Context: an optimization exercise on an open-source flow, tuned for a short achievable clock period and few clock cycles. The choices shown serve that exercise and are no tape-out recipe.
RTL that was checked went through simulation tests only; none was proved equivalent to the original.
The series may have gaps, and a smaller design here may also do less where the tests do not look.
The RTL of run 4 was laid out without a check of its function.
Power is estimated from default activity; no workload was simulated.

==> flow/design.v <==
`timescale 1ns / 1ps
module mux4to1(
		input [4 * WIDTH - 1:0] in,
		input [1:0] select,
		output [WIDTH - 1:0] out
		);
	parameter WIDTH = 1;
	assign out =
			select == 2'b00 ? in[WIDTH - 1:0] :
			select == 2'b01 ? in[2 * WIDTH - 1: WIDTH] :
			select == 2'b10 ? in[3 * WIDTH - 1: 2 * WIDTH] :
			in[4 * WIDTH - 1: 3 * WIDTH];
endmodule
`timescale 1ns / 1ps
module mux16to1(
		input [16 * WIDTH - 1:0] in,
		input [3:0] select,
		output [WIDTH - 1:0] out
		);
	parameter WIDTH = 1;
	assign out =
			select == 4'b0000 ? in[WIDTH - 1:0] :
			select == 4'b0001 ? in[2 * WIDTH - 1: WIDTH] :
			select == 4'b0010 ? in[3 * WIDTH - 1: 2 * WIDTH] :
			select == 4'b0011 ? in[4 * WIDTH - 1: 3 * WIDTH] :
			select == 4'b0100 ? in[5 * WIDTH - 1: 4 * WIDTH] :
			select == 4'b0101 ? in[6 * WIDTH - 1: 5 * WIDTH] :
			select == 4'b0110 ? in[7 * WIDTH - 1: 6 * WIDTH] :
			select == 4'b0111 ? in[8 * WIDTH - 1: 7 * WIDTH] :
			select == 4'b1000 ? in[9 * WIDTH - 1: 8 * WIDTH] :
			select == 4'b1001 ? in[10 * WIDTH - 1: 9 * WIDTH] :
			select == 4'b1010 ? in[11 * WIDTH - 1: 10 * WIDTH] :
			select == 4'b1011 ? in[12 * WIDTH - 1: 11 * WIDTH] :
			select == 4'b1100 ? in[13 * WIDTH - 1: 12 * WIDTH] :
			select == 4'b1101 ? in[14 * WIDTH - 1: 13 * WIDTH] :
			select == 4'b1110 ? in[15 * WIDTH - 1: 14 * WIDTH] :
			in[16 * WIDTH - 1: 15 * WIDTH];
endmodule
`timescale 1ns / 1ps
module Ext_32(
		input [15:0] Imm_16,
		output [31:0] Imm_32
		);
	assign Imm_32 = {{16{Imm_16[15]}}, Imm_16};
endmodule
`timescale 1ns / 1ps
module REG32(
		input clk,
		input rst,
		input CE,
		input [31:0] D,
		output reg [31:0] Q
	);
	always @(posedge clk or posedge rst) begin
		if (rst) begin
			Q <= 0;
		end else if (CE) begin
			Q <= D;
		end
	end
endmodule
`timescale 1ns / 1ps
module Regs(
		input clk,
		input rst,
		input L_S,
		input [4:0] R_addr_A,
		input [4:0] R_addr_B,
		input [4:0] Wt_addr,
		input [31:0] Wt_data,
		output [31:0] rdata_A,
		output [31:0] rdata_B
		);
	reg [31:0] register [1:31];
	integer i;
	assign rdata_A = R_addr_A == 0 ? 0 : register[R_addr_A];
	assign rdata_B = R_addr_B == 0 ? 0 : register[R_addr_B];
	always @(posedge clk or posedge rst) begin
		if (rst) begin
			for (i = 1; i < 32; i = i + 1) begin
				register[i] <= 0;
			end
		end else if (L_S == 1 && Wt_addr != 0) begin
			register[Wt_addr] <= Wt_data;
		end
	end
endmodule
`timescale 1ns / 1ps
module ALU(
		input [31:0] A,
		input [3:0] ALU_operation,
		input [31:0] B,
		output overflow,
		output [31:0] res,
		output zero
	);
	mux16to1 #(32) ALU_MUX (
			.in({
				{6{32'b0}},
				{31'b0, $signed(A) < $signed(B)},
				B << A[4:0],
				{31'b0, A < B},
				$signed(A) - $signed(B),
				B >> A[4:0],
				~(A | B),
				A ^ B,
				$signed(A) + $signed(B),
				A | B,
				A & B
			}),
			.select(ALU_operation),
			.out(res)
	);
	assign zero = ~|res;
	assign overflow = 0;
endmodule
`timescale 1ns / 1ps
module M_datapath(
		input clk,
		input reset,
		input MIO_ready,
		input IorD,
		input IRWrite,
		input [1:0] RegDst,
		input RegWrite,
		input [1:0] MemtoReg,
		input ALUSrcA,
		input [1:0] ALUSrcB,
		input [1:0] PCSource,
		input PCWrite,
		input PCWriteCond,
		input Branch,
		input [3:0] ALU_operation,
		output [31:0] PC_Current,
		input [31:0] Data_in,
		output [31:0] Inst,
		output [31:0] data_out,
		output [31:0] M_addr,
		output zero,
		output overflow
	);
	wire [31:0] MDR;
	wire [4:0] Wt_addr;
	wire [31:0] Wt_data;
	wire [31:0] rdata_A;
	wire [31:0] Imm_32;
	wire [31:0] A;
	wire [31:0] B;
	wire [31:0] res;
	wire [31:0] ALUOut;
	wire [31:0] PC_Next;
	REG32 U_IR (
			.clk(clk),
			.rst(1'b0),
			.CE(IRWrite),
			.D(Data_in[31:0]),
			.Q(Inst[31:0])
	);
	REG32 U_MDR (
			.clk(clk),
			.rst(1'b0),
			.CE(1'b1),
			.D(Data_in[31:0]),
			.Q(MDR[31:0])
	);
	mux4to1 #(5) U_mux_Wt_addr (
			.in({
				5'b0,	 
				5'd31,	 
				Inst[15:11],	 
				Inst[20:16]	 
			}),
			.select(RegDst[1:0]),
			.out(Wt_addr[4:0])
	);
	mux4to1 #(32) U_mux_Wt_data (
			.in({
				PC_Current[31:0],	 
				{Inst[15:0], 16'b0},	 
				MDR[31:0],	 
				ALUOut[31:0]	 
			}),
			.select(MemtoReg[1:0]),
			.out(Wt_data[31:0])
	);
	Regs U2 (
			.clk(clk),
			.rst(reset),
			.R_addr_A(Inst[25:21]),
			.R_addr_B(Inst[20:16]),
			.Wt_addr(Wt_addr[4:0]),
			.Wt_data(Wt_data[31:0]),
			.L_S(RegWrite),
			.rdata_A(rdata_A[31:0]),
			.rdata_B(data_out[31:0])
	);
	Ext_32 U_Ext (
			.Imm_16(Inst[15:0]),
			.Imm_32(Imm_32[31:0])
	);
	assign A = ALUSrcA ? rdata_A : PC_Current;
	mux4to1 #(32) U_mux_B (
			.in({
				{Imm_32[29:0], 2'b00},	 
				Imm_32[31:0],	 
				32'd4,	 
				data_out[31:0]	 
			}),
			.select(ALUSrcB[1:0]),
			.out(B[31:0])
	);
	ALU U1 (
			.A(A[31:0]),
			.B(B[31:0]),
			.ALU_operation(ALU_operation[3:0]),
			.zero(zero),
			.res(res[31:0]),
			.overflow(overflow)
	);
	REG32 U_ALUOut (
			.clk(clk),
			.rst(1'b0),
			.CE(1'b1),
			.D(res[31:0]),
			.Q(ALUOut[31:0])
	);
	mux4to1 #(32) U_mux_PC_next (
			.in({
				ALUOut[31:0],	 
				{PC_Current[31:28], Inst[25:0], 2'b00},	 
				ALUOut[31:0],	 
				res[31:0]	 
			}),
			.select(PCSource[1:0]),
			.out(PC_Next[31:0])
	);
	REG32 U_PC (
			.clk(clk),
			.rst(reset),
			.CE(MIO_ready && (PCWrite || (PCWriteCond && (Branch == zero)))),
			.D(PC_Next[31:0]),
			.Q(PC_Current[31:0])
	);
	assign M_addr = IorD ? ALUOut : PC_Current;
endmodule
`timescale 1ns / 1ps
module ctrl(
		input clk,
		input reset,
		input [31:0] Inst_in,
		input zero,
		input overflow,
		input MIO_ready,
		output reg MemRead,
		output reg MemWrite,
		output reg [3:0] ALU_operation,
		output [4:0] state_out,
		output reg CPU_MIO,
		output reg IorD,
		output reg IRWrite,
		output reg [1:0] RegDst,
		output reg RegWrite,
		output reg [1:0] MemtoReg,
		output reg ALUSrcA,
		output reg [1:0] ALUSrcB,
		output reg [1:0] PCSource,
		output reg PCWrite,
		output reg PCWriteCond,
		output reg Branch
	);
	localparam
			IF = 4'b0000,
			ID = 4'b0001,
			Mem_Ex = 4'b0010,
			Mem_RD = 4'b0011,
			LW_WB = 4'b0100,
			Mem_WD = 4'b0101,
			R_Exe = 4'b0110,
			R_WB = 4'b0111,
			Beq_Exe = 4'b1000,
			J = 4'b1001,
			I_Exe = 4'b1010,
			I_WB = 4'b1011,
			Lui_WB = 4'b1100,
			Bne_Exe = 4'b1101,
			Jr = 4'b1110,
			Jal = 4'b1111;
	localparam
			ALU_AND = 4'b0000,
			ALU_OR = 4'b0001,
			ALU_ADD = 4'b0010,
			ALU_XOR = 4'b0011,
			ALU_NOR = 4'b0100,
			ALU_SRLV = 4'b0101,
			ALU_SUB = 4'b0110,
			ALU_SLTU = 4'b0111,
			ALU_SLLV = 4'b1000,
			ALU_SLT = 4'b1001;
	reg [3:0] state;
	assign state_out = {1'b0, state};
	task GoToIF;
		begin
			{PCWrite, PCWriteCond, IorD, MemRead, MemWrite, IRWrite, MemtoReg[1:0], PCSource[1:0], ALUSrcB[1:0], ALUSrcA, RegWrite, RegDst[1:0], CPU_MIO} <= 17'h12821;
			ALU_operation <= ALU_ADD;
			state <= IF;
		end
	endtask
	always @(posedge clk or posedge reset) begin
		if (reset) begin
			GoToIF;
		end else begin
			ALU_operation <= ALU_ADD;
			case (state)
				IF: begin
					if (MIO_ready) begin
						{PCWrite, PCWriteCond, IorD, MemRead, MemWrite, IRWrite, MemtoReg[1:0], PCSource[1:0], ALUSrcB[1:0], ALUSrcA, RegWrite, RegDst[1:0], CPU_MIO} <= 17'h00060;
						ALU_operation <= ALU_ADD;
						state <= ID;
					end else begin
						GoToIF;
					end
				end
				ID: begin
					case (Inst_in[31:26])
						6'b000000: begin	 
							{PCWrite, PCWriteCond, IorD, MemRead, MemWrite, IRWrite, MemtoReg[1:0], PCSource[1:0], ALUSrcB[1:0], ALUSrcA, RegWrite, RegDst[1:0], CPU_MIO} <= 17'h00010;
							state <= R_Exe;
							case (Inst_in[5:0])
								6'b100000: begin ALU_operation <= ALU_ADD; end
								6'b100010: begin ALU_operation <= ALU_SUB; end
								6'b100100: begin ALU_operation <= ALU_AND; end
								6'b100101: begin ALU_operation <= ALU_OR; end
								6'b100110: begin ALU_operation <= ALU_XOR; end
								6'b100111: begin ALU_operation <= ALU_NOR; end
								6'b101010: begin ALU_operation <= ALU_SLT; end
								6'b101011: begin ALU_operation <= ALU_SLTU; end
								6'b000110: begin ALU_operation <= ALU_SRLV; end
								6'b000100: begin ALU_operation <= ALU_SLLV; end
								6'b001000: begin	 
									{PCWrite, PCWriteCond, IorD, MemRead, MemWrite, IRWrite, MemtoReg[1:0], PCSource[1:0], ALUSrcB[1:0], ALUSrcA, RegWrite, RegDst[1:0], CPU_MIO} <= 17'h10010;
									state <= Jr;
								end
								default: begin	 
									GoToIF;
								end
							endcase
						end
						6'b001000: begin	 
							{PCWrite, PCWriteCond, IorD, MemRead, MemWrite, IRWrite, MemtoReg[1:0], PCSource[1:0], ALUSrcB[1:0], ALUSrcA, RegWrite, RegDst[1:0], CPU_MIO} <= 17'h00050;
							ALU_operation <= ALU_ADD;
							state <= I_Exe;
						end
						6'b001100: begin	 
							{PCWrite, PCWriteCond, IorD, MemRead, MemWrite, IRWrite, MemtoReg[1:0], PCSource[1:0], ALUSrcB[1:0], ALUSrcA, RegWrite, RegDst[1:0], CPU_MIO} <= 17'h00050;
							ALU_operation <= ALU_AND;
							state <= I_Exe;
						end
						6'b001101: begin	 
							{PCWrite, PCWriteCond, IorD, MemRead, MemWrite, IRWrite, MemtoReg[1:0], PCSource[1:0], ALUSrcB[1:0], ALUSrcA, RegWrite, RegDst[1:0], CPU_MIO} <= 17'h00050;
							ALU_operation <= ALU_OR;
							state <= I_Exe;
						end
						6'b001110: begin	 
							{PCWrite, PCWriteCond, IorD, MemRead, MemWrite, IRWrite, MemtoReg[1:0], PCSource[1:0], ALUSrcB[1:0], ALUSrcA, RegWrite, RegDst[1:0], CPU_MIO} <= 17'h00050;
							ALU_operation <= ALU_XOR;
							state <= I_Exe;
						end
						6'b001010: begin	 
							{PCWrite, PCWriteCond, IorD, MemRead, MemWrite, IRWrite, MemtoReg[1:0], PCSource[1:0], ALUSrcB[1:0], ALUSrcA, RegWrite, RegDst[1:0], CPU_MIO} <= 17'h00050;
							ALU_operation <= ALU_SLT;
							state <= I_Exe;
						end
						6'b001011: begin	 
							{PCWrite, PCWriteCond, IorD, MemRead, MemWrite, IRWrite, MemtoReg[1:0], PCSource[1:0], ALUSrcB[1:0], ALUSrcA, RegWrite, RegDst[1:0], CPU_MIO} <= 17'h00050;
							ALU_operation <= ALU_SLTU;
							state <= I_Exe;
						end
						6'b001111: begin	 
							{PCWrite, PCWriteCond, IorD, MemRead, MemWrite, IRWrite, MemtoReg[1:0], PCSource[1:0], ALUSrcB[1:0], ALUSrcA, RegWrite, RegDst[1:0], CPU_MIO} <= 17'h00468;
							state <= Lui_WB;
						end
						6'b100011, 6'b101011: begin	 
							{PCWrite, PCWriteCond, IorD, MemRead, MemWrite, IRWrite, MemtoReg[1:0], PCSource[1:0], ALUSrcB[1:0], ALUSrcA, RegWrite, RegDst[1:0], CPU_MIO} <= 17'h00050;
							ALU_operation <= ALU_ADD;
							state <= Mem_Ex;
						end
						6'b000100: begin	 
							Branch <= 1;
							{PCWrite, PCWriteCond, IorD, MemRead, MemWrite, IRWrite, MemtoReg[1:0], PCSource[1:0], ALUSrcB[1:0], ALUSrcA, RegWrite, RegDst[1:0], CPU_MIO} <= 17'h08090;
							ALU_operation <= ALU_SUB;
							state <= Beq_Exe;
						end
						6'b000101: begin	 
							Branch <= 0;
							{PCWrite, PCWriteCond, IorD, MemRead, MemWrite, IRWrite, MemtoReg[1:0], PCSource[1:0], ALUSrcB[1:0], ALUSrcA, RegWrite, RegDst[1:0], CPU_MIO} <= 17'h08090;
							ALU_operation <= ALU_SUB;
							state <= Bne_Exe;
						end
						6'b000010: begin	 
							{PCWrite, PCWriteCond, IorD, MemRead, MemWrite, IRWrite, MemtoReg[1:0], PCSource[1:0], ALUSrcB[1:0], ALUSrcA, RegWrite, RegDst[1:0], CPU_MIO} <= 17'h10160;
							state <= J;
						end
						6'b000011: begin	 
							{PCWrite, PCWriteCond, IorD, MemRead, MemWrite, IRWrite, MemtoReg[1:0], PCSource[1:0], ALUSrcB[1:0], ALUSrcA, RegWrite, RegDst[1:0], CPU_MIO} <= 17'h1076C;
							state <= Jal;
						end
						default: begin	 
							GoToIF;
						end
					endcase
				end
				Mem_Ex: begin
					case (Inst_in[31:26])
						6'b100011: begin	 
							{PCWrite, PCWriteCond, IorD, MemRead, MemWrite, IRWrite, MemtoReg[1:0], PCSource[1:0], ALUSrcB[1:0], ALUSrcA, RegWrite, RegDst[1:0], CPU_MIO} <= 17'h06051;
							state <= Mem_RD;
						end
						6'b101011: begin	 
							{PCWrite, PCWriteCond, IorD, MemRead, MemWrite, IRWrite, MemtoReg[1:0], PCSource[1:0], ALUSrcB[1:0], ALUSrcA, RegWrite, RegDst[1:0], CPU_MIO} <= 17'h05051;
							state <= Mem_WD;
						end
						default: begin	 
							GoToIF;
						end
					endcase
				end
				Mem_RD: begin
					if (MIO_ready) begin
						{PCWrite, PCWriteCond, IorD, MemRead, MemWrite, IRWrite, MemtoReg[1:0], PCSource[1:0], ALUSrcB[1:0], ALUSrcA, RegWrite, RegDst[1:0], CPU_MIO} <= 17'h00208;
						state <= LW_WB;
					end else begin
						{PCWrite, PCWriteCond, IorD, MemRead, MemWrite, IRWrite, MemtoReg[1:0], PCSource[1:0], ALUSrcB[1:0], ALUSrcA, RegWrite, RegDst[1:0], CPU_MIO} <= 17'h06051;
						state <= Mem_RD;
					end
				end
				LW_WB: begin
					GoToIF;
				end
				Mem_WD: begin
					if (MIO_ready) begin
						GoToIF;
					end else begin
						{PCWrite, PCWriteCond, IorD, MemRead, MemWrite, IRWrite, MemtoReg[1:0], PCSource[1:0], ALUSrcB[1:0], ALUSrcA, RegWrite, RegDst[1:0], CPU_MIO} <= 17'h05051;
						state <= Mem_WD;
					end
				end
				R_Exe: begin
					{PCWrite, PCWriteCond, IorD, MemRead, MemWrite, IRWrite, MemtoReg[1:0], PCSource[1:0], ALUSrcB[1:0], ALUSrcA, RegWrite, RegDst[1:0], CPU_MIO} <= 17'h0001A;
					state <= R_WB;
				end
				R_WB: begin
					GoToIF;
				end
				Beq_Exe: begin
					GoToIF;
				end
				J: begin
					GoToIF;
				end
				I_Exe: begin
					{PCWrite, PCWriteCond, IorD, MemRead, MemWrite, IRWrite, MemtoReg[1:0], PCSource[1:0], ALUSrcB[1:0], ALUSrcA, RegWrite, RegDst[1:0], CPU_MIO} <= 17'h00058;
					state <= I_WB;
				end
				I_WB: begin
					GoToIF;
				end
				Lui_WB: begin
					GoToIF;
				end
				Bne_Exe: begin
					GoToIF;
				end
				Jr: begin
					GoToIF;
				end
				Jal: begin
					GoToIF;
				end
				default begin	 
					GoToIF;
				end
			endcase
		end
	end
endmodule
`timescale 1ns / 1ps
module Multi_CPU(
		input clk,
		input reset,
		input MIO_ready,	 
		output mem_w,	
		output [31:0] Addr_out,	
		output [31:0] Data_out,	
		input [31:0] Data_in,	
		output CPU_MIO,	 
		input INT	
	);
	wire [31:0] PC_out;
	wire [31:0] inst_out;
	wire [4:0] state;
	wire MemRead;
	wire MemWrite;
	wire IorD;
	wire IRWrite;
	wire RegWrite;
	wire ALUSrcA;
	wire PCWrite;
	wire PCWriteCond;
	wire Branch;
	wire [1:0] RegDst;
	wire [1:0] MemtoReg;
	wire [1:0] ALUSrcB;
	wire [1:0] PCSource;
	wire [3:0] ALU_operation;
	wire zero;
	wire overflow;
	ctrl U11(
			.clk(clk),
			.reset(reset),
			.zero(zero),
			.overflow(overflow),
			.MIO_ready(MIO_ready),
			.Inst_in(inst_out[31:0]),
			.MemRead(MemRead),
			.MemWrite(MemWrite),
			.CPU_MIO(CPU_MIO),
			.IorD(IorD),
			.IRWrite(IRWrite),
			.RegWrite(RegWrite),
			.ALUSrcA(ALUSrcA),
			.PCWrite(PCWrite),
			.PCWriteCond(PCWriteCond),
			.Branch(Branch),
			.RegDst(RegDst[1:0]),
			.MemtoReg(MemtoReg[1:0]),
			.ALUSrcB(ALUSrcB[1:0]),
			.PCSource(PCSource[1:0]),
			.ALU_operation(ALU_operation[3:0]),
			.state_out(state[4:0])
	);
	assign mem_w = MemWrite && (!MemRead);
	M_datapath U12(
			.clk(clk),
			.reset(reset),
			.MIO_ready(MIO_ready),
			.IorD(IorD),
			.IRWrite(IRWrite),
			.RegWrite(RegWrite),
			.ALUSrcA(ALUSrcA),
			.PCWrite(PCWrite),
			.PCWriteCond(PCWriteCond),
			.Branch(Branch),
			.RegDst(RegDst[1:0]),
			.MemtoReg(MemtoReg[1:0]),
			.ALUSrcB(ALUSrcB[1:0]),
			.PCSource(PCSource[1:0]),
			.ALU_operation(ALU_operation[3:0]),
			.Data_in(Data_in[31:0]),
			.zero(zero),
			.overflow(overflow),
			.PC_Current(PC_out[31:0]),
			.Inst(inst_out[31:0]),
			.data_out(Data_out[31:0]),
			.M_addr(Addr_out[31:0])
	);
endmodule
==> flow/run.sh <==
#!/bin/bash
# synth_recipe.tcl (not shown) runs the flow's synth.tcl, then flattens the netlist and writes it again
# the make line also repeats each setting of config.mk as NAME=value (left out here)
make -C /OpenROAD-flow-scripts/flow DESIGN_CONFIG=/design/flow/config.mk WORK_HOME=/design/flow/orfs CLKGATE_MAP_FILE= SYNTH_SCRIPT=/design/flow/synth_recipe.tcl finish
==> flow/config.mk <==
export PLATFORM = sky130hd
export DESIGN_NAME = Multi_CPU
export DESIGN_NICKNAME = Multi_CPU
export VERILOG_FILES = /design/flow/design.v
export SDC_FILE = /design/flow/constraint.sdc
export NUM_CORES = 4
export LEC_CHECK = 0
export CAP_MARGIN = 30
export CORE_MARGIN = 2
export CORE_UTILIZATION = 30
export PLACE_DENSITY = 0.45
export SLEW_MARGIN = 30
==> flow/constraint.sdc <==
create_clock -name core_clock -period 11.0 [get_ports {clk}]
set_input_delay 2.2000 -clock core_clock [delete_from_list [all_inputs] [get_ports {clk}]]
set_output_delay 2.2000 -clock core_clock [all_outputs]
set_load 0.01 [all_outputs]
### Placement density heat map, run 1

24 x 24 tiles, from dark purple (low) to yellow (high), 0 to 100% covered.
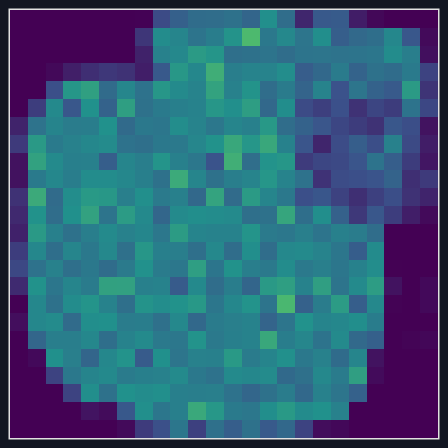
fullest tile	68%
mean over tiles	32%
nearly empty tiles	15%

### Pin placement, run 1

Pins as bars across the die edge, other pins in grey.
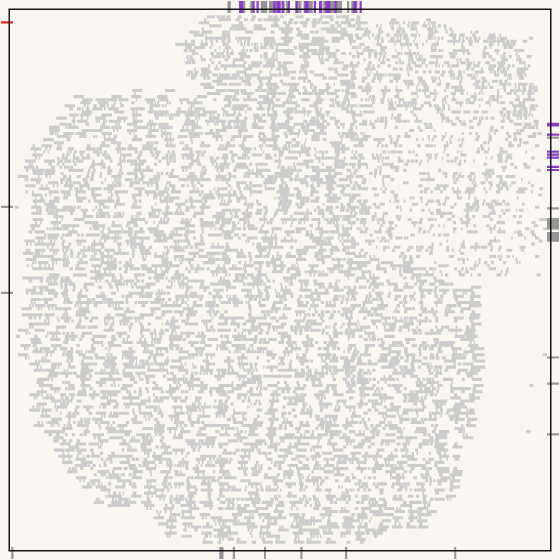
port	colour	pins	direction	edge
Addr_out	purple	32	output	24 north, 8 east
clk	red	1	input	west
all pins by edge	64 north, 26 east, 9 south, 3 west

==> impl_metrics.toml, run 1 <==
[clocking]
clk_latency_ps = 850
hold_buffers = 0
clockRootBuffer = "clkbuf_16"
htree_num_levels = 4
tritoncts = "done"
cts_setup_buffers = 0
clockBufferDepth = 3

[worst_setup_path]
crit_top_cell = "a21oi_1"
path_class = "reg -> reg"
endpoint_kind = "flop"
cp-endpoint = "U12.U_PC.Q[12]"
crit_start = "U12.U_IR.Q[18]"
start_kind = "flop"
r2r_slack_ps = 580
critical_path.max_stage_delay_ps = 830
path_buf_inv = 2
crit_required_ps = 11690
r2r-start = "U12.U_IR.Q[18]"
reg2reg_to = "U12.U_PC.Q[12]"

[run]
max_cap_violations = 0

[synth]
yosys.area.top_type_share = 0.3871
synthFlopType = "dfrtp_1"
synth_common_cells = "1327 x nand2_1, 1185 x o21ai_0, 1042 x dfrtp_1"
netlist_instances = 7945
syn_avg_cell_area_um2 = 8.478

[finish]
n_fill_cell = 23104
drive_gt1_frac = 0.1191
final_area_mm2 = 0.07748
nets = 7930

[timing]
finalCritPeriodShare = 0.9470
clock_skew_ps = 49.92
maxSlewHeadroom = 0.2102
holdWs_ps = 480.6
rsz0062_at_grt = "no"
setup_violations = 0

[placed_design]
dpl_cell_area_mm2 = 0.07276
gp_congestion = 1.028
pre_cts_ws_ps = 1119
dp_cells = 10628

[grt]
grt_max_degree = 160
first_global_vias = 65192
antenna_found_initial = 36
grt_pass1_wl_um = 574000
grtUsageMet1 = 0.4717
gr-usage-all-layers = 0.3610

[die]
dieArea_mm2 = 0.2283
rows = 173
initial_utilization = 0.3024
core_area_mm2 = 0.2227
dieWidth_um = 477.8

[drt]
drt_iter0_markers = 10907
post_drt_wl_per_cell_um = 39.19
met1Wirelength_um = 168200
num_vias = 70329
vias_per_cell = 6.460

[outcome]
status = "complete, no violations"

[hold_path]
min_to = "U12.U2.register[2][1]"
min_path_cells = 2
worstHoldStart = "U12.U2.register[2][1]"
Testbench counts for the RTL of run 1, summed over its fixed seeds: cycles 281,034.
### Register map, names as in the netlist, run 1

The bar under the picture is 100 um long. Other sequential cells in the stronger grey, the rest of the logic in the fainter grey.
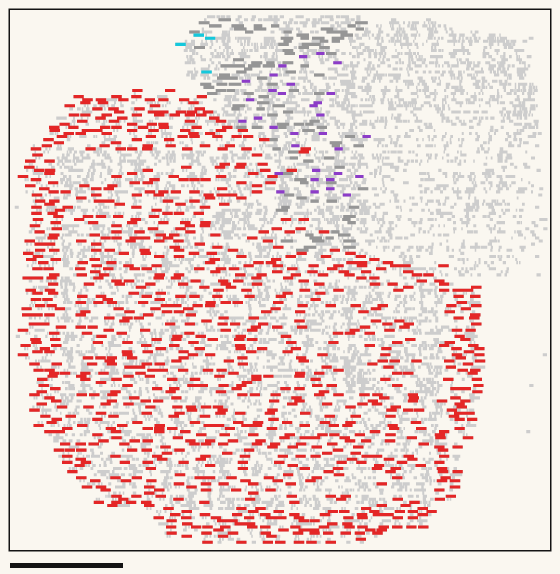
name in the netlist	colour	flops
U11.state	cyan	4
U12.U2.register	red	992
U12.U_ALUOut.Q	purple	32

-- run 1: registers in the layout, summed over array words and instances (netlist names), 2 cells and up --
name and flops:
U12.U2.register 992, U12.U_ALUOut.Q 32, U12.U_IR.Q 32, U12.U_MDR.Q 32, U12.U_PC.Q 32, U11.ALU_operation 4
U11.state 4, U11.ALUSrcB 2, U11.MemtoReg 2, U11.PCSource 2, U11.RegDst 2
-- run 1: kinds of logic after synthesis --
| group | share of synthesized area |
|---|---|
| compound gates | 0.2646 |
| simple gates | 0.1973 |
| flops | 0.4232 |
| buf+inv | 0.05346 |
| mux | 0.03745 |
| fa+ha+maj | 0.01861 |
| xor+xnor | 0.005331 |
-- run 1: layout make-up --
cell class                      instances  area [um2]  share of cell area
Clock buffer                          189        3915             0.05053
Tap cell                             2975        3722             0.04804
Multi-Input combinational cell       5926       36170              0.4668
Sequential cell                      1145       28520              0.3681
Inverter                              130       491.7            0.006346
Antenna cell                           20       50.05           0.0006460
Clock inverter                         46       610.6            0.007881
Timing Repair Buffer                  456        4004             0.05168
-- run 1: power breakdown --
group	switching (mW)	internal, mW	total (mW)
clock	2.03	2.71	4.74
combinational	4.33	1.69	6.02
sequential	0.329	4.49	4.81
==> run 2: changes to the inputs <==
--- a/flow/design.v
+++ b/flow/design.v
@@ -487,80 +487,165 @@
 module Multi_CPU(
 		input clk,
 		input reset,
-		input MIO_ready,	 
-		output mem_w,	
-		output [31:0] Addr_out,	
-		output [31:0] Data_out,	
-		input [31:0] Data_in,	
-		output CPU_MIO,	 
-		input INT	
-	);
-	wire [31:0] PC_out;
-	wire [31:0] inst_out;
-	wire [4:0] state;
-	wire MemRead;
-	wire MemWrite;
-	wire IorD;
-	wire IRWrite;
-	wire RegWrite;
-	wire ALUSrcA;
-	wire PCWrite;
-	wire PCWriteCond;
-	wire Branch;
-	wire [1:0] RegDst;
-	wire [1:0] MemtoReg;
-	wire [1:0] ALUSrcB;
-	wire [1:0] PCSource;
-	wire [3:0] ALU_operation;
-	wire zero;
-	wire overflow;
-	ctrl U11(
-			.clk(clk),
-			.reset(reset),
-			.zero(zero),
-			.overflow(overflow),
-			.MIO_ready(MIO_ready),
-			.Inst_in(inst_out[31:0]),
-			.MemRead(MemRead),
-			.MemWrite(MemWrite),
-			.CPU_MIO(CPU_MIO),
-			.IorD(IorD),
-			.IRWrite(IRWrite),
-			.RegWrite(RegWrite),
-			.ALUSrcA(ALUSrcA),
-			.PCWrite(PCWrite),
-			.PCWriteCond(PCWriteCond),
-			.Branch(Branch),
-			.RegDst(RegDst[1:0]),
-			.MemtoReg(MemtoReg[1:0]),
-			.ALUSrcB(ALUSrcB[1:0]),
-			.PCSource(PCSource[1:0]),
-			.ALU_operation(ALU_operation[3:0]),
-			.state_out(state[4:0])
-	);
-	assign mem_w = MemWrite && (!MemRead);
-	M_datapath U12(
-			.clk(clk),
-			.reset(reset),
-			.MIO_ready(MIO_ready),
-			.IorD(IorD),
-			.IRWrite(IRWrite),
-			.RegWrite(RegWrite),
-			.ALUSrcA(ALUSrcA),
-			.PCWrite(PCWrite),
-			.PCWriteCond(PCWriteCond),
-			.Branch(Branch),
-			.RegDst(RegDst[1:0]),
-			.MemtoReg(MemtoReg[1:0]),
-			.ALUSrcB(ALUSrcB[1:0]),
-			.PCSource(PCSource[1:0]),
-			.ALU_operation(ALU_operation[3:0]),
-			.Data_in(Data_in[31:0]),
-			.zero(zero),
-			.overflow(overflow),
-			.PC_Current(PC_out[31:0]),
-			.Inst(inst_out[31:0]),
-			.data_out(Data_out[31:0]),
-			.M_addr(Addr_out[31:0])
+		input MIO_ready,
+		output mem_w,
+		output [31:0] Addr_out,
+		output [31:0] Data_out,
+		input [31:0] Data_in,
+		output CPU_MIO,
+		input INT
 	);
+	wire run = MIO_ready;
+	reg [31:0] rf [1:31];
+	reg [31:0] pc_f;
+	reg v_d;
+	reg [31:0] ir_d;
+	reg [31:0] pc_d;
+	reg [31:0] a_e, b_e, sd_e, alt_e;
+	reg fa_e, fb_e, fs_e;
+	reg [4:0] rd_e;
+	reg ld_e, st_e, br_e, bne_e, jr_e, pt_e;
+	reg o_add, o_sub, o_and, o_or, o_xor, o_nor, o_slt, o_sltu, o_sll, o_srl, o_pass;
+	reg [31:0] res_m, sd_m;
+	reg [4:0] rd_m;
+	reg ld_m, st_m, jr_m;
+	wire [5:0] op = ir_d[31:26];
+	wire [5:0] fn = ir_d[5:0];
+	wire [4:0] rs = ir_d[25:21];
+	wire [4:0] rt = ir_d[20:16];
+	wire [4:0] rdf = ir_d[15:11];
+	wire [15:0] imm16 = ir_d[15:0];
+	wire [31:0] imm = {{16{imm16[15]}}, imm16};
+	wire is_r = v_d && op == 6'h00;
+	wire f_add = fn == 6'h20, f_sub = fn == 6'h22, f_and = fn == 6'h24, f_or = fn == 6'h25;
+	wire f_xor = fn == 6'h26, f_nor = fn == 6'h27, f_slt = fn == 6'h2a, f_sltu = fn == 6'h2b;
+	wire f_sll = fn == 6'h04, f_srl = fn == 6'h06, f_jr = fn == 6'h08;
+	wire r_alu = is_r && (f_add || f_sub || f_and || f_or || f_xor || f_nor || f_slt || f_sltu || f_sll || f_srl);
+	wire r_jr = is_r && f_jr;
+	wire i_addi = v_d && op == 6'h08;
+	wire i_andi = v_d && op == 6'h0c;
+	wire i_ori = v_d && op == 6'h0d;
+	wire i_xori = v_d && op == 6'h0e;
+	wire i_slti = v_d && op == 6'h0a;
+	wire i_sltiu = v_d && op == 6'h0b;
+	wire i_lui = v_d && op == 6'h0f;
+	wire i_lw = v_d && op == 6'h23;
+	wire i_sw = v_d && op == 6'h2b;
+	wire i_beq = v_d && op == 6'h04;
+	wire i_bne = v_d && op == 6'h05;
+	wire i_j = v_d && op == 6'h02;
+	wire i_jal = v_d && op == 6'h03;
+	wire i_alu = i_addi || i_andi || i_ori || i_xori || i_slti || i_sltiu;
+	wire i_br = i_beq || i_bne;
+	wire [4:0] dst = r_alu ? rdf : (i_alu || i_lui || i_lw) ? rt : i_jal ? 5'd31 : 5'd0;
+	wire use_rs = r_alu || r_jr || i_alu || i_lw || i_sw || i_br;
+	wire use_rt = r_alu || r_jr || i_br;
+	wire use_imm = i_alu || i_lw || i_sw;
+	wire stall_d = ld_e && rd_e != 5'd0 &&
+			((use_rs && rs == rd_e) || (use_rt && rt == rd_e));
+	wire [31:0] wd_m = ld_m ? Data_in : res_m;
+	wire [31:0] rf_a = rs == 5'd0 ? 32'd0 : rf[rs];
+	wire [31:0] rf_b = rt == 5'd0 ? 32'd0 : rf[rt];
+	wire [31:0] rs_val = (rd_m != 5'd0 && rd_m == rs) ? wd_m : rf_a;
+	wire [31:0] rt_val = (rd_m != 5'd0 && rd_m == rt) ? wd_m : rf_b;
+	wire [31:0] pc4_d = pc_d + 32'd4;
+	wire [31:0] btgt_d = pc4_d + {imm[29:0], 2'b00};
+	wire [31:0] jtgt_d = {pc4_d[31:28], ir_d[25:0], 2'b00};
+	wire pt_d = i_br && imm16[15];	 
+	wire redirect_d = i_j || i_jal || pt_d;
+	wire [31:0] dtgt = (i_j || i_jal) ? jtgt_d : btgt_d;
+	wire [31:0] A = fa_e ? res_m : a_e;
+	wire [31:0] B = fb_e ? res_m : b_e;
+	wire sub_mode = o_sub || o_slt || o_sltu;
+	wire [31:0] Bx = sub_mode ? ~B : B;
+	wire [32:0] sum = {1'b0, A} + {1'b0, Bx} + {32'd0, sub_mode};
+	wire lt_u = ~sum[32];
+	wire lt_s = (A[31] ^ B[31]) ? A[31] : sum[31];
+	wire [31:0] res =
+			({32{o_add || o_sub}} & sum[31:0]) |
+			({32{o_and}} & (A & B)) |
+			({32{o_or}} & (A | B)) |
+			({32{o_xor}} & (A ^ B)) |
+			({32{o_nor}} & ~(A | B)) |
+			{31'd0, (o_slt && lt_s) || (o_sltu && lt_u)} |
+			({32{o_sll}} & (B << A[4:0])) |
+			({32{o_srl}} & (B >> A[4:0])) |
+			({32{o_pass}} & B);
+	wire eq = A == B;
+	wire taken_e = br_e && (bne_e ? !eq : eq);
+	wire redirect_e = br_e && (taken_e != pt_e);
+	wire mem_m = ld_m || st_m;
+	wire redirect_m = jr_m;
+	assign Addr_out = mem_m ? res_m : pc_f;
+	assign Data_out = sd_m;
+	assign mem_w = st_m;
+	assign CPU_MIO = mem_m || !stall_d;
+	integer i;
+	always @(posedge clk or posedge reset) begin
+		if (reset) begin
+			for (i = 1; i < 32; i = i + 1) rf[i] <= 32'd0;
+		end else if (rd_m != 5'd0) begin
+			rf[rd_m] <= wd_m;
+		end
+	end
+	always @(posedge clk or posedge reset) begin
+		if (reset) begin
+			pc_f <= 32'd0;
+			v_d <= 1'b0;
+			rd_e <= 5'd0; ld_e <= 1'b0; st_e <= 1'b0; br_e <= 1'b0; jr_e <= 1'b0;
+			rd_m <= 5'd0; ld_m <= 1'b0; st_m <= 1'b0; jr_m <= 1'b0;
+		end else if (run) begin
+			if (redirect_m) begin
+				rd_m <= 5'd0; ld_m <= 1'b0; st_m <= 1'b0; jr_m <= 1'b0;
+			end else begin
+				rd_m <= rd_e; ld_m <= ld_e; st_m <= st_e; jr_m <= jr_e;
+			end
+			if (redirect_m || redirect_e || stall_d) begin
+				rd_e <= 5'd0; ld_e <= 1'b0; st_e <= 1'b0; br_e <= 1'b0; jr_e <= 1'b0;
+			end else begin
+				rd_e <= dst; ld_e <= i_lw; st_e <= i_sw; br_e <= i_br; jr_e <= r_jr;
+			end
+			if (redirect_m || redirect_e) begin
+				v_d <= 1'b0;
+			end else if (!stall_d) begin
+				v_d <= !redirect_d && !mem_m;
+			end
+			if (redirect_m) pc_f <= res_m;
+			else if (redirect_e) pc_f <= alt_e;
+			else if (!stall_d) begin
+				if (redirect_d) pc_f <= dtgt;
+				else if (!mem_m) pc_f <= pc_f + 32'd4;
+			end
+		end
+	end
+	always @(posedge clk) begin
+		if (run) begin
+			res_m <= res;
+			sd_m <= fs_e ? wd_m : sd_e;
+			if (!stall_d) begin
+				ir_d <= Data_in;
+				pc_d <= pc_f;
+				a_e <= rs_val;
+				b_e <= i_lw || i_sw || i_alu ? imm : i_lui ? {imm16, 16'd0} : i_jal ? pc4_d : rt_val;
+				sd_e <= rt_val;
+				fa_e <= rd_e != 5'd0 && rd_e == rs;
+				fb_e <= rd_e != 5'd0 && rd_e == rt && !use_imm && !i_lui && !i_jal;
+				fs_e <= rd_e != 5'd0 && rd_e == rt;
+				alt_e <= pt_d ? pc4_d : btgt_d;
+				bne_e <= i_bne;
+				pt_e <= pt_d;
+				o_add <= (r_alu && f_add) || i_addi || i_lw || i_sw || r_jr;
+				o_sub <= r_alu && f_sub;
+				o_and <= (r_alu && f_and) || i_andi;
+				o_or <= (r_alu && f_or) || i_ori;
+				o_xor <= (r_alu && f_xor) || i_xori;
+				o_nor <= r_alu && f_nor;
+				o_slt <= (r_alu && f_slt) || i_slti;
+				o_sltu <= (r_alu && f_sltu) || i_sltiu;
+				o_sll <= r_alu && f_sll;
+				o_srl <= r_alu && f_srl;
+				o_pass <= i_lui || i_jal;
+			end
+		end
+	end
 endmodule
==> run 2 against run 1 <==
Compared with the run above:
- setup slack improved by 4000 ps
- synthesized cell count fell by 1.6%
- global-route usage shrank 4.6 points
- area after synthesis rose by 5.9%
- critical endpoint is now CPU_MIO
==> impl_metrics.toml, run 2 <==
[finish]
nets = 7816
syn_to_final_growth_pct = 16.09
drive_gt1_frac = 0.1002
final_area_mm2 = 0.08279
layout_commonest_cell = "dfrtp_1"
final_cell_mix = "1040 x dfrtp_1, 970 x a21oi_1, 874 x nor2_1"
utilization = 0.3510
largest-register = "rf"
largest_reg_flops = 992
fin_cells = 10936

[die]
initial_utilization = 0.3024
core_area_mm2 = 0.2359
dieArea_mm2 = 0.2416
io_pins = 102
dieWidth_um = 491.5
rows = 178

[worst_setup_path]
critPathTopFamily = "compound AO/OA/AOI/OAI gates"
start_kind = "flop"
path_buf_inv = 1
critical_path.max_stage_delay_ps = 830
endpoint_kind = "output pin"
crit_arrival_ps = 4220
slowest_stage = "o21ai_0"
path_class = "reg -> out"
cp_cell_sequence = "or2_2 -> nor4_2 -> a211oi_1 -> a211oi_1 -> o21ai_0 -> nand2b_1 -> clkdlybuf4s50_1"
crit_required_ps = 8800
worstPathMaxFanout = 10
crit_top_cell = "a211oi_1"

[timing]
clock_skew_ps = 70.35
rsz0062_at_grt = "no"
setup_tns_ps = 0
final-hold-violation-count = 0
maxSlewHeadroom = 0.2086
period_needed_ps = 6423
fmax_ghz = 0.1557
setup_slack_ps = 4577
setup_violations = 0
holdWs_ps = 470.0
finalCritPeriodShare = 0.5839
slew_violations = 0

[power]
max-vdd-ir-drop_v = 0.0001341
p_leak_nw = 30.97
switching_share = 0.3740
p_int_mw = 10.57
power.largest_group = "sequential cells"
powerClk_mw = 5.57
pwr-share-clk = 0.330
comb_power_mw = 4.69
comb_power_share = 0.278
power_density_mw_per_mm2 = 203.9
switchingPower_mw = 6.313
seqPwrFrac = 0.392
p_seq_mw = 6.62

[grt]
grt_pass1_wl_um = 537400
first_global_vias = 64044
grt_overflow = 0
antenna_found_initial = 20
grt_max_degree = 151
gr-usage-all-layers = 0.3150

[clocking]
tritoncts = "done"
cts_made_buffers = 157
clk_pin_slew_ps = 60
cts_resized = 0
htree_num_levels = 4
clockRootBuffer = "clkbuf_16"
cts_sinks = 1314
cts_setup_buffers = 0
hold_buffers = 0
clockBufferDepth = 3

[drt]
highest_layer = "met5"
antenna_left = 0
num_vias = 68900
vias_per_cell = 6.300
wirelength_um = 394300
drc = 0
met1Wirelength_um = 158700
first_pass_iters = 9
drt_iter0_markers = 11308
post_drt_wl_per_cell_um = 36.05

[synth]
syn_avg_cell_area_um2 = 9.124
async_flop_share = 0.7930
synth_enable_flop_cells = 272
synth-adder-area-share = 0.02284
yosysSeqAreaShare = 0.4802
synth_top_family_by_area = "compound AO/OA/AOI/OAI gates"
yosys.area.top_type = "dfrtp_1"
synthMuxAreaShare = 0.03706
ys_types = 95
synthFlopType = "dfrtp_1"
yosys-top-cells-area = "dfrtp_1 37%, edfxtp_1 11%, a22oi_1 7.8%, a21oi_1 6.8%, nor2_1 5.0%"
netlist_instances = 7816
ys_ff_latch = 1314
syn_nets = 7981
yosys_warnings = 2
synth_area_mm2 = 0.07131
synth_common_cells = "1042 x dfrtp_1, 972 x a21oi_1, 953 x nor2_1"
yosys.area.top_type_share = 0.3657
synth-simple-area-share = 0.1435
synth_xor_area_frac = 0.01888
synth_compound_area_frac = 0.2539
yosysMostFrequentCell = "dfrtp_1"

[outcome]
status = "complete, no violations"

[hold_path]
hold_class = "reg -> reg"

[placed_design]
dp_cells = 10637
dpl_cell_area_mm2 = 0.07715
gp_congestion = 0.9489
portBuffers = 100
pre_cts_ws_ps = 5008
dp.final_hpwl_um = 244000

[run]
max_cap_violations = 0
Testbench counts for the RTL of run 2, summed over its fixed seeds: cycles 107,940.
-- run 2: cell count changes after synthesis, sizes merged, moves of 74 or more --
cell	previous run	this run
nor2	346	954
a2111oi	95	8
nand2	1328	758
a21oi	360	972
o21ai	1192	535
mux2i	99	193
a22oi	502	741
edfxtp	33	272
and3	337	24
xnor2	29	103
-- run 2: metal layers --
metal / vias to the layer above / track usage
li1: 28540 / -
met2: 4696 / 0.4586
met5: - / 0
met4: 18 / 0.1600
met3: 1179 / 0.09816
met1: 34467 / 0.4189
-- run 2: final cells by class --
cell class / instances / area, um2
timing repair buffer: 363 / 3457
inverter: 104 / 394.1
sequential: 1314 / 34250
fill: 23961 / 153100
clock inverter: 77 / 1020
tap: 3150 / 3941
multi-input combinational: 5711 / 35290
clock buffer: 212 / 4427
antenna: 5 / 12.51
-- run 2: path summary, 6_finish.rpt --
path                              start         end  slack, ps  cells after the start
worst max-delay path            ir_d[1]     CPU_MIO       4580                      7
worst min-delay path            pc_f[0]     pc_d[0]        470                      0
worst max register to register     fa_e    pc_f[28]       4820                     13
worst min register to register  pc_f[0]     pc_d[0]        470                      0
max in group asynchronous         reset  rf[31][26]       7110                      5
min in group asynchronous         reset    rf[8][4]       1800                      2
### Clock routing, run 2

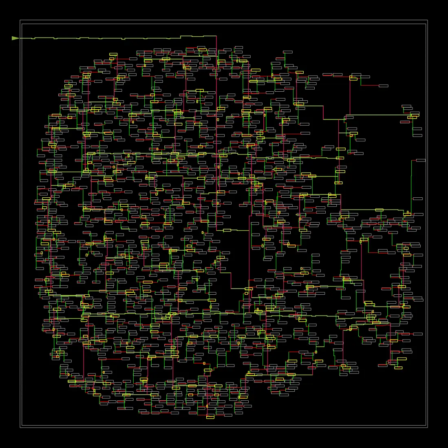
clock latency (worst-skew pair): 860 ps
clkbuf count: 212

### Register map, names as in the netlist, run 2

The bar under the picture is 100 um long. Other sequential cells in the stronger grey, the rest of the logic in the fainter grey.
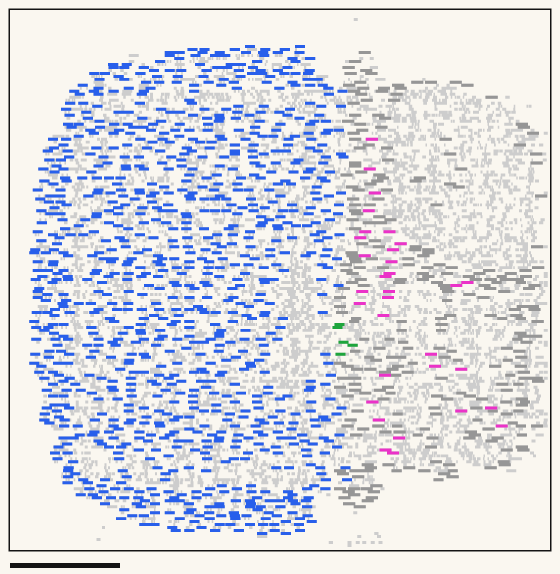
name in the netlist	colour	flops
rf	blue	992
ir_d	magenta	32
rd_m	green	5
not coloured	285

### Placement density heat map, run 2

25 x 25 tiles, from dark purple (low) to yellow (high), 0 to 100% covered.
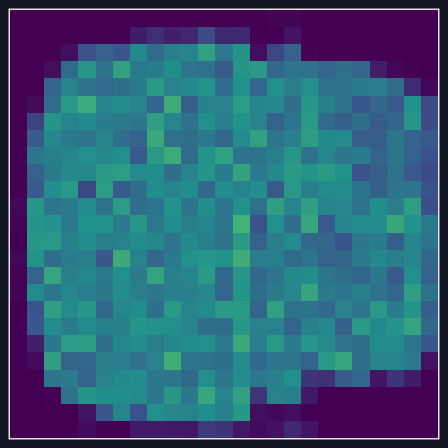
fullest tile	65%
nearly empty tiles	18%
densest ninth of the die	centre

### Pin placement, run 2

Pins as bars across the die edge, other pins in grey.
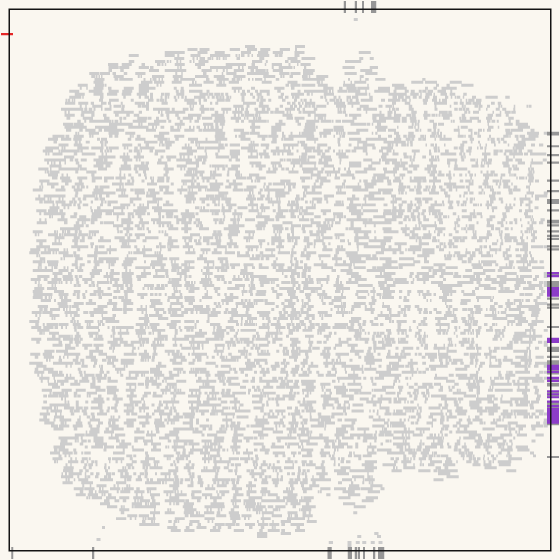

==> run 3: changes to the inputs <==
--- a/flow/design.v
+++ b/flow/design.v
@@ -498,6 +498,26 @@
 	wire run = MIO_ready;
 	reg [31:0] rf [1:31];
 	reg [31:0] pc_f;
+	reg hq;	 
+	reg [31:0] pf_addr;	 
+	reg pf_ok;	 
+	reg pf_near;	 
+	localparam CI = 6;	 
+	localparam CN = 1 << CI;
+	localparam TW = 10 - CI;	 
+	localparam [31:0] PF_LIMIT = (CN - 16) * 4;
+	reg [31:0] cdat [0:CN-1];
+	reg [TW-1:0] ctag [0:CN-1];
+	reg [CN-1:0] cval;
+	function [CI-1:0] cidx(input [31:0] a);
+		cidx = a[CI+1:2];
+	endfunction
+	function [TW-1:0] ctg(input [31:0] a);
+		ctg = a[11:CI+2];
+	endfunction
+	function cacheable(input [31:0] a);
+		cacheable = a[31:12] == 20'd0;
+	endfunction
 	reg v_d;
 	reg [31:0] ir_d;
 	reg [31:0] pc_d;
@@ -576,10 +596,25 @@
 	wire redirect_e = br_e && (taken_e != pt_e);
 	wire mem_m = ld_m || st_m;
 	wire redirect_m = jr_m;
-	assign Addr_out = mem_m ? res_m : pc_f;
+	wire [31:0] pc_f4 = pc_f + 32'd4;
+	wire [31:0] pf4 = pf_addr + 32'd4;
+	wire hit = cval[cidx(pc_f)] && ctag[cidx(pc_f)] == ctg(pc_f) && cacheable(pc_f);
+	wire seq_raw = cval[cidx(pc_f4)] && ctag[cidx(pc_f4)] == ctg(pc_f4) && cacheable(pc_f4);
+	wire pf4_raw = cval[cidx(pf4)] && ctag[cidx(pf4)] == ctg(pf4);
+	wire pf_go = pf_ok && pf_near;
+	wire fetch_mem = !mem_m && (!hq || pf_go);
+	wire issue = fetch_mem && hq;
+	wire demand_miss = fetch_mem && !hq && !hit;
+	wire [31:0] fa = hq ? pf_addr : pc_f;
+	wire deliver = hit || (!mem_m && !hq);
+	wire [31:0] idata = hit ? cdat[cidx(pc_f)] : Data_in;
+	wire seq_hit = (fetch_mem && cidx(fa) == cidx(pc_f4)) ?
+			(fa == pc_f4 && cacheable(pc_f4)) : seq_raw;
+	wire keep_hit = hit && !(issue && cidx(pf_addr) == cidx(pc_f));
+	assign Addr_out = mem_m ? res_m : fa;
 	assign Data_out = sd_m;
 	assign mem_w = st_m;
-	assign CPU_MIO = mem_m || !stall_d;
+	assign CPU_MIO = mem_m || !hq || pf_go;
 	integer i;
 	always @(posedge clk or posedge reset) begin
 		if (reset) begin
@@ -588,9 +623,39 @@
 			rf[rd_m] <= wd_m;
 		end
 	end
+	always @(posedge clk) begin
+		if (fetch_mem) begin
+			cdat[cidx(fa)] <= Data_in;
+			ctag[cidx(fa)] <= ctg(fa);
+		end
+	end
+	always @(posedge clk or posedge reset) begin
+		if (reset) begin
+			cval <= {CN{1'b0}};
+		end else if (fetch_mem) begin
+			cval[cidx(fa)] <= run && cacheable(fa);
+		end
+	end
+	always @(posedge clk or posedge reset) begin
+		if (reset) begin
+			pf_addr <= 32'd4;
+			pf_ok <= 1'b0;
+			pf_near <= 1'b0;
+		end else if (run) begin
+			if (demand_miss) begin
+				pf_addr <= pc_f4;
+				pf_ok <= !seq_raw && cacheable(pc_f4);
+			end else if (issue || !pf_ok) begin
+				pf_addr <= pf4;
+				pf_ok <= !pf4_raw && cacheable(pf4);
+			end
+			pf_near <= (pf_addr - pc_f) < PF_LIMIT;
+		end
+	end
 	always @(posedge clk or posedge reset) begin
 		if (reset) begin
 			pc_f <= 32'd0;
+			hq <= 1'b0;
 			v_d <= 1'b0;
 			rd_e <= 5'd0; ld_e <= 1'b0; st_e <= 1'b0; br_e <= 1'b0; jr_e <= 1'b0;
 			rd_m <= 5'd0; ld_m <= 1'b0; st_m <= 1'b0; jr_m <= 1'b0;
@@ -608,13 +673,20 @@
 			if (redirect_m || redirect_e) begin
 				v_d <= 1'b0;
 			end else if (!stall_d) begin
-				v_d <= !redirect_d && !mem_m;
+				v_d <= !redirect_d && deliver;
 			end
-			if (redirect_m) pc_f <= res_m;
-			else if (redirect_e) pc_f <= alt_e;
-			else if (!stall_d) begin
-				if (redirect_d) pc_f <= dtgt;
-				else if (!mem_m) pc_f <= pc_f + 32'd4;
+			if (redirect_m) begin
+				pc_f <= res_m; hq <= 1'b0;
+			end else if (redirect_e) begin
+				pc_f <= alt_e; hq <= 1'b0;
+			end else if (stall_d) begin
+				hq <= keep_hit && hq;
+			end else if (redirect_d) begin
+				pc_f <= dtgt; hq <= 1'b0;
+			end else if (deliver) begin
+				pc_f <= pc_f4; hq <= seq_hit;
+			end else begin
+				hq <= keep_hit && hq;
 			end
 		end
 	end
@@ -623,7 +695,7 @@
 			res_m <= res;
 			sd_m <= fs_e ? wd_m : sd_e;
 			if (!stall_d) begin
-				ir_d <= Data_in;
+				ir_d <= idata;
 				pc_d <= pc_f;
 				a_e <= rs_val;
 				b_e <= i_lw || i_sw || i_alu ? imm : i_lui ? {imm16, 16'd0} : i_jal ? pc4_d : rt_val;
--- a/flow/config.mk
+++ b/flow/config.mk
@@ -9,4 +9,6 @@
 export CORE_MARGIN = 2
 export CORE_UTILIZATION = 30
 export PLACE_DENSITY = 0.45
+export SETUP_SLACK_MARGIN = 5
 export SLEW_MARGIN = 30
+export TNS_END_PERCENT = 100
### Pin placement, run 3

Pins as bars across the die edge, other pins in grey.
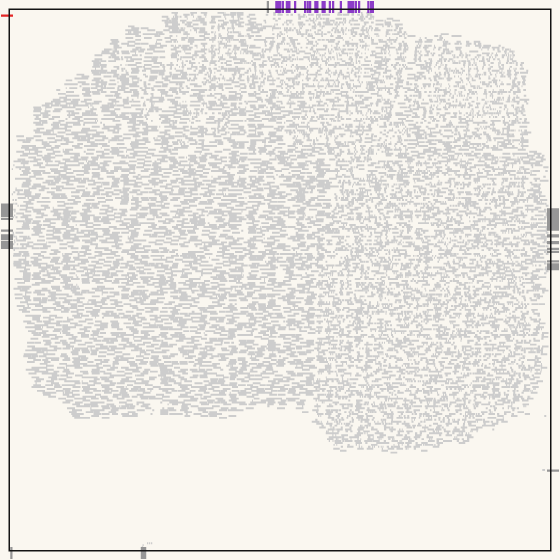
port	colour	pins	direction	edge
Addr_out	purple	32	output	north
clk	red	1	input	west
all pins by edge	34 north, 34 east, 27 west, 7 south

### Placement density heat map, run 3

38 x 38 tiles, from dark purple (low) to yellow (high), 0 to 100% covered.
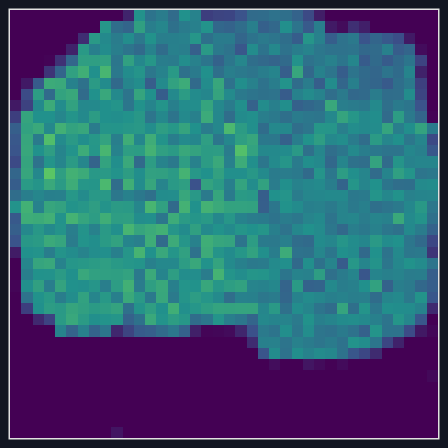
mean over tiles	33%
emptiest ninth of the die	south-west
fullest tile	73%
nearly empty tiles	27%

==> run 3 against run 2 <==
Compared with the run above:
- first-iteration DRC count rose by 56%
- register-to-register slack gained 250 ps
- clock skew is 19 ps higher
- count of clock-buffer cells in the layout increased by 305
- via count up 78%
- sequential cell count grew 2403
- final cell count up 89%
- hold slack better by 24 ps
- total power increased to 2.7 times the previous value
- setup slack better by 450 ps
- non-clock buffer count grew 241
- highest routed layer unchanged
==> impl_metrics.toml, run 3 <==
[power]
comb_power_mw = 14.2
pwr-share-clk = 0.304
p_leak_nw = 67.06
switching_share = 0.3501
powerClk_mw = 13.8
power.largest_group = "sequential cells"
max-vdd-ir-drop_v = 0.0002181
switchingPower_mw = 15.93

[finish]
largest_reg_flops = 2048
multi_input_gates = 7827
largest-register = "cdat"
clk_share = 0.06659
final_area_mm2 = 0.1980
register_area_mm2 = 0.1059
final_cell_mix = "2576 x edfxtp_1, 1131 x dfrtp_1, 1043 x nand2_1"
n_all_inverters = 156
n_fill_cell = 55852
fin_cells = 20622
layout_commonest_cell = "edfxtp_1"
drive_gt1_frac = 0.1869
top_regs = "cdat (2048), rf (992), ctag (256)"
seq_share = 0.5349

[synth]
synth_enable_flop_cells = 2576
yosysMostFrequentCell = "edfxtp_1"
ys_ff_latch = 3717
yosys_warnings = 2
async_flop_share = 0.3070
yosys-top-cells-area = "edfxtp_1 45%, dfrtp_1 17%, mux4_2 12%, a22oi_1 3.0%, a21oi_1 2.9%"
syn_avg_cell_area_um2 = 13.57
yosys.area.top_type = "edfxtp_1"
ys_types = 100
yosys.area.top_type_share = 0.4492

[clocking]
tritoncts = "done"
htree_num_levels = 5
clockRootBuffer = "clkbuf_16"
cts_sinks = 3717
cts_made_buffers = 400
clockBufferDepth = 4
cts_setup_buffers = 5
cts_resized = 11
clk_pin_slew_ps = 60

[placed_design]
dpl_cell_area_mm2 = 0.1845
gp_congestion = 0.9045
pre_cts_ws_ps = 4641
portBuffers = 100

[drt]
wirelength_um = 734200
drt_iter0_markers = 17611
first_pass_iters = 9
num_vias = 122565
vias_per_cell = 5.943
antenna_left = 0

[grt]
gr-usage-all-layers = 0.2454
grtUsageMet1 = 0.3441
antenna_found_initial = 34
first_global_vias = 118271
grt_pass1_wl_um = 1005000
met2_usage = 0.3728
met3_usage = 0.04803

[die]
core_area_mm2 = 0.5725
rows = 278
io_pins = 102
dieWidth_um = 761.6
dieArea_mm2 = 0.5801

[run]
max_cap_violations = 0

[worst_setup_path]
path_class = "reg -> out"
worstPathMaxFanout = 16
critPathTopFamily = "buffers and inverters"
critical_path.max_stage_delay_ps = 720
cp_cell_sequence = "clkinv_2 -> o21ai_4 -> clkinvlp_4 -> o21ai_0 -> clkdlybuf4s50_1"
start_kind = "flop"
crit_required_ps = 8800

[timing]
fmax_ghz = 0.1674
final-hold-violation-count = 0
setup_tns_ps = 0

[outcome]
status = "complete, no violations"
Testbench counts for the RTL of run 3, summed over its fixed seeds: cycles 90,907.
### Clock routing, run 3

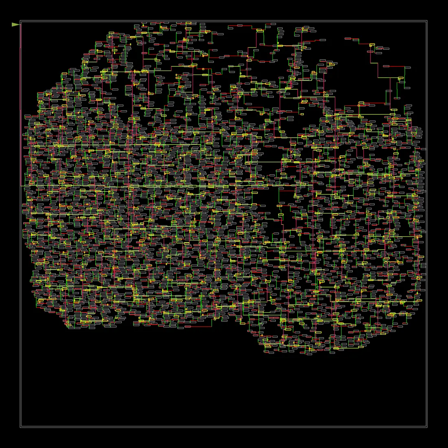
clkbuf count: 517
clock latency (worst-skew pair): 1090 ps

==> run 3: cell types whose count changed after synthesis, sizes merged, moves of 48 or more <==
cell,change
dfrtp,+98
edfxtp,+2304
clkbuf,+225
mux2,+52
xnor2,+65
mux4,+913
buf,+79
nand2,+298
a221oi,+48
o21ai,+153
nor2,+170
a22oi,-58
==> run 3: routing by layer <==
layer  vias to the layer above  share of wire  wire length [um]
met5                         -       0.000063                46
met4                         6          0.050             36590
met3                      1566          0.091             66960
met2                      6793           0.44            323200
met1                     64566           0.42            307400
li1                      49634              -                 -
==> run 3: kinds of logic after synthesis <==
| group | share of synthesized area |
|---|---|
| fa+ha+maj | 0.01184 |
| buf+inv | 0.02614 |
| mux | 0.1408 |
| flops | 0.6150 |
| xor+xnor | 0.01288 |
| simple gates | 0.07620 |
| compound gates | 0.1171 |
==> run 3: worst paths after layout <==
kind / start / end / slack (ps) / depth (start not counted)
max in group asynchronous: reset / rf[24][11] / 7030 / 5
hold / removal: jr_e / jr_m / 490 / 2
setup reg to reg: res_m[16] / pc_f[17] / 5070 / 13
setup / recovery: pc_f[2] / Addr_out[2] / 5030 / 5
hold reg to reg: jr_e / jr_m / 490 / 2
min in group asynchronous: reset / rf[17][22] / 1540 / 2
==> run 4: changes to the inputs <==
--- a/flow/design.v
+++ b/flow/design.v
@@ -502,6 +502,8 @@
 	reg [31:0] pf_addr;	 
 	reg pf_ok;	 
 	reg pf_near;	 
+	reg [31:0] addr_q;	 
+	reg mio_q;	 
 	localparam CI = 6;	 
 	localparam CN = 1 << CI;
 	localparam TW = 10 - CI;	 
@@ -602,19 +604,58 @@
 	wire seq_raw = cval[cidx(pc_f4)] && ctag[cidx(pc_f4)] == ctg(pc_f4) && cacheable(pc_f4);
 	wire pf4_raw = cval[cidx(pf4)] && ctag[cidx(pf4)] == ctg(pf4);
 	wire pf_go = pf_ok && pf_near;
-	wire fetch_mem = !mem_m && (!hq || pf_go);
+	wire fetch_mem = mio_q && !mem_m;
 	wire issue = fetch_mem && hq;
 	wire demand_miss = fetch_mem && !hq && !hit;
-	wire [31:0] fa = hq ? pf_addr : pc_f;
+	wire [31:0] fa = addr_q;	 
 	wire deliver = hit || (!mem_m && !hq);
 	wire [31:0] idata = hit ? cdat[cidx(pc_f)] : Data_in;
 	wire seq_hit = (fetch_mem && cidx(fa) == cidx(pc_f4)) ?
 			(fa == pc_f4 && cacheable(pc_f4)) : seq_raw;
 	wire keep_hit = hit && !(issue && cidx(pf_addr) == cidx(pc_f));
-	assign Addr_out = mem_m ? res_m : fa;
+	reg [31:0] pc_f_n, pf_addr_n;
+	reg hq_n, pf_ok_n;
+	always @(*) begin
+		pc_f_n = pc_f;
+		hq_n = keep_hit && hq;
+		if (redirect_m) begin
+			pc_f_n = res_m; hq_n = 1'b0;
+		end else if (redirect_e) begin
+			pc_f_n = alt_e; hq_n = 1'b0;
+		end else if (!stall_d) begin
+			if (redirect_d) begin
+				pc_f_n = dtgt; hq_n = 1'b0;
+			end else if (deliver) begin
+				pc_f_n = pc_f4; hq_n = seq_hit;
+			end
+		end
+		pf_addr_n = pf_addr;
+		pf_ok_n = pf_ok;
+		if (demand_miss) begin
+			pf_addr_n = pc_f4;
+			pf_ok_n = !seq_raw && cacheable(pc_f4);
+		end else if (issue || !pf_ok) begin
+			pf_addr_n = pf4;
+			pf_ok_n = !pf4_raw && cacheable(pf4);
+		end
+	end
+	wire pf_near_n = (pf_addr - pc_f) < PF_LIMIT;
+	wire mem_n = !redirect_m && (ld_e || st_e);
+	wire [31:0] addr_n = mem_n ? res : hq_n ? pf_addr_n : pc_f_n;
+	wire mio_n = mem_n || !hq_n || (pf_ok_n && pf_near_n);
+	always @(posedge clk or posedge reset) begin
+		if (reset) begin
+			addr_q <= 32'd0;
+			mio_q <= 1'b1;
+		end else if (run) begin
+			addr_q <= addr_n;
+			mio_q <= mio_n;
+		end
+	end
+	assign Addr_out = addr_q;
 	assign Data_out = sd_m;
 	assign mem_w = st_m;
-	assign CPU_MIO = mem_m || !hq || pf_go;
+	assign CPU_MIO = mio_q;
 	integer i;
 	always @(posedge clk or posedge reset) begin
 		if (reset) begin
@@ -642,14 +683,9 @@
 			pf_ok <= 1'b0;
 			pf_near <= 1'b0;
 		end else if (run) begin
-			if (demand_miss) begin
-				pf_addr <= pc_f4;
-				pf_ok <= !seq_raw && cacheable(pc_f4);
-			end else if (issue || !pf_ok) begin
-				pf_addr <= pf4;
-				pf_ok <= !pf4_raw && cacheable(pf4);
-			end
-			pf_near <= (pf_addr - pc_f) < PF_LIMIT;
+			pf_addr <= pf_addr_n;
+			pf_ok <= pf_ok_n;
+			pf_near <= pf_near_n;
 		end
 	end
 	always @(posedge clk or posedge reset) begin
@@ -675,19 +711,8 @@
 			end else if (!stall_d) begin
 				v_d <= !redirect_d && deliver;
 			end
-			if (redirect_m) begin
-				pc_f <= res_m; hq <= 1'b0;
-			end else if (redirect_e) begin
-				pc_f <= alt_e; hq <= 1'b0;
-			end else if (stall_d) begin
-				hq <= keep_hit && hq;
-			end else if (redirect_d) begin
-				pc_f <= dtgt; hq <= 1'b0;
-			end else if (deliver) begin
-				pc_f <= pc_f4; hq <= seq_hit;
-			end else begin
-				hq <= keep_hit && hq;
-			end
+			pc_f <= pc_f_n;
+			hq <= hq_n;
 		end
 	end
 	always @(posedge clk) begin
==> flow/flow/run.sh (new file) <==
#!/bin/bash
# Standard layout flow; timing repair asks for extra setup slack so that the
# layout runs faster than the constraint's clock period requires.
export SETUP_SLACK_MARGIN=7.5
bash standard.sh > standard_flow.log 2>&1
==> flow/standard.sh (new file) <==
#!/bin/bash
# synth_recipe.tcl (not shown) runs the flow's synth.tcl, then flattens the netlist and writes it again
# the make line also repeats each setting of config.mk as NAME=value (left out here)
make -C /OpenROAD-flow-scripts/flow DESIGN_CONFIG=/design/flow/config.mk WORK_HOME=/design/flow/orfs CLKGATE_MAP_FILE= SYNTH_SCRIPT=/design/flow/synth_recipe.tcl "${@:-finish}"
--- a/flow/config.mk
+++ b/flow/config.mk
@@ -9,6 +9,5 @@
 export CORE_MARGIN = 2
 export CORE_UTILIZATION = 30
 export PLACE_DENSITY = 0.45
-export SETUP_SLACK_MARGIN = 5
 export SLEW_MARGIN = 30
 export TNS_END_PERCENT = 100
removed: flow/run.sh
### Placement density heat map, run 4

38 x 38 tiles, from dark purple (low) to yellow (high), 0 to 100% covered.
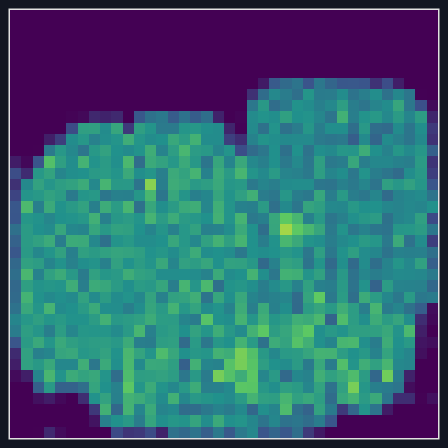
fullest tile	86%
tiles over 75% full	0.50%
emptiest ninth of the die	north-west
nearly empty tiles	26%

### Register map, names as in the netlist, run 4

The bar under the picture is 200 um long. Other sequential cells in the stronger grey, the rest of the logic in the fainter grey.
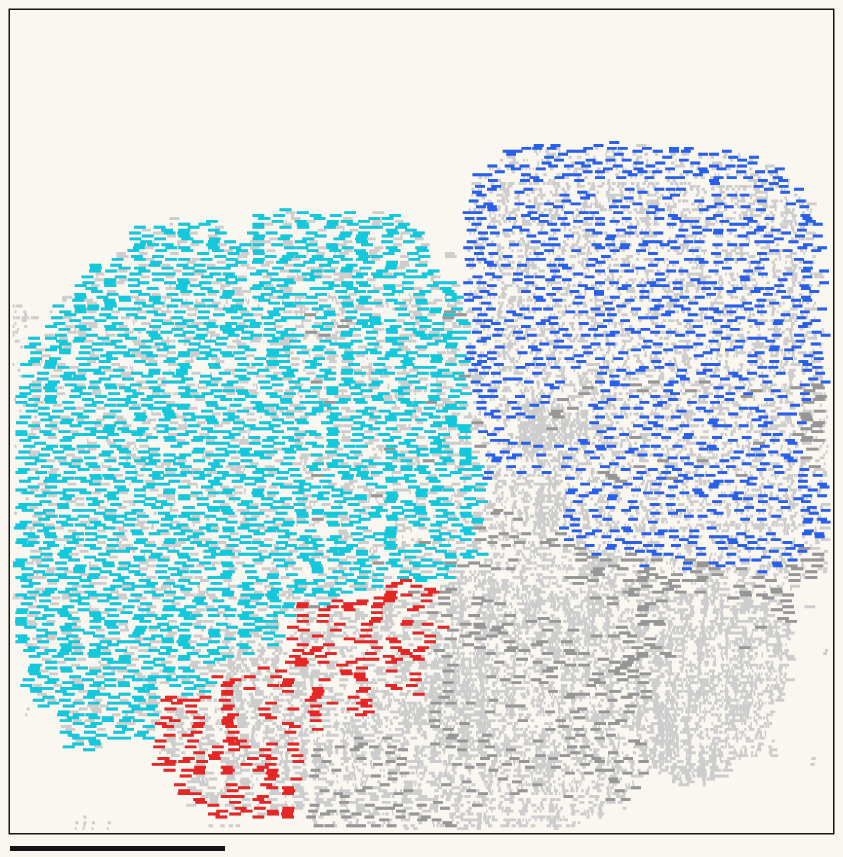
name in the netlist	colour	flops
rf	blue	992
cdat	cyan	2048
ctag	red	256
not coloured	453

### Power grid, run 4

Pins as bars on the die edge. Tap cells in grey.
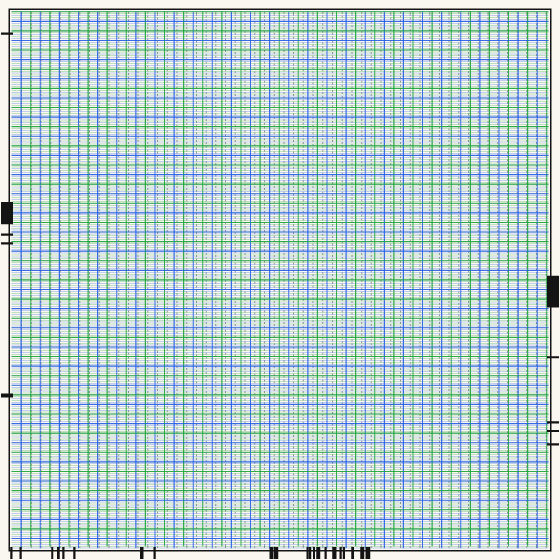
net	colour
VDD	green
VSS	blue
met4 straps	56
signal pins	102
rows	280

==> run 4 against run 3 <==
Compared with the run above:
- critical path depth grew 12
- critical path type is now reg -> reg
- sequential cell count increased by 32
- sequential power barely moved
- final cell count up 6.4%
- setup slack better by 1300 ps
- highest routed layer unchanged
- count of clock-buffer cells in the layout grew 3
==> impl_metrics.toml, run 4 <==
[drt]
vias_per_cell = 6.024
wirelength_um = 810600
drc = 0
antenna_left = 0
num_vias = 132177

[power]
powerClk_mw = 13.8
power_density_mw_per_mm2 = 215.2
comb_power_mw = 15.6
p_seq_mw = 17.5
pwr-share-clk = 0.295
switchingPower_mw = 16.24
p_leak_nw = 75.18
comb_power_share = 0.332
power.largest_group = "sequential cells"
seqPwrFrac = 0.374

[run]
max_cap_violations = 0

[synth]
yosysSeqAreaShare = 0.6113
synth_compound_area_frac = 0.1236
synthMuxAreaShare = 0.1339
syn_avg_cell_area_um2 = 13.41
synth_area_mm2 = 0.1746
syn_nets = 13214
yosys-top-cells-area = "edfxtp_1 44%, dfrtp_1 17%, mux4_2 11%, a21oi_1 3.1%, a22oi_1 2.5%"
yosys.area.top_type_share = 0.4431
yosysMostFrequentCell = "edfxtp_1"
synth_enable_flop_cells = 2576
ys_ff_latch = 3749
synth_common_cells = "2576 x edfxtp_1, 1171 x dfrtp_1, 1121 x nor2_1"
synth_top_family_by_area = "multiplexers"
synthFlopType = "edfxtp_1"
netlist_instances = 13014

[finish]
largest_reg_flops = 2048
top_regs = "cdat (2048), rf (992), ctag (256)"
utilization = 0.3754
final_cell_mix = "2576 x edfxtp_1, 1122 x dfrtp_1, 1006 x a21oi_1"
layout_commonest_cell = "edfxtp_1"
syn_to_final_growth_pct = 24.84
largest-register = "cdat"
nets = 14031

[clocking]
clockBufferDepth = 4
cts_resized = 1749
hold_buffers = 0
clockRootBuffer = "clkbuf_16"
cts_setup_buffers = 553
clk_latency_ps = 1080
cts_made_buffers = 402
cts_sinks = 3749
htree_num_levels = 5

[timing]
setup_violations = 0
finalCritPeriodShare = 0.4224
final-hold-violation-count = 0
holdWs_ps = 505.0
rsz0062_at_grt = "yes"
setup_slack_ps = 6354
clock_skew_ps = 105.7
period_needed_ps = 4646
maxSlewHeadroom = 0.2617

[worst_setup_path]
critical_path.max_stage_delay_ps = 530
endpoint_kind = "flop"
path_class = "reg -> reg"
crit_required_ps = 11940
start_kind = "flop"
r2r-start = "pc_f[2]"
crit_start = "pc_f[2]"
cp_cell_sequence = "buf_6 -> ha_4 -> buf_12 -> buf_16 -> buf_4 -> mux4_2 -> mux2i_1 -> xnor2_1 -> a32oi_1 -> o311a_1 -> nor4_4 -> buf_6 -> a2bb2oi_4 -> o41ai_4 -> buf_4 -> mux2_4 -> a21oi_2"
worstPathMaxFanout = 8
critPathTopFamily = "multiplexers"
critical_path_depth = 17
cp-endpoint = "addr_q[6]"
reg2reg_to = "addr_q[6]"
reg2regPathDepth = 17

[grt]
first_global_vias = 125971
antenna_found_initial = 56
grt_max_degree = 147
gr-usage-all-layers = 0.2647

[die]
rows = 280
dieArea_mm2 = 0.5880
io_pins = 102
initial_utilization = 0.3007

[placed_design]
dp.final_hpwl_um = 464100
pre_cts_ws_ps = 4124
gp_congestion = 0.9233

[hold_path]
hold_class = "reg -> reg"
worstHoldStart = "rf[1][10]"
min_to = "rf[1][10]"

[outcome]
status = "complete, no violations"
==> run 4: cell types whose count changed after synthesis, sizes merged, moves of 19 or more <==
cell    delta
a21oi     +85
a221oi    +54
a22o      +63
a22oi    -112
clkbuf    +25
dfrtp     +31
mux2      -32
mux4      -22
nand3     +30
o21ai     +96
o22ai     +23
xor2      +19
==> run 4: layer usage <==
metal	vias to the layer above	wire length [um]	GRT usage
li1	52586	-	-
met1	69156	324300	0.3617
met2	8292	355700	0.4014
met3	2123	84080	0.06102
met4	20	46300	0.1188
met5	-	229	0
==> run 4: per-stage QoR <==
stage	TNS, ps	total power [mW]	instances	instance area (um2)
2_1_floorplan	-8666700	25.07	13014	174600
3_3_place_gp	0	30.03	20337	186500
3_5_place_dp	0	30.10	20369	187200
4_1_cts	0	46.20	21737	213800
5_1_grt	0	48.33	21923	217900
6_report	0	46.90	21942	217900
==> run 4: final cells by class <==
type	count	area (um2)
multi-input combinational	8091	70950
clock inverter	220	2175
tap	7755	9703
clock buffer	520	10920
fill	55177	362600
timing repair buffer	1421	16600
inverter	166	705.7
sequential	3749	106800
antenna	20	50.05
### Pin placement, run 4

Pins as bars across the die edge, other pins in grey.
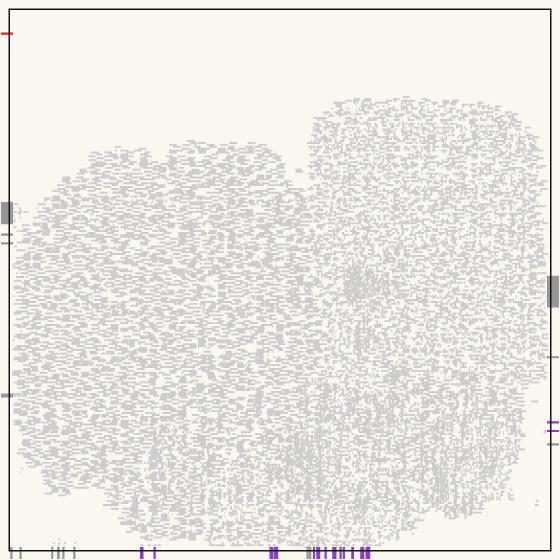

==> run 5: changes to the inputs <==
--- a/flow/design.v
+++ b/flow/design.v
@@ -497,8 +497,12 @@
 	);
 	wire run = MIO_ready;
 	reg [31:0] rf [1:31];
+	reg [31:1] rvalid;
 	reg [31:0] pc_f;
 	reg hq;	 
+	reg hs;	 
+	reg pq, ps;	 
+	reg [9:0] tq, ts;	 
 	reg [31:0] pf_addr;	 
 	reg pf_ok;	 
 	reg pf_near;	 
@@ -511,6 +515,8 @@
 	reg [31:0] cdat [0:CN-1];
 	reg [TW-1:0] ctag [0:CN-1];
 	reg [CN-1:0] cval;
+	reg [CN-1:0] cpt;	 
+	reg [9:0] ctgt [0:CN-1];	 
 	function [CI-1:0] cidx(input [31:0] a);
 		cidx = a[CI+1:2];
 	endfunction
@@ -521,6 +527,7 @@
 		cacheable = a[31:12] == 20'd0;
 	endfunction
 	reg v_d;
+	reg fp_d;	 
 	reg [31:0] ir_d;
 	reg [31:0] pc_d;
 	reg [31:0] a_e, b_e, sd_e, alt_e;
@@ -566,16 +573,17 @@
 	wire stall_d = ld_e && rd_e != 5'd0 &&
 			((use_rs && rs == rd_e) || (use_rt && rt == rd_e));
 	wire [31:0] wd_m = ld_m ? Data_in : res_m;
-	wire [31:0] rf_a = rs == 5'd0 ? 32'd0 : rf[rs];
-	wire [31:0] rf_b = rt == 5'd0 ? 32'd0 : rf[rt];
+	wire [31:0] rf_a = (rs != 5'd0 && rvalid[rs]) ? rf[rs] : 32'd0;
+	wire [31:0] rf_b = (rt != 5'd0 && rvalid[rt]) ? rf[rt] : 32'd0;
 	wire [31:0] rs_val = (rd_m != 5'd0 && rd_m == rs) ? wd_m : rf_a;
 	wire [31:0] rt_val = (rd_m != 5'd0 && rd_m == rt) ? wd_m : rf_b;
 	wire [31:0] pc4_d = pc_d + 32'd4;
 	wire [31:0] btgt_d = pc4_d + {imm[29:0], 2'b00};
 	wire [31:0] jtgt_d = {pc4_d[31:28], ir_d[25:0], 2'b00};
-	wire pt_d = i_br && imm16[15];	 
-	wire redirect_d = i_j || i_jal || pt_d;
-	wire [31:0] dtgt = (i_j || i_jal) ? jtgt_d : btgt_d;
+	wire pt_d = fp_d ? i_br : (i_bne || (i_beq && imm16[15]));
+	wire fp_bad = fp_d && v_d && !(i_j || i_jal || i_br);
+	wire redirect_d = fp_d ? fp_bad : (i_j || i_jal || pt_d);
+	wire [31:0] dtgt = fp_bad ? pc4_d : (i_j || i_jal) ? jtgt_d : btgt_d;
 	wire [31:0] A = fa_e ? res_m : a_e;
 	wire [31:0] B = fb_e ? res_m : b_e;
 	wire sub_mode = o_sub || o_slt || o_sltu;
@@ -598,48 +606,95 @@
 	wire redirect_e = br_e && (taken_e != pt_e);
 	wire mem_m = ld_m || st_m;
 	wire redirect_m = jr_m;
-	wire [31:0] pc_f4 = pc_f + 32'd4;
-	wire [31:0] pf4 = pf_addr + 32'd4;
-	wire hit = cval[cidx(pc_f)] && ctag[cidx(pc_f)] == ctg(pc_f) && cacheable(pc_f);
-	wire seq_raw = cval[cidx(pc_f4)] && ctag[cidx(pc_f4)] == ctg(pc_f4) && cacheable(pc_f4);
-	wire pf4_raw = cval[cidx(pf4)] && ctag[cidx(pf4)] == ctg(pf4);
+	function lookup(input [31:0] a);
+		lookup = cval[cidx(a)] && ctag[cidx(a)] == ctg(a) && cacheable(a);
+	endfunction
 	wire pf_go = pf_ok && pf_near;
 	wire fetch_mem = mio_q && !mem_m;
+	wire [31:0] fa = addr_q;	 
 	wire issue = fetch_mem && hq;
+	wire [5:0] fop = Data_in[31:26];
+	wire f_isj = fop == 6'h02 || fop == 6'h03;
+	wire f_isb = fop == 6'h05 || (fop == 6'h04 && Data_in[15]);
+	wire [16:0] f_bsum = {7'd0, fa[11:2]} + 17'd1 + {Data_in[15], Data_in[15:0]};
+	wire f_pt = (f_isj && Data_in[25:10] == 16'd0) || (f_isb && f_bsum[16:10] == 7'd0);
+	wire [9:0] f_tgt = f_isj ? Data_in[9:0] : f_bsum[9:0];
+	function cached_after(input raw, input [31:0] x);
+		cached_after = (fetch_mem && cidx(fa) == cidx(x)) ? (fa == x && cacheable(x)) : raw;
+	endfunction
+	function pt_after(input raw, input [31:0] x);
+		pt_after = (fetch_mem && cidx(fa) == cidx(x)) ? f_pt : raw;
+	endfunction
+	function [9:0] tg_after(input [9:0] raw, input [31:0] x);
+		tg_after = (fetch_mem && cidx(fa) == cidx(x)) ? f_tgt : raw;
+	endfunction
+	wire [31:0] pc_f4 = pc_f + 32'd4;
+	wire [31:0] pc_f8 = pc_f + 32'd8;
+	wire [31:0] pf4 = pf_addr + 32'd4;
+	wire hit = lookup(pc_f);
 	wire demand_miss = fetch_mem && !hq && !hit;
-	wire [31:0] fa = addr_q;	 
-	wire deliver = hit || (!mem_m && !hq);
-	wire [31:0] idata = hit ? cdat[cidx(pc_f)] : Data_in;
-	wire seq_hit = (fetch_mem && cidx(fa) == cidx(pc_f4)) ?
-			(fa == pc_f4 && cacheable(pc_f4)) : seq_raw;
-	wire keep_hit = hit && !(issue && cidx(pf_addr) == cidx(pc_f));
+	wire deliver = hq || !mem_m;
+	wire [31:0] idata = hq ? cdat[cidx(pc_f)] : Data_in;
+	wire fjump = hq && pq;	 
+	wire [31:0] ftgt = {20'd0, tq, 2'b00};
+	wire [31:0] ftgt4 = ftgt + 32'd4;
+	wire hq_keep = cached_after(hq, pc_f);
+	wire hs_keep = cached_after(hs, pc_f4);
+	wire ps_keep = pt_after(ps, pc_f4);
+	wire [9:0] ts_keep = tg_after(ts, pc_f4);
+	wire h8 = cached_after(lookup(pc_f8), pc_f8);
+	wire p8 = pt_after(cpt[cidx(pc_f8)], pc_f8);
+	wire [9:0] t8 = tg_after(ctgt[cidx(pc_f8)], pc_f8);
+	wire [31:0] alt4 = alt_e + 32'd4;
+	wire ha0 = cached_after(lookup(alt_e), alt_e);
+	wire pa0 = pt_after(cpt[cidx(alt_e)], alt_e);
+	wire [9:0] ta0 = tg_after(ctgt[cidx(alt_e)], alt_e);
+	wire ha4 = cached_after(lookup(alt4), alt4);
+	wire pa4 = pt_after(cpt[cidx(alt4)], alt4);
+	wire [9:0] ta4 = tg_after(ctgt[cidx(alt4)], alt4);
+	wire hj0 = cached_after(lookup(ftgt), ftgt);
+	wire pj0 = pt_after(cpt[cidx(ftgt)], ftgt);
+	wire [9:0] tj0 = tg_after(ctgt[cidx(ftgt)], ftgt);
+	wire hj4 = cached_after(lookup(ftgt4), ftgt4);
+	wire pj4 = pt_after(cpt[cidx(ftgt4)], ftgt4);
+	wire [9:0] tj4 = tg_after(ctgt[cidx(ftgt4)], ftgt4);
 	reg [31:0] pc_f_n, pf_addr_n;
-	reg hq_n, pf_ok_n;
+	reg hq_n, hs_n, pq_n, ps_n, pf_ok_n;
+	reg [9:0] tq_n, ts_n;
 	always @(*) begin
 		pc_f_n = pc_f;
-		hq_n = keep_hit && hq;
+		hq_n = hq_keep; pq_n = pq; tq_n = tq;
+		hs_n = hs_keep; ps_n = ps_keep; ts_n = ts_keep;
 		if (redirect_m) begin
-			pc_f_n = res_m; hq_n = 1'b0;
+			pc_f_n = res_m; hq_n = 1'b0; hs_n = 1'b0;
 		end else if (redirect_e) begin
-			pc_f_n = alt_e; hq_n = 1'b0;
+			pc_f_n = alt_e;
+			hq_n = ha0; pq_n = pa0; tq_n = ta0;
+			hs_n = ha4; ps_n = pa4; ts_n = ta4;
 		end else if (!stall_d) begin
 			if (redirect_d) begin
-				pc_f_n = dtgt; hq_n = 1'b0;
+				pc_f_n = dtgt; hq_n = 1'b0; hs_n = 1'b0;
+			end else if (fjump) begin
+				pc_f_n = ftgt;
+				hq_n = hj0; pq_n = pj0; tq_n = tj0;
+				hs_n = hj4; ps_n = pj4; ts_n = tj4;
 			end else if (deliver) begin
-				pc_f_n = pc_f4; hq_n = seq_hit;
+				pc_f_n = pc_f4;
+				hq_n = hs_keep; pq_n = ps_keep; tq_n = ts_keep;
+				hs_n = h8; ps_n = p8; ts_n = t8;
 			end
 		end
 		pf_addr_n = pf_addr;
 		pf_ok_n = pf_ok;
 		if (demand_miss) begin
 			pf_addr_n = pc_f4;
-			pf_ok_n = !seq_raw && cacheable(pc_f4);
+			pf_ok_n = !lookup(pc_f4) && cacheable(pc_f4);
 		end else if (issue || !pf_ok) begin
 			pf_addr_n = pf4;
-			pf_ok_n = !pf4_raw && cacheable(pf4);
+			pf_ok_n = !lookup(pf4) && cacheable(pf4);
 		end
 	end
-	wire pf_near_n = (pf_addr - pc_f) < PF_LIMIT;
+	wire pf_near_n = (pf_addr - pc_f) < PF_LIMIT && !fjump;
 	wire mem_n = !redirect_m && (ld_e || st_e);
 	wire [31:0] addr_n = mem_n ? res : hq_n ? pf_addr_n : pc_f_n;
 	wire mio_n = mem_n || !hq_n || (pf_ok_n && pf_near_n);
@@ -656,25 +711,30 @@
 	assign Data_out = sd_m;
 	assign mem_w = st_m;
 	assign CPU_MIO = mio_q;
-	integer i;
+	always @(posedge clk) begin
+		if (rd_m != 5'd0) rf[rd_m] <= wd_m;
+	end
 	always @(posedge clk or posedge reset) begin
 		if (reset) begin
-			for (i = 1; i < 32; i = i + 1) rf[i] <= 32'd0;
+			rvalid <= 31'd0;
 		end else if (rd_m != 5'd0) begin
-			rf[rd_m] <= wd_m;
+			rvalid[rd_m] <= 1'b1;
 		end
 	end
 	always @(posedge clk) begin
-		if (fetch_mem) begin
+		if (fetch_mem && run) begin
 			cdat[cidx(fa)] <= Data_in;
 			ctag[cidx(fa)] <= ctg(fa);
+			ctgt[cidx(fa)] <= f_tgt;
 		end
 	end
 	always @(posedge clk or posedge reset) begin
 		if (reset) begin
 			cval <= {CN{1'b0}};
-		end else if (fetch_mem) begin
-			cval[cidx(fa)] <= run && cacheable(fa);
+			cpt <= {CN{1'b0}};
+		end else if (fetch_mem && run) begin
+			cval[cidx(fa)] <= cacheable(fa);
+			cpt[cidx(fa)] <= f_pt;
 		end
 	end
 	always @(posedge clk or posedge reset) begin
@@ -692,7 +752,11 @@
 		if (reset) begin
 			pc_f <= 32'd0;
 			hq <= 1'b0;
+			hs <= 1'b0;
+			pq <= 1'b0;
+			ps <= 1'b0;
 			v_d <= 1'b0;
+			fp_d <= 1'b0;
 			rd_e <= 5'd0; ld_e <= 1'b0; st_e <= 1'b0; br_e <= 1'b0; jr_e <= 1'b0;
 			rd_m <= 5'd0; ld_m <= 1'b0; st_m <= 1'b0; jr_m <= 1'b0;
 		end else if (run) begin
@@ -710,9 +774,15 @@
 				v_d <= 1'b0;
 			end else if (!stall_d) begin
 				v_d <= !redirect_d && deliver;
+				fp_d <= fjump;
 			end
 			pc_f <= pc_f_n;
 			hq <= hq_n;
+			hs <= hs_n;
+			pq <= pq_n;
+			ps <= ps_n;
+			tq <= tq_n;
+			ts <= ts_n;
 		end
 	end
 	always @(posedge clk) begin
### Pin placement, run 5

Pins as bars across the die edge, other pins in grey.
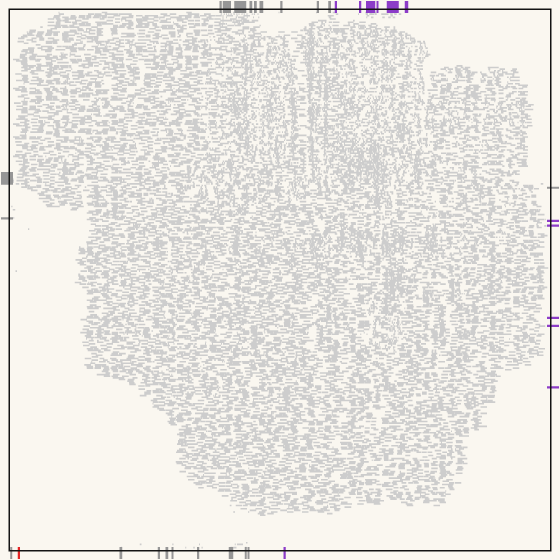
port	colour	pins	direction	edge
Addr_out	purple	32	output	26 north, 5 east, 1 south
clk	red	1	input	south
all pins by edge	64 north, 17 south, 15 west, 6 east

### Register map, names as in the netlist, run 5

The bar under the picture is 200 um long. Other sequential cells in the stronger grey, the rest of the logic in the fainter grey.
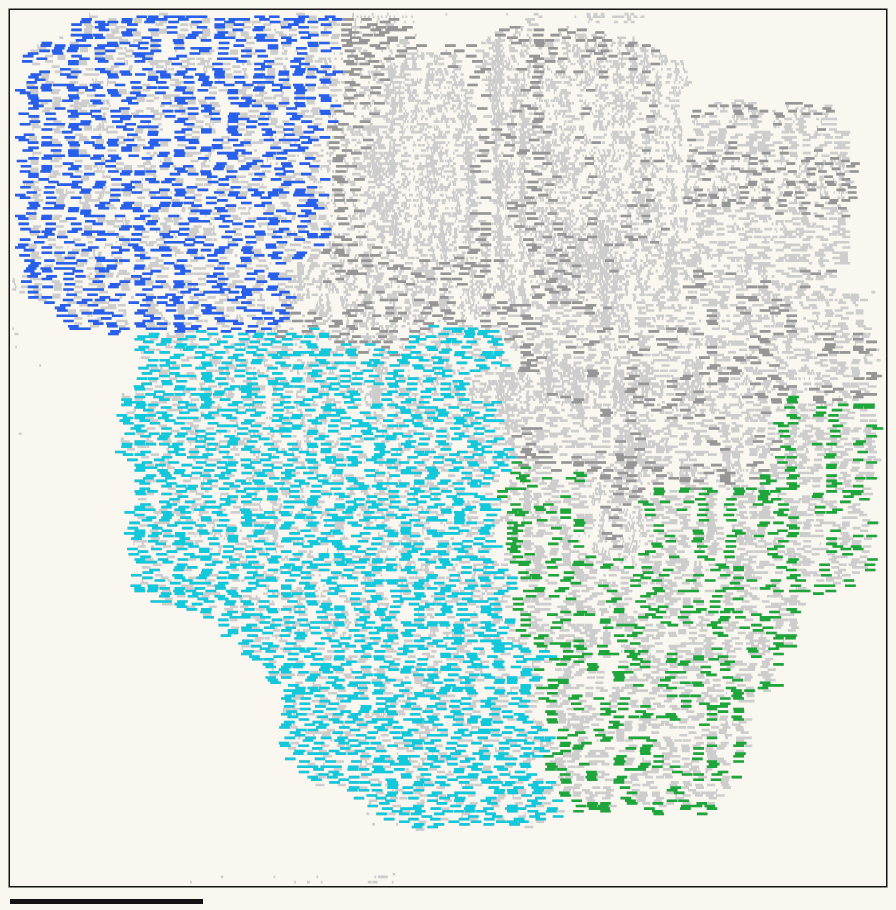
name in the netlist	colour	flops
rf	blue	992
cdat	cyan	2048
ctgt	green	640
not coloured	850

### Clock routing, run 5

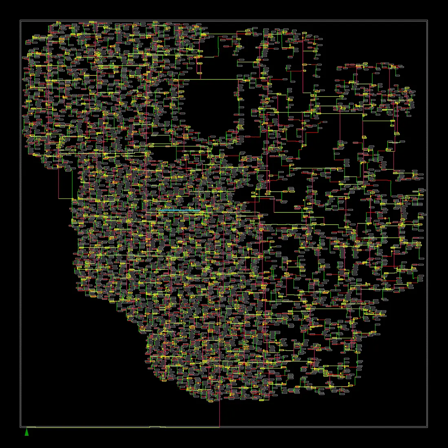
clkbuf count: 663
Clk. pwr: 18.0 mW
num sequential: 4530
clock latency (worst-skew pair): 1140 ps

==> run 5 against run 4 <==
Compared with the run above:
- synthesized cell count up 13%
- clock power is about 30% higher
- largest power group is now combinational logic
- sequential share of layout area is 5.2 points lower
- global-route usage rose by 0.15 points
- hold slack worse by 13 ps
- sequential cell count is 781 higher
- critical endpoint is now addr_q[0]
- total power up 75%
- core utilization up 0.12 points
- sequential power up 29%
==> impl_metrics.toml, run 5 <==
[timing]
clock_skew_ps = 129.2
fmax_ghz = 0.2133
rsz0062_at_grt = "yes"
setup_tns_ps = 0
finalCritPeriodShare = 0.4261
maxSlewHeadroom = 0.2759
setup_violations = 0
holdWs_ps = 491.9
period_needed_ps = 4687
final-hold-violation-count = 0

[die]
core_area_mm2 = 0.8167
rows = 332
dieArea_mm2 = 0.8258
io_pins = 102
initial_utilization = 0.3007

[worst_setup_path]
cp-endpoint = "addr_q[0]"
cp_cell_sequence = "inv_2 -> buf_6 -> mux2_2 -> nand3_1 -> nand4_1 -> o21ai_2 -> xnor2_1 -> nor3_2 -> a211oi_2 -> buf_4 -> or3_4 -> buf_12 -> a32o_2 -> a311o_1"
path_class = "reg -> reg"
r2r_slack_ps = 6310
reg2regPathDepth = 14
slowest_stage = "buf_6"
critical_path_depth = 14
reg2reg_to = "addr_q[0]"
crit_required_ps = 12020

[finish]
drive_gt1_frac = 0.4358
layout_commonest_cell = "edfxtp_1"
largest-register = "cdat"
largest_reg_flops = 2048
utilization = 0.3766
syn_to_final_growth_pct = 25.26

[synth]
synth_xor_area_frac = 0.01612
yosys_warnings = 1
synth_enable_flop_cells = 4228
synthMuxAreaShare = 0.3092
syn_avg_cell_area_um2 = 16.75
ys_types = 94
synth_area_mm2 = 0.2456
yosysSeqAreaShare = 0.5474
yosys.area.top_type_share = 0.5170
synth_compound_area_frac = 0.05051

[drt]
first_pass_iters = 11
post_drt_wl_per_cell_um = 41.84
drt_iter0_markers = 25173
drc = 0
antenna_left = 0

[grt]
met2_usage = 0.4021
first_global_vias = 163537

[clocking]
cts_sinks = 4530
cts_resized = 2301
clk_pin_slew_ps = 60
htree_num_levels = 6
tritoncts = "done"

[power]
switching_share = 0.4029
p_int_mw = 49.05
pwr-share-clk = 0.219
power_density_mw_per_mm2 = 267.1
comb_power_share = 0.507

[placed_design]
portBuffers = 100
dp.final_hpwl_um = 654700
gp_congestion = 0.9477

[hold_path]
min_to = "rvalid[7]"
worstHoldStart = "rvalid[7]"
hold_class = "reg -> reg"

[run]
max_cap_violations = 0

[outcome]
status = "complete, no violations"
Testbench counts for the RTL of run 5, summed over its fixed seeds: cycles 86,142.
## run 5: power groups by stage
stage	combinational (mW)	clock [mW]	sequential, mW
global route	42.3	18.9	22.5
detailed placement	31.0	0	23.2
global placement	31.0	0	23.3
floorplan	19.8	0	22.0
CTS	38.8	18.3	22.4
finish	41.6	18.0	22.5
## run 5: cell type report
type / instances / area [um2]
antenna: 42 / 105.1
inverter: 244 / 1100
timing repair buffer: 1902 / 26140
fill: 75485 / 509100
sequential: 4530 / 134600
clock inverter: 305 / 3147
timing repair inverter: 12 / 85.08
multi-input combinational: 8710 / 114600
tap: 10855 / 13580
clock buffer: 663 / 14220
## run 5: stage by stage
stage                     power [mW]  area (um2)  instances
after floorplan                41.80      248400      14664
after global placement         54.25      262100      24990
after detailed placement       54.23      262900      25021
after CTS                      79.57      301300      26914
after global routing           83.76      307500      27236
final                          82.14      307600      27263
## run 5: metal layers
| layer | wire length, um | up-vias |
|---|---|---|
| met5 | 387 | - |
| li1 | - | 64577 |
| met1 | 442200 | 92365 |
| met4 | 75560 | 34 |
| met2 | 504100 | 10980 |
| met3 | 118400 | 2619 |
==> run 6: changes to the inputs <==
--- a/flow/design.v
+++ b/flow/design.v
@@ -530,11 +530,12 @@
 	reg fp_d;	 
 	reg [31:0] ir_d;
 	reg [31:0] pc_d;
+	reg [31:0] pc4_d;	 
 	reg [31:0] a_e, b_e, sd_e, alt_e;
 	reg fa_e, fb_e, fs_e;
 	reg [4:0] rd_e;
 	reg ld_e, st_e, br_e, bne_e, jr_e, pt_e;
-	reg o_add, o_sub, o_and, o_or, o_xor, o_nor, o_slt, o_sltu, o_sll, o_srl, o_pass;
+	reg o_arith, o_sub, o_and, o_or, o_xor, o_nor, o_slt, o_sltu, o_sll, o_srl, o_pass;
 	reg [31:0] res_m, sd_m;
 	reg [4:0] rd_m;
 	reg ld_m, st_m, jr_m;
@@ -577,87 +578,121 @@
 	wire [31:0] rf_b = (rt != 5'd0 && rvalid[rt]) ? rf[rt] : 32'd0;
 	wire [31:0] rs_val = (rd_m != 5'd0 && rd_m == rs) ? wd_m : rf_a;
 	wire [31:0] rt_val = (rd_m != 5'd0 && rd_m == rt) ? wd_m : rf_b;
-	wire [31:0] pc4_d = pc_d + 32'd4;
 	wire [31:0] btgt_d = pc4_d + {imm[29:0], 2'b00};
 	wire [31:0] jtgt_d = {pc4_d[31:28], ir_d[25:0], 2'b00};
 	wire pt_d = fp_d ? i_br : (i_bne || (i_beq && imm16[15]));
 	wire fp_bad = fp_d && v_d && !(i_j || i_jal || i_br);
 	wire redirect_d = fp_d ? fp_bad : (i_j || i_jal || pt_d);
 	wire [31:0] dtgt = fp_bad ? pc4_d : (i_j || i_jal) ? jtgt_d : btgt_d;
-	wire [31:0] A = fa_e ? res_m : a_e;
-	wire [31:0] B = fb_e ? res_m : b_e;
 	wire sub_mode = o_sub || o_slt || o_sltu;
-	wire [31:0] Bx = sub_mode ? ~B : B;
-	wire [32:0] sum = {1'b0, A} + {1'b0, Bx} + {32'd0, sub_mode};
-	wire lt_u = ~sum[32];
-	wire lt_s = (A[31] ^ B[31]) ? A[31] : sum[31];
-	wire [31:0] res =
-			({32{o_add || o_sub}} & sum[31:0]) |
+	wire [31:0] A = fa_e ? res_m : a_e;
+	wire [31:0] Bx = fb_e ? (res_m ^ {32{sub_mode}}) : b_e;
+	wire [31:0] B = fb_e ? res_m : b_e;	 
+	wire [32:0] sum_a = {1'b0, A} + {1'b0, Bx};
+	wire [32:0] sum_s = {1'b0, A} - {1'b0, ~Bx};
+	wire [31:0] sum = sub_mode ? sum_s[31:0] : sum_a[31:0];
+	wire lt_u = sum_s[32];	 
+	wire lt_s = (A[31] ^ ~Bx[31]) ? A[31] : sum_s[31];
+	wire [31:0] mem_addr = A + b_e;
+	wire [31:0] res_oth =
 			({32{o_and}} & (A & B)) |
 			({32{o_or}} & (A | B)) |
 			({32{o_xor}} & (A ^ B)) |
 			({32{o_nor}} & ~(A | B)) |
-			{31'd0, (o_slt && lt_s) || (o_sltu && lt_u)} |
 			({32{o_sll}} & (B << A[4:0])) |
 			({32{o_srl}} & (B >> A[4:0])) |
 			({32{o_pass}} & B);
-	wire eq = A == B;
+	wire slt_bit = (o_slt && lt_s) || (o_sltu && lt_u);
+	wire [31:0] res = o_arith ? sum[31:0] : {res_oth[31:1], res_oth[0] | slt_bit};
+	wire eq = fa_e ? (fb_e || res_m == b_e) : (fb_e ? a_e == res_m : a_e == b_e);
 	wire taken_e = br_e && (bne_e ? !eq : eq);
 	wire redirect_e = br_e && (taken_e != pt_e);
 	wire mem_m = ld_m || st_m;
 	wire redirect_m = jr_m;
-	function lookup(input [31:0] a);
-		lookup = cval[cidx(a)] && ctag[cidx(a)] == ctg(a) && cacheable(a);
-	endfunction
 	wire pf_go = pf_ok && pf_near;
 	wire fetch_mem = mio_q && !mem_m;
 	wire [31:0] fa = addr_q;	 
 	wire issue = fetch_mem && hq;
-	wire [5:0] fop = Data_in[31:26];
-	wire f_isj = fop == 6'h02 || fop == 6'h03;
-	wire f_isb = fop == 6'h05 || (fop == 6'h04 && Data_in[15]);
-	wire [16:0] f_bsum = {7'd0, fa[11:2]} + 17'd1 + {Data_in[15], Data_in[15:0]};
-	wire f_pt = (f_isj && Data_in[25:10] == 16'd0) || (f_isb && f_bsum[16:10] == 7'd0);
-	wire [9:0] f_tgt = f_isj ? Data_in[9:0] : f_bsum[9:0];
-	function cached_after(input raw, input [31:0] x);
-		cached_after = (fetch_mem && cidx(fa) == cidx(x)) ? (fa == x && cacheable(x)) : raw;
+	reg pd_v;	 
+	reg [CI-1:0] pd_idx;
+	reg [9:0] pd_w;	 
+	reg [31:0] pd_data;
+	wire [5:0] pd_op = pd_data[31:26];
+	wire pd_isj = pd_op == 6'h02 || pd_op == 6'h03;
+	wire pd_isb = pd_op == 6'h05 || (pd_op == 6'h04 && pd_data[15]);
+	wire [17:0] pd_bsum2 = {7'd0, pd_w, 1'b1} + {pd_data[15], pd_data[15:0], 1'b1};
+	wire [16:0] pd_bsum = pd_bsum2[17:1];	 
+	wire pd_pt = (pd_isj && pd_data[25:10] == 16'd0) || (pd_isb && pd_bsum[16:10] == 7'd0);
+	wire [9:0] pd_tgt = pd_isj ? pd_data[9:0] : pd_bsum[9:0];
+	function lk(input ok, input [9:0] w);
+		lk = ok && cval[w[CI-1:0]] && ctag[w[CI-1:0]] == w[9:CI];
+	endfunction
+	wire fa_ok = fa[31:12] == 20'd0;
+	wire [9:0] fw = fa[11:2];
+	function ca(input raw, input ok, input [9:0] w);
+		ca = (fetch_mem && fw[CI-1:0] == w[CI-1:0]) ? (ok && fa_ok && fw == w) : raw;
 	endfunction
-	function pt_after(input raw, input [31:0] x);
-		pt_after = (fetch_mem && cidx(fa) == cidx(x)) ? f_pt : raw;
+	function ptn(input [9:0] w);
+		ptn = (pd_v && pd_idx == w[CI-1:0]) ? pd_pt : cpt[w[CI-1:0]];
 	endfunction
-	function [9:0] tg_after(input [9:0] raw, input [31:0] x);
-		tg_after = (fetch_mem && cidx(fa) == cidx(x)) ? f_tgt : raw;
+	function [9:0] tgn(input [9:0] w);
+		tgn = (pd_v && pd_idx == w[CI-1:0]) ? pd_tgt : ctgt[w[CI-1:0]];
+	endfunction
+	function pa(input raw, input [9:0] w);
+		pa = (fetch_mem && fw[CI-1:0] == w[CI-1:0]) ? 1'b0 : raw;
 	endfunction
 	wire [31:0] pc_f4 = pc_f + 32'd4;
-	wire [31:0] pc_f8 = pc_f + 32'd8;
 	wire [31:0] pf4 = pf_addr + 32'd4;
-	wire hit = lookup(pc_f);
+	wire ok_q = pc_f[31:12] == 20'd0;
+	wire [9:0] w_q = pc_f[11:2];
+	wire [10:0] w_s = {1'b0, w_q} + 11'd1;
+	wire [10:0] w_8 = {1'b0, w_q} + 11'd2;
+	wire ok_s = ok_q && !w_s[10];
+	wire ok_8 = ok_q && !w_8[10];
+	wire hit = lk(ok_q, w_q);
 	wire demand_miss = fetch_mem && !hq && !hit;
+	reg dm_q;
+	reg [31:0] dm_a;
 	wire deliver = hq || !mem_m;
-	wire [31:0] idata = hq ? cdat[cidx(pc_f)] : Data_in;
+	wire [31:0] idata = hq ? cdat[w_q[CI-1:0]] : Data_in;
 	wire fjump = hq && pq;	 
 	wire [31:0] ftgt = {20'd0, tq, 2'b00};
-	wire [31:0] ftgt4 = ftgt + 32'd4;
-	wire hq_keep = cached_after(hq, pc_f);
-	wire hs_keep = cached_after(hs, pc_f4);
-	wire ps_keep = pt_after(ps, pc_f4);
-	wire [9:0] ts_keep = tg_after(ts, pc_f4);
-	wire h8 = cached_after(lookup(pc_f8), pc_f8);
-	wire p8 = pt_after(cpt[cidx(pc_f8)], pc_f8);
-	wire [9:0] t8 = tg_after(ctgt[cidx(pc_f8)], pc_f8);
+	wire [10:0] w_j4 = {1'b0, tq} + 11'd1;
+	wire ok_j4 = !w_j4[10];
+	wire hq_keep = ca(hq, ok_q, w_q);
+	wire hs_keep = ca(hs, ok_s, w_s[9:0]);
+	wire ps_keep = pa(ps, w_s[9:0]);
+	wire [9:0] ts_keep = ts;
+	wire h8 = ca(lk(ok_8, w_8[9:0]), ok_8, w_8[9:0]);
+	wire p8 = pa(ptn(w_8[9:0]), w_8[9:0]);
+	wire [9:0] t8 = tgn(w_8[9:0]);
 	wire [31:0] alt4 = alt_e + 32'd4;
-	wire ha0 = cached_after(lookup(alt_e), alt_e);
-	wire pa0 = pt_after(cpt[cidx(alt_e)], alt_e);
-	wire [9:0] ta0 = tg_after(ctgt[cidx(alt_e)], alt_e);
-	wire ha4 = cached_after(lookup(alt4), alt4);
-	wire pa4 = pt_after(cpt[cidx(alt4)], alt4);
-	wire [9:0] ta4 = tg_after(ctgt[cidx(alt4)], alt4);
-	wire hj0 = cached_after(lookup(ftgt), ftgt);
-	wire pj0 = pt_after(cpt[cidx(ftgt)], ftgt);
-	wire [9:0] tj0 = tg_after(ctgt[cidx(ftgt)], ftgt);
-	wire hj4 = cached_after(lookup(ftgt4), ftgt4);
-	wire pj4 = pt_after(cpt[cidx(ftgt4)], ftgt4);
-	wire [9:0] tj4 = tg_after(ctgt[cidx(ftgt4)], ftgt4);
+	wire ok_a0 = alt_e[31:12] == 20'd0;
+	wire [9:0] w_a0 = alt_e[11:2];
+	wire [10:0] w_a4 = {1'b0, w_a0} + 11'd1;
+	wire [10:0] w_a8 = {1'b0, w_a0} + 11'd2;
+	wire ok_a4 = ok_a0 && !w_a4[10];
+	wire ok_a8 = ok_a0 && !w_a8[10];
+	wire ha0 = ca(lk(ok_a0, w_a0), ok_a0, w_a0);
+	wire pa0 = pa(ptn(w_a0), w_a0);
+	wire [9:0] ta0 = tgn(w_a0);
+	wire ha4 = ca(lk(ok_a4, w_a4[9:0]), ok_a4, w_a4[9:0]);
+	wire pa4 = pa(ptn(w_a4[9:0]), w_a4[9:0]);
+	wire [9:0] ta4 = tgn(w_a4[9:0]);
+	wire ha8 = ca(lk(ok_a8, w_a8[9:0]), ok_a8, w_a8[9:0]);
+	wire pa8 = pa(ptn(w_a8[9:0]), w_a8[9:0]);
+	wire [9:0] ta8 = tgn(w_a8[9:0]);
+	wire alt_hit = lk(ok_a0, w_a0);
+	wire [31:0] alt_data = cdat[w_a0[CI-1:0]];
+	wire hj0 = ca(lk(1'b1, tq), 1'b1, tq);
+	wire pj0 = pa(ptn(tq), tq);
+	wire [9:0] tj0 = tgn(tq);
+	wire hj4 = ca(lk(ok_j4, w_j4[9:0]), ok_j4, w_j4[9:0]);
+	wire pj4 = pa(ptn(w_j4[9:0]), w_j4[9:0]);
+	wire [9:0] tj4 = tgn(w_j4[9:0]);
+	wire [10:0] w_p4 = {1'b0, pf_addr[11:2]} + 11'd1;
+	wire ok_p4 = pf_addr[31:12] == 20'd0 && !w_p4[10];
+	wire ok_dm = dm_a[31:12] == 20'd0;
 	reg [31:0] pc_f_n, pf_addr_n;
 	reg hq_n, hs_n, pq_n, ps_n, pf_ok_n;
 	reg [9:0] tq_n, ts_n;
@@ -667,6 +702,10 @@
 		hs_n = hs_keep; ps_n = ps_keep; ts_n = ts_keep;
 		if (redirect_m) begin
 			pc_f_n = res_m; hq_n = 1'b0; hs_n = 1'b0;
+		end else if (redirect_e && alt_hit) begin
+			pc_f_n = alt4;
+			hq_n = ha4; pq_n = pa4; tq_n = ta4;
+			hs_n = ha8; ps_n = pa8; ts_n = ta8;
 		end else if (redirect_e) begin
 			pc_f_n = alt_e;
 			hq_n = ha0; pq_n = pa0; tq_n = ta0;
@@ -686,19 +725,19 @@
 		end
 		pf_addr_n = pf_addr;
 		pf_ok_n = pf_ok;
-		if (demand_miss) begin
-			pf_addr_n = pc_f4;
-			pf_ok_n = !lookup(pc_f4) && cacheable(pc_f4);
+		if (dm_q) begin
+			pf_addr_n = dm_a;
+			pf_ok_n = ok_dm && !lk(ok_dm, dm_a[11:2]);
 		end else if (issue || !pf_ok) begin
 			pf_addr_n = pf4;
-			pf_ok_n = !lookup(pf4) && cacheable(pf4);
+			pf_ok_n = ok_p4 && !lk(ok_p4, w_p4[9:0]);
 		end
 	end
 	wire pf_near_n = (pf_addr - pc_f) < PF_LIMIT && !fjump;
 	wire mem_n = !redirect_m && (ld_e || st_e);
-	wire [31:0] addr_n = mem_n ? res : hq_n ? pf_addr_n : pc_f_n;
+	wire [31:0] addr_n = mem_n ? mem_addr : hq_n ? pf_addr_n : pc_f_n;
 	wire mio_n = mem_n || !hq_n || (pf_ok_n && pf_near_n);
-	always @(posedge clk or posedge reset) begin
+	always @(posedge clk) begin
 		if (reset) begin
 			addr_q <= 32'd0;
 			mio_q <= 1'b1;
@@ -725,18 +764,29 @@
 		if (fetch_mem && run) begin
 			cdat[cidx(fa)] <= Data_in;
 			ctag[cidx(fa)] <= ctg(fa);
-			ctgt[cidx(fa)] <= f_tgt;
 		end
 	end
 	always @(posedge clk or posedge reset) begin
 		if (reset) begin
 			cval <= {CN{1'b0}};
 			cpt <= {CN{1'b0}};
-		end else if (fetch_mem && run) begin
-			cval[cidx(fa)] <= cacheable(fa);
-			cpt[cidx(fa)] <= f_pt;
+		end else begin
+			if (fetch_mem && run) cval[cidx(fa)] <= cacheable(fa);
+			if (pd_v) cpt[pd_idx] <= pd_pt;
 		end
 	end
+	always @(posedge clk) begin
+		if (pd_v) ctgt[pd_idx] <= pd_tgt;
+		if (run) begin
+			pd_idx <= cidx(fa);
+			pd_w <= fa[11:2];
+			pd_data <= Data_in;
+		end
+	end
+	always @(posedge clk or posedge reset) begin
+		if (reset) pd_v <= 1'b0;
+		else if (run) pd_v <= fetch_mem;
+	end
 	always @(posedge clk or posedge reset) begin
 		if (reset) begin
 			pf_addr <= 32'd4;
@@ -750,6 +800,16 @@
 	end
 	always @(posedge clk or posedge reset) begin
 		if (reset) begin
+			dm_q <= 1'b0;
+		end else if (run) begin
+			dm_q <= demand_miss;
+		end
+	end
+	always @(posedge clk) begin
+		if (run) dm_a <= pc_f4;
+	end
+	always @(posedge clk or posedge reset) begin
+		if (reset) begin
 			pc_f <= 32'd0;
 			hq <= 1'b0;
 			hs <= 1'b0;
@@ -770,8 +830,11 @@
 			end else begin
 				rd_e <= dst; ld_e <= i_lw; st_e <= i_sw; br_e <= i_br; jr_e <= r_jr;
 			end
-			if (redirect_m || redirect_e) begin
+			if (redirect_m) begin
 				v_d <= 1'b0;
+			end else if (redirect_e) begin
+				v_d <= alt_hit;
+				fp_d <= 1'b0;
 			end else if (!stall_d) begin
 				v_d <= !redirect_d && deliver;
 				fp_d <= fjump;
@@ -789,11 +852,21 @@
 		if (run) begin
 			res_m <= res;
 			sd_m <= fs_e ? wd_m : sd_e;
-			if (!stall_d) begin
+			if (redirect_e) begin
+				ir_d <= alt_data;
+				pc_d <= alt_e;
+				pc4_d <= alt4;
+			end else if (!stall_d) begin
 				ir_d <= idata;
 				pc_d <= pc_f;
+				pc4_d <= pc_f4;
+			end
+			if (!stall_d) begin
 				a_e <= rs_val;
-				b_e <= i_lw || i_sw || i_alu ? imm : i_lui ? {imm16, 16'd0} : i_jal ? pc4_d : rt_val;
+				b_e <= i_lw || i_sw || i_addi || i_andi || i_ori || i_xori ? imm :
+						i_slti || i_sltiu ? ~imm :
+						i_lui ? {imm16, 16'd0} : i_jal ? pc4_d :
+						r_alu && (f_sub || f_slt || f_sltu) ? ~rt_val : rt_val;
 				sd_e <= rt_val;
 				fa_e <= rd_e != 5'd0 && rd_e == rs;
 				fb_e <= rd_e != 5'd0 && rd_e == rt && !use_imm && !i_lui && !i_jal;
@@ -801,7 +874,7 @@
 				alt_e <= pt_d ? pc4_d : btgt_d;
 				bne_e <= i_bne;
 				pt_e <= pt_d;
-				o_add <= (r_alu && f_add) || i_addi || i_lw || i_sw || r_jr;
+				o_arith <= (r_alu && (f_add || f_sub)) || i_addi || i_lw || i_sw || r_jr;
 				o_sub <= r_alu && f_sub;
 				o_and <= (r_alu && f_and) || i_andi;
 				o_or <= (r_alu && f_or) || i_ori;
### Placement density heat map, run 6

24 x 24 tiles, from dark purple (low) to yellow (high), 0 to 100% covered.
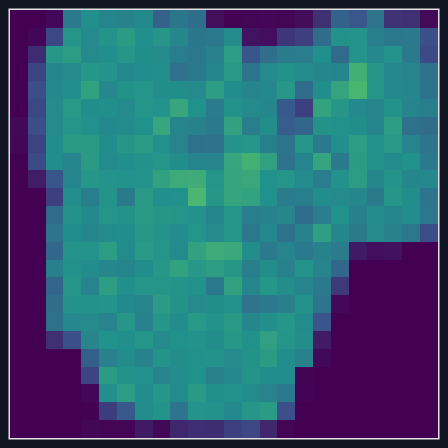
nearly empty tiles	22%
mean over tiles	35%
emptiest ninth of the die	south-east
fullest tile	66%
densest ninth of the die	centre

### Clock routing, run 6

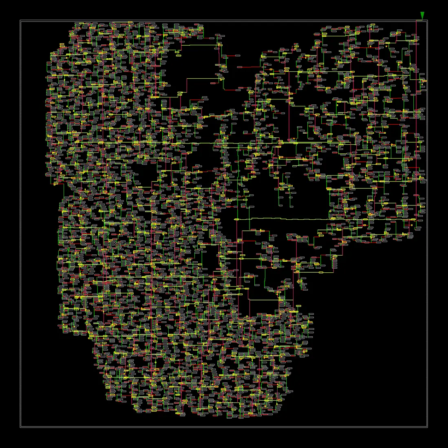
num sequential: 4612
final clock skew: 110.9 ps
clock latency (worst-skew pair): 1200 ps

==> run 6 against run 5 <==
Compared with the run above:
- clock skew down 18 ps
- register-to-register slack got worse by 100 ps
- die area grew 12%
- wire length rose by 14%
- final area rose by 8.6%
- clock power up 6%
- area after synthesis is 12% higher
- via count is 13% higher
- combinational power is 3% lower
- critical endpoint is now addr_q[2]
==> impl_metrics.toml, run 6 <==
[timing]
setup_violations = 0
setup_slack_ps = 6212
final-hold-violation-count = 0
setup_tns_ps = 0
finalCritPeriodShare = 0.4353
period_needed_ps = 4788
rsz0062_at_grt = "yes"
slew_violations = 0

[drt]
drc = 0
drt_iter0_markers = 27908
vias_per_cell = 6.392
post_drt_wl_per_cell_um = 42.95
wirelength_um = 1297000
first_pass_iters = 9
antenna_left = 0
num_vias = 192997

[power]
powerClk_mw = 19.0
max-vdd-ir-drop_v = 0.0002611
comb_power_share = 0.499
seqPwrFrac = 0.267
p_int_mw = 48.77
comb_power_mw = 40.4
p_seq_mw = 21.7
power.largest_group = "combinational logic"
p_leak_nw = 108.2
switching_share = 0.3987
switchingPower_mw = 32.34

[worst_setup_path]
crit_top_cell = "buf_12"
endpoint_kind = "flop"
critical_path_depth = 20
r2r_slack_ps = 6210
cp_cell_sequence = "buf_12 -> ha_4 -> buf_12 -> buf_12 -> buf_16 -> mux4_2 -> mux4_2 -> mux2i_4 -> xnor2_2 -> nand2_2 -> a21oi_4 -> a211oi_4 -> buf_6 -> nor3_4 -> buf_6 -> buf_12 -> buf_16 -> buf_12 -> a211o_1 -> a41oi_2"
reg2regPathDepth = 20
r2r-start = "alt_e[3]"
critPathTopFamily = "multiplexers"
path_class = "reg -> reg"
reg2reg_to = "addr_q[2]"
start_kind = "flop"
crit_required_ps = 11990
crit_arrival_ps = 5780
path_buf_inv = 9

[finish]
utilization = 0.3655
largest-register = "cdat"
top_regs = "cdat (2048), rf (992), ctgt (640)"
multi_input_gates = 10396
final_cell_mix = "4302 x edfxtp_1, 3931 x mux4_2, 794 x nand2_1"
nClkBuffers = 686
largest_reg_flops = 2048
layout_commonest_cell = "edfxtp_1"
nets = 17773
final_area_mm2 = 0.3339
largest_class = "multi-input gates"
syn_to_final_growth_pct = 21.49
clk_share = 0.05542
seq_share = 0.4100
fin_cells = 30193
buf_share = 0.07004
nNonClkBuffers = 1687
n_fill_cell = 84990

[synth]
syn_nets = 16974
yosys.area.top_type_share = 0.4700
synth_compound_area_frac = 0.05211
yosys_warnings = 1
synthMuxAreaShare = 0.3553
ys_ff_latch = 4612
yosysMostFrequentCell = "edfxtp_1"
synth_common_cells = "4302 x edfxtp_1, 3931 x mux4_2, 912 x nor2_1"
synth_enable_flop_cells = 4302
async_flop_share = 0.05399
syn_avg_cell_area_um2 = 16.45
netlist_instances = 16704
synth-adder-area-share = 0.01082
yosys.area.top_type = "edfxtp_1"

[grt]
gr-usage-all-layers = 0.2718
antenna_found_initial = 63
grtUsageMet1 = 0.3526

[clocking]
clk_pin_slew_ps = 60
htree_num_levels = 6
clockRootBuffer = "clkbuf_16"
cts_sinks = 4612
cts_made_buffers = 566
hold_buffers = 0
tritoncts = "done"

[die]
io_pins = 102
rows = 351
dieWidth_um = 961.1
taps = 12178
core_area_mm2 = 0.9135
dieArea_mm2 = 0.9238
initial_utilization = 0.3009

[outcome]
status = "complete, no violations"

[placed_design]
dpl_cell_area_mm2 = 0.2937
pre_cts_ws_ps = 3605
dp.final_hpwl_um = 769900
dp_cells = 28203

[hold_path]
min_path_cells = 1
worstHoldStart = "rvalid[18]"
min_to = "rvalid[18]"
hold_class = "reg -> reg"

[run]
max_cap_violations = 0
Testbench counts for the RTL of run 6, summed over its fixed seeds: cycles 84,224.
### Pin placement, run 6

Pins as bars across the die edge, other pins in grey.
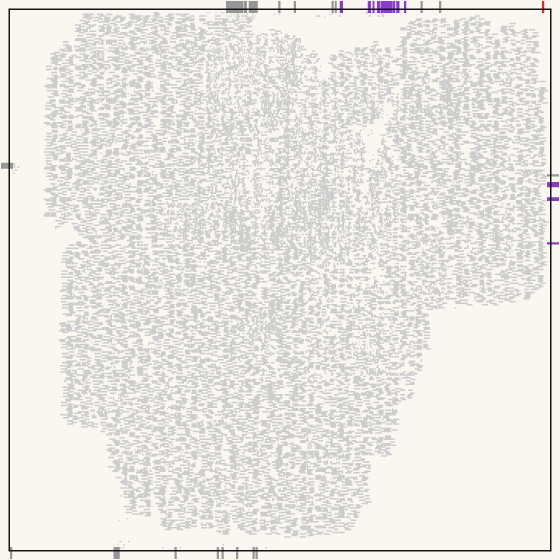
port	colour	pins	direction	edge
Addr_out	purple	32	output	26 north, 6 east
clk	red	1	input	north

==> run 6: repair_timing <==
item / 4_1_cts / 5_1_grt
pin swaps: 334 / 178
buffers inserted: 605 / 130
gates resized for setup: 2075 / 433
endpoints found under the setup margin: 3418 / 1129
cloned: 159 / 12
==> run 6: worst register-to-register path: stages (launching register included) <==
cell      delay, ps
edfxtp_1        510
buf_12          190
ha_4            300
buf_12          130
buf_12          120
buf_16          170
mux4_2          510
mux4_2          490
mux2i_4         340
xnor2_2         170
nand2_2          90
a21oi_4         290
a211oi_4        100
buf_6           140
nor3_4          290
buf_6           190
buf_12          110
buf_16          140
buf_12          130
a211o_1         110
a41oi_2         110
==> run 6: worst max path at each step <==
stage                         from    endpoint  slack, ps
after floorplan              reset  addr_q[18]       3590
after global placement    alt_e[3]  addr_q[17]       3620
after detailed placement  alt_e[3]  addr_q[17]       3600
after CTS                 alt_e[3]  addr_q[10]       6330
after global routing      alt_e[3]   addr_q[3]       6180
final                     alt_e[3]   addr_q[2]       6210
==> run 6: metal layers <==
layer	routed length, um	vias to the layer above
li1	-	72852
met4	94860	10
met1	492700	104683
met2	579800	12641
met5	69	-
met3	129300	2811
### Register map, names as in the netlist, run 6

The bar under the picture is 200 um long. Other sequential cells in the stronger grey, the rest of the logic in the fainter grey.
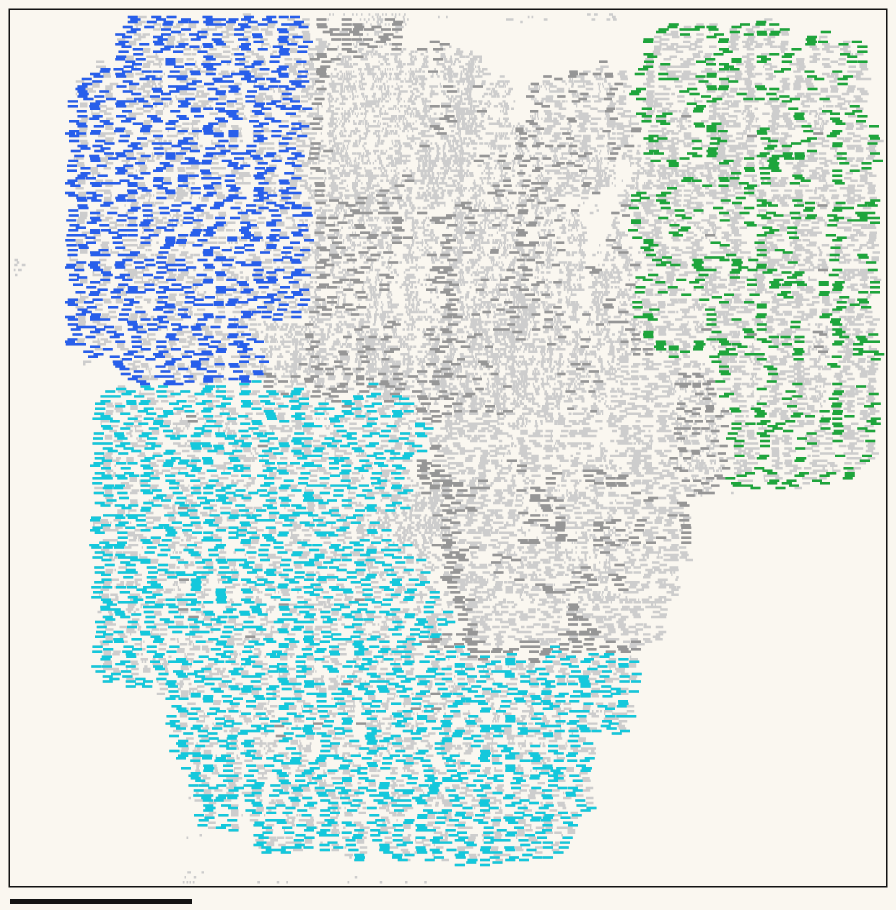

--- run 7: outline of the changes from run 6 ---
flow/design.v: 891 -> 920 lines; modules unchanged: 8
  Multi_CPU: edited, 405 -> 434 lines
### Register map, names as in the netlist, run 7

The bar under the picture is 200 um long. Other sequential cells in the stronger grey, the rest of the logic in the fainter grey.
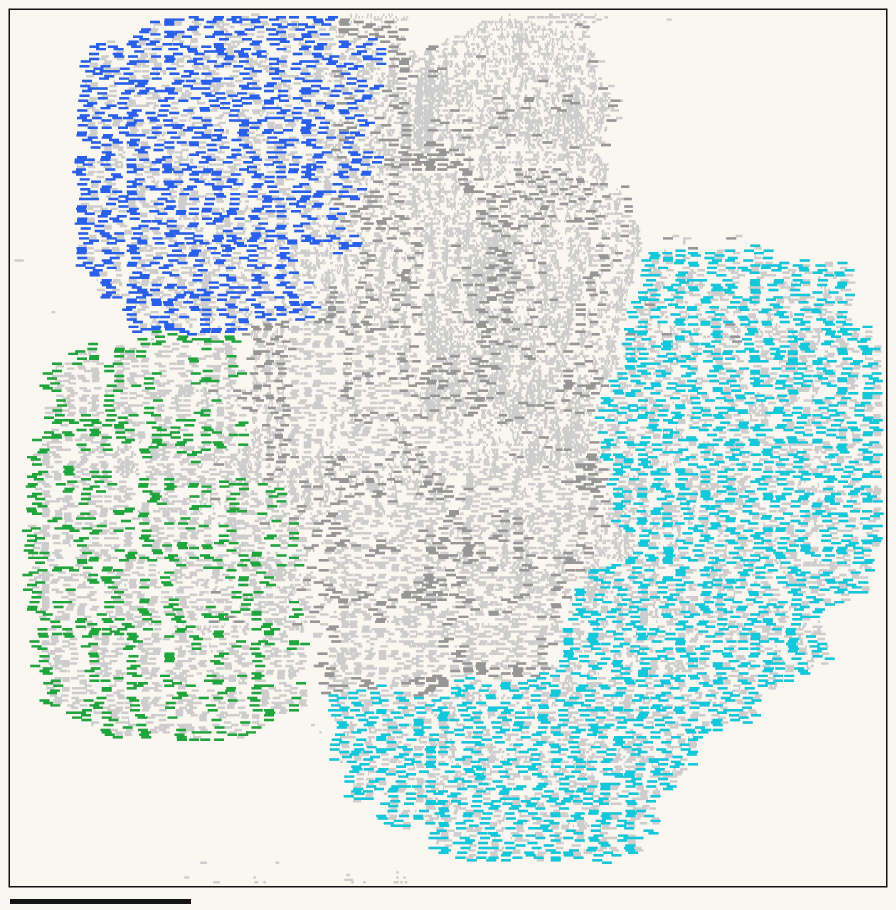
name in the netlist	colour	flops
cdat	cyan	2048
rf	blue	992
ctgt	green	640

### A small window of the routed layout, run 7

The bar under the picture is 10 um long. Window x 230 to 255, y 715 to 740 um. Cells in grey, sequential cells in the stronger grey; small squares are vias.
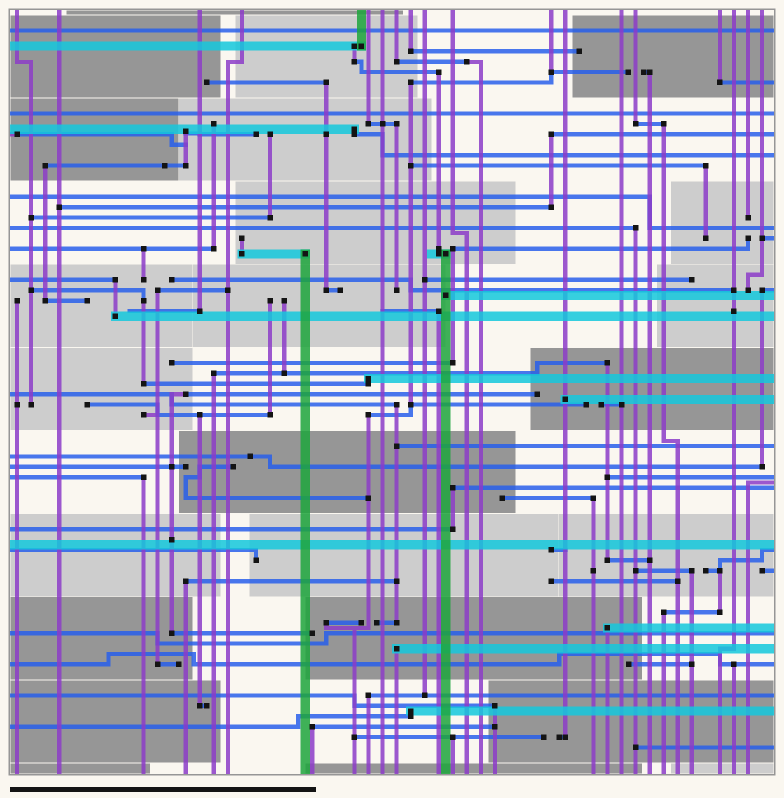
layer	colour
metal 4	green
metal 3	cyan
metal 1	blue
metal 2	purple
cells with their middle in the window	18
sequential cells in the window	9
netlist names of flops here include	rf (9)
most frequent	edfxtp_1 (9), mux4_2 (5), clkbuf_16 (2)

### Placement density heat map, run 7

24 x 24 tiles, from dark purple (low) to yellow (high), 0 to 100% covered.
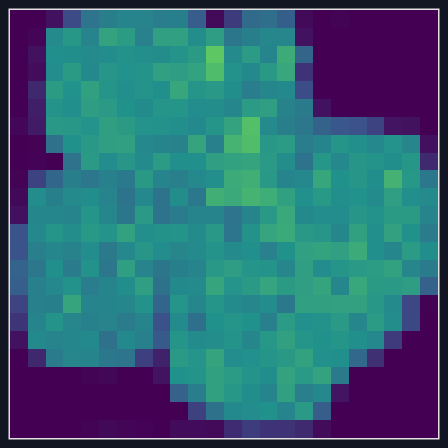
nearly empty tiles	21%
mean over tiles	36%
emptiest ninth of the die	north-east
fullest tile	74%

==> run 7 against run 6 <==
Compared with the run above:
- global-route usage up 0.73 points
- sequential cell count rose by 57
- register-to-register slack better by 220 ps
- hold slack got worse by 4.3 ps
- critical path type unchanged
- critical endpoint is now addr_q[22]
==> impl_metrics.toml, run 7 <==
[outcome]
status = "complete, no violations"

[grt]
antenna_found_initial = 98
met3_usage = 0.08066
grt_max_degree = 154
grt_overflow = 0

[power]
p_seq_mw = 22.7
comb_power_share = 0.492
switchingPower_mw = 32.62
power_mw = 82.61
seqPwrFrac = 0.274

[synth]
yosys-top-cells-area = "edfxtp_1 47%, mux4_2 32%, mux2i_1 2.4%, dfrtp_1 2.2%, xnor2_1 1.3%"
syn_avg_cell_area_um2 = 16.40
ys_types = 103
yosys_warnings = 1

[clocking]
cts_sinks = 4669
clockBufferDepth = 5
cts_made_buffers = 605

[finish]
drive_gt1_frac = 0.4684
final_area_mm2 = 0.3494
top_regs = "cdat (2048), rf (992), ctgt (640)"

[worst_setup_path]
critical_path.max_stage_delay_ps = 670
r2r_slack_ps = 6440
critPathTopFamily = "multiplexers"
crit_top_cell = "mux4_2"
critical_path_depth = 14
cp-endpoint = "addr_q[22]"

[timing]
clock_skew_ps = 96.14
setup_tns_ps = 0
setup_violations = 0
final-hold-violation-count = 0

[drt]
wl_met3_um = 150500
highest_layer = "met5"
drc = 0
dr_wl_met2_um = 597000
met1Wirelength_um = 519600

[die]
rows = 354
io_pins = 102
core_area_mm2 = 0.9293

[placed_design]
dpl_cell_area_mm2 = 0.2978
gp_congestion = 0.9332

[hold_path]
hold_class = "reg -> reg"
Testbench counts for the RTL of run 7, summed over its fixed seeds: cycles 84,236.
==> run 7: area by class of cell <==
class                      instances  area, um2
antenna                          145      362.8
multi-input combinational      10631     144600
inverter                         261       1237
sequential                      4669     138500
fill                           85461     579800
tap                            12282      15370
clock inverter                   270       2399
timing repair buffer            2229      30580
clock buffer                     754      16080
timing repair inverter            19      287.8
==> run 7: repair_timing <==
item                                     CTS  global route
endpoints found under the setup margin  3590          1013
buffers inserted                         900           312
cloned                                   237            42
pin swaps                                469           415
gates resized for setup                 2810           754
hold buffers                               0             0
==> run 7: cells by family (layout without fill, tap and decap cells) <==
group | Yosys count | after routing | share of synthesized area
buffers and inverters | 1761 | 3533 | 0.02584
other | 0 | 145 | 0
and+or+nand+nor | 2606 | 2612 | 0.04180
AOI/OAI and AO/OA | 2281 | 2281 | 0.05255
muxes | 4889 | 4896 | 0.3553
xor gates and xnor gates | 579 | 579 | 0.01823
adders and majority gates | 263 | 263 | 0.01195
DFF | 4669 | 4669 | 0.4943

==> screenshots <==
A small window of the routed layout.
(a)
The bar under the picture is 10 um long. Window x 107 to 132, y 346 to 371 um. Cells in grey, sequential cells in the stronger grey; small squares are vias.
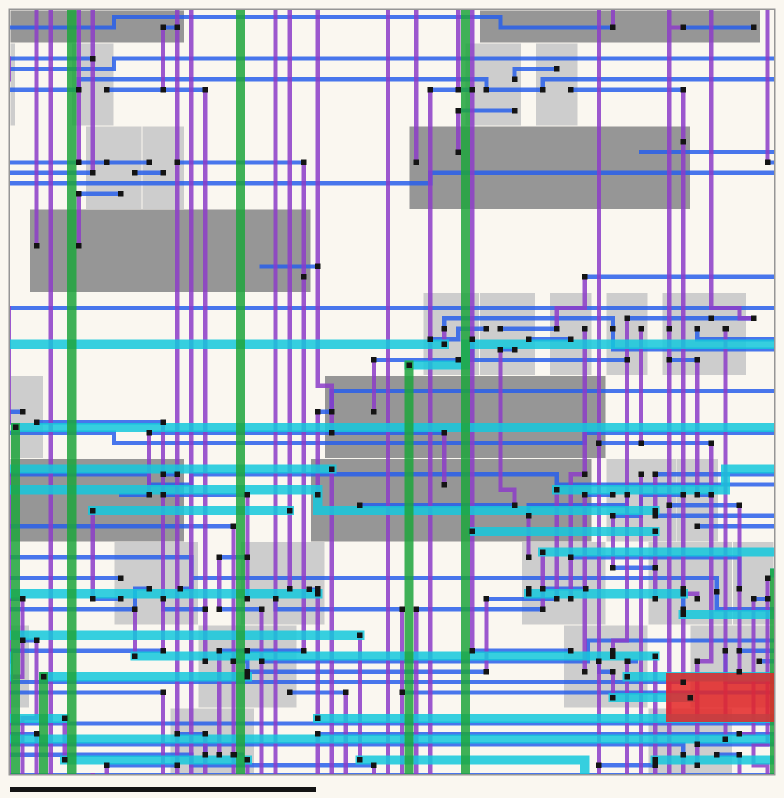
(b)
The bar under the picture is 10 um long. Window x 215 to 240, y 669 to 694 um. Cells in grey, sequential cells in the stronger grey; small squares are vias.
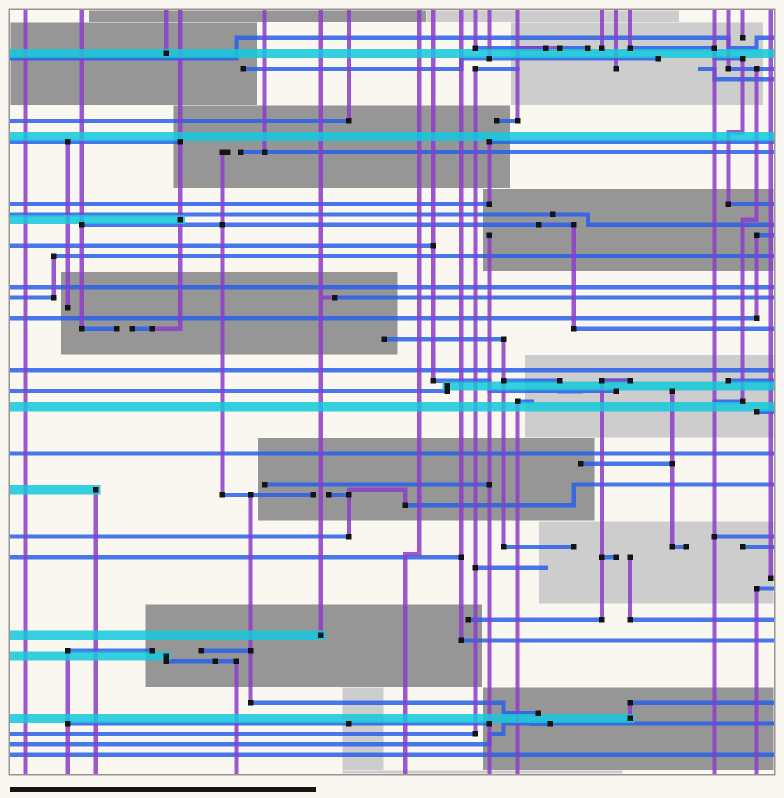
(c)
The bar under the picture is 10 um long. Window x 228 to 253, y 708 to 733 um. Cells in grey, sequential cells in the stronger grey; small squares are vias.
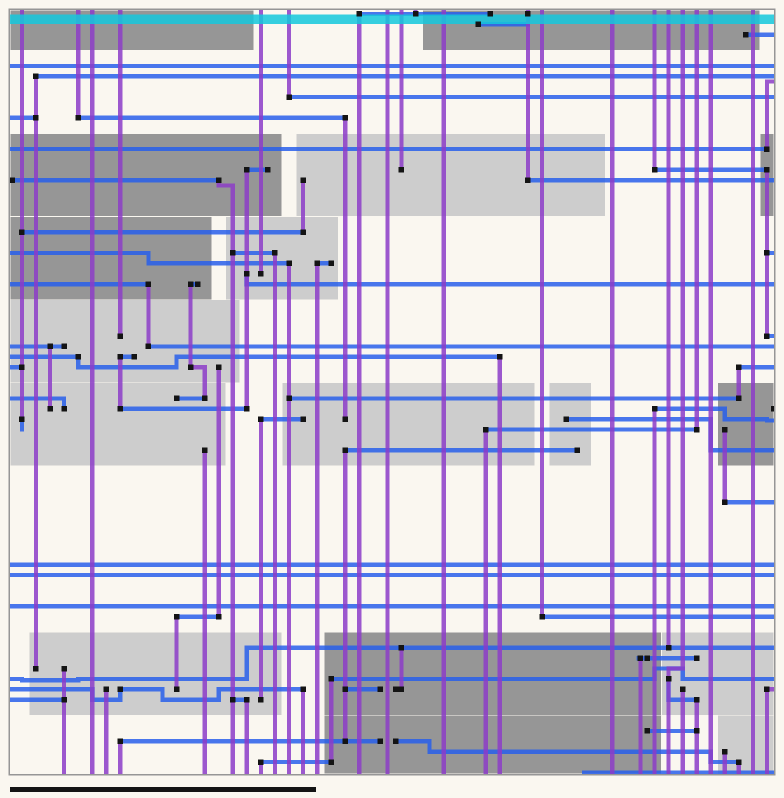
(d)
The bar under the picture is 10 um long. Window x 178 to 203, y 559 to 584 um. Cells in grey, sequential cells in the stronger grey; small squares are vias.
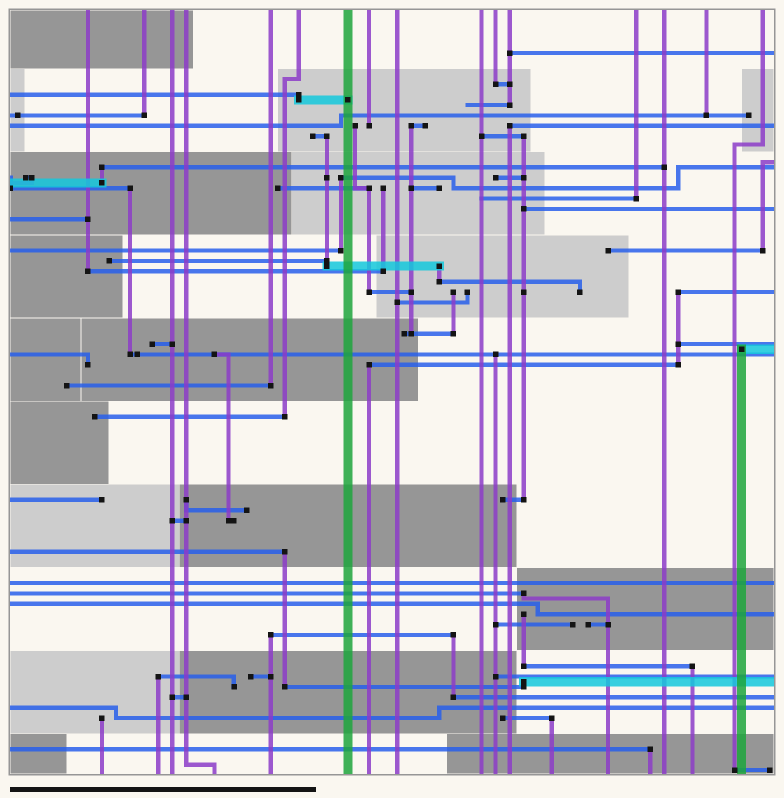
- (d) = run 3
- (c) = run 6
- (a) = run 1
- (b) = run 5
- smallest die: (a)

Key to (b):
layer	colour
metal 1	blue
metal 2	purple
metal 3	cyan
sequential cells in the window	7
netlist names of flops here include	rf (7)
cells with their middle in the window	11
most frequent	edfxtp_1 (7), mux4_2 (3), clkinv_1 (1)

## afterwards: timing with drivers on the ports
The results above use ideal ports. As a check the final layouts listed here were re-extracted and re-timed, cells and wires unchanged. Step 1 (the two cells are an assumption about what drives the block):
set clk [get_ports {clk}]
set_driving_cell -lib_cell sky130_fd_sc_hd__clkbuf_16 $clk
set_driving_cell -lib_cell sky130_fd_sc_hd__buf_2 [delete_from_list [all_inputs] $clk]
Step 2 adds t to the input delays and takes it off the output delays; t is the mean of the earliest and latest rising clock arrival at the registers after step 1. Input paths then give back, and output paths get back, about the clock's delay inside the block. a / b / c = ideal / step 1 / step 2; a / b = the first two.
| run | shift t [ns] | slack for setup (ns) | worst setup path after step 2 |
|---|---|---|---|
| run 1 | 0.914 | 0.583 / 0.583 / 0.583 | register to register |
| run 2 | 0.922 | 4.577 / 4.479 / 4.820 | register to register |
| run 3 | 1.155 | 5.025 / 4.902 / 5.067 | register to register |
| run 4 | 1.166 | 6.354 / 6.354 / 5.454 | input to register |
| run 5 | 1.229 | 6.313 / 6.313 / 5.403 | input to register |
| run 6 | 1.321 | 6.212 / 6.212 / 5.310 | input to register |
| run 7 | 1.227 | 6.437 / 6.437 / 5.290 | input to register |
After both steps setup and hold are still met in every run listed. For run 7, which loses most, drivers alone change the setup slack by 0.000 ns; drivers and shift together by -1.147 ns.
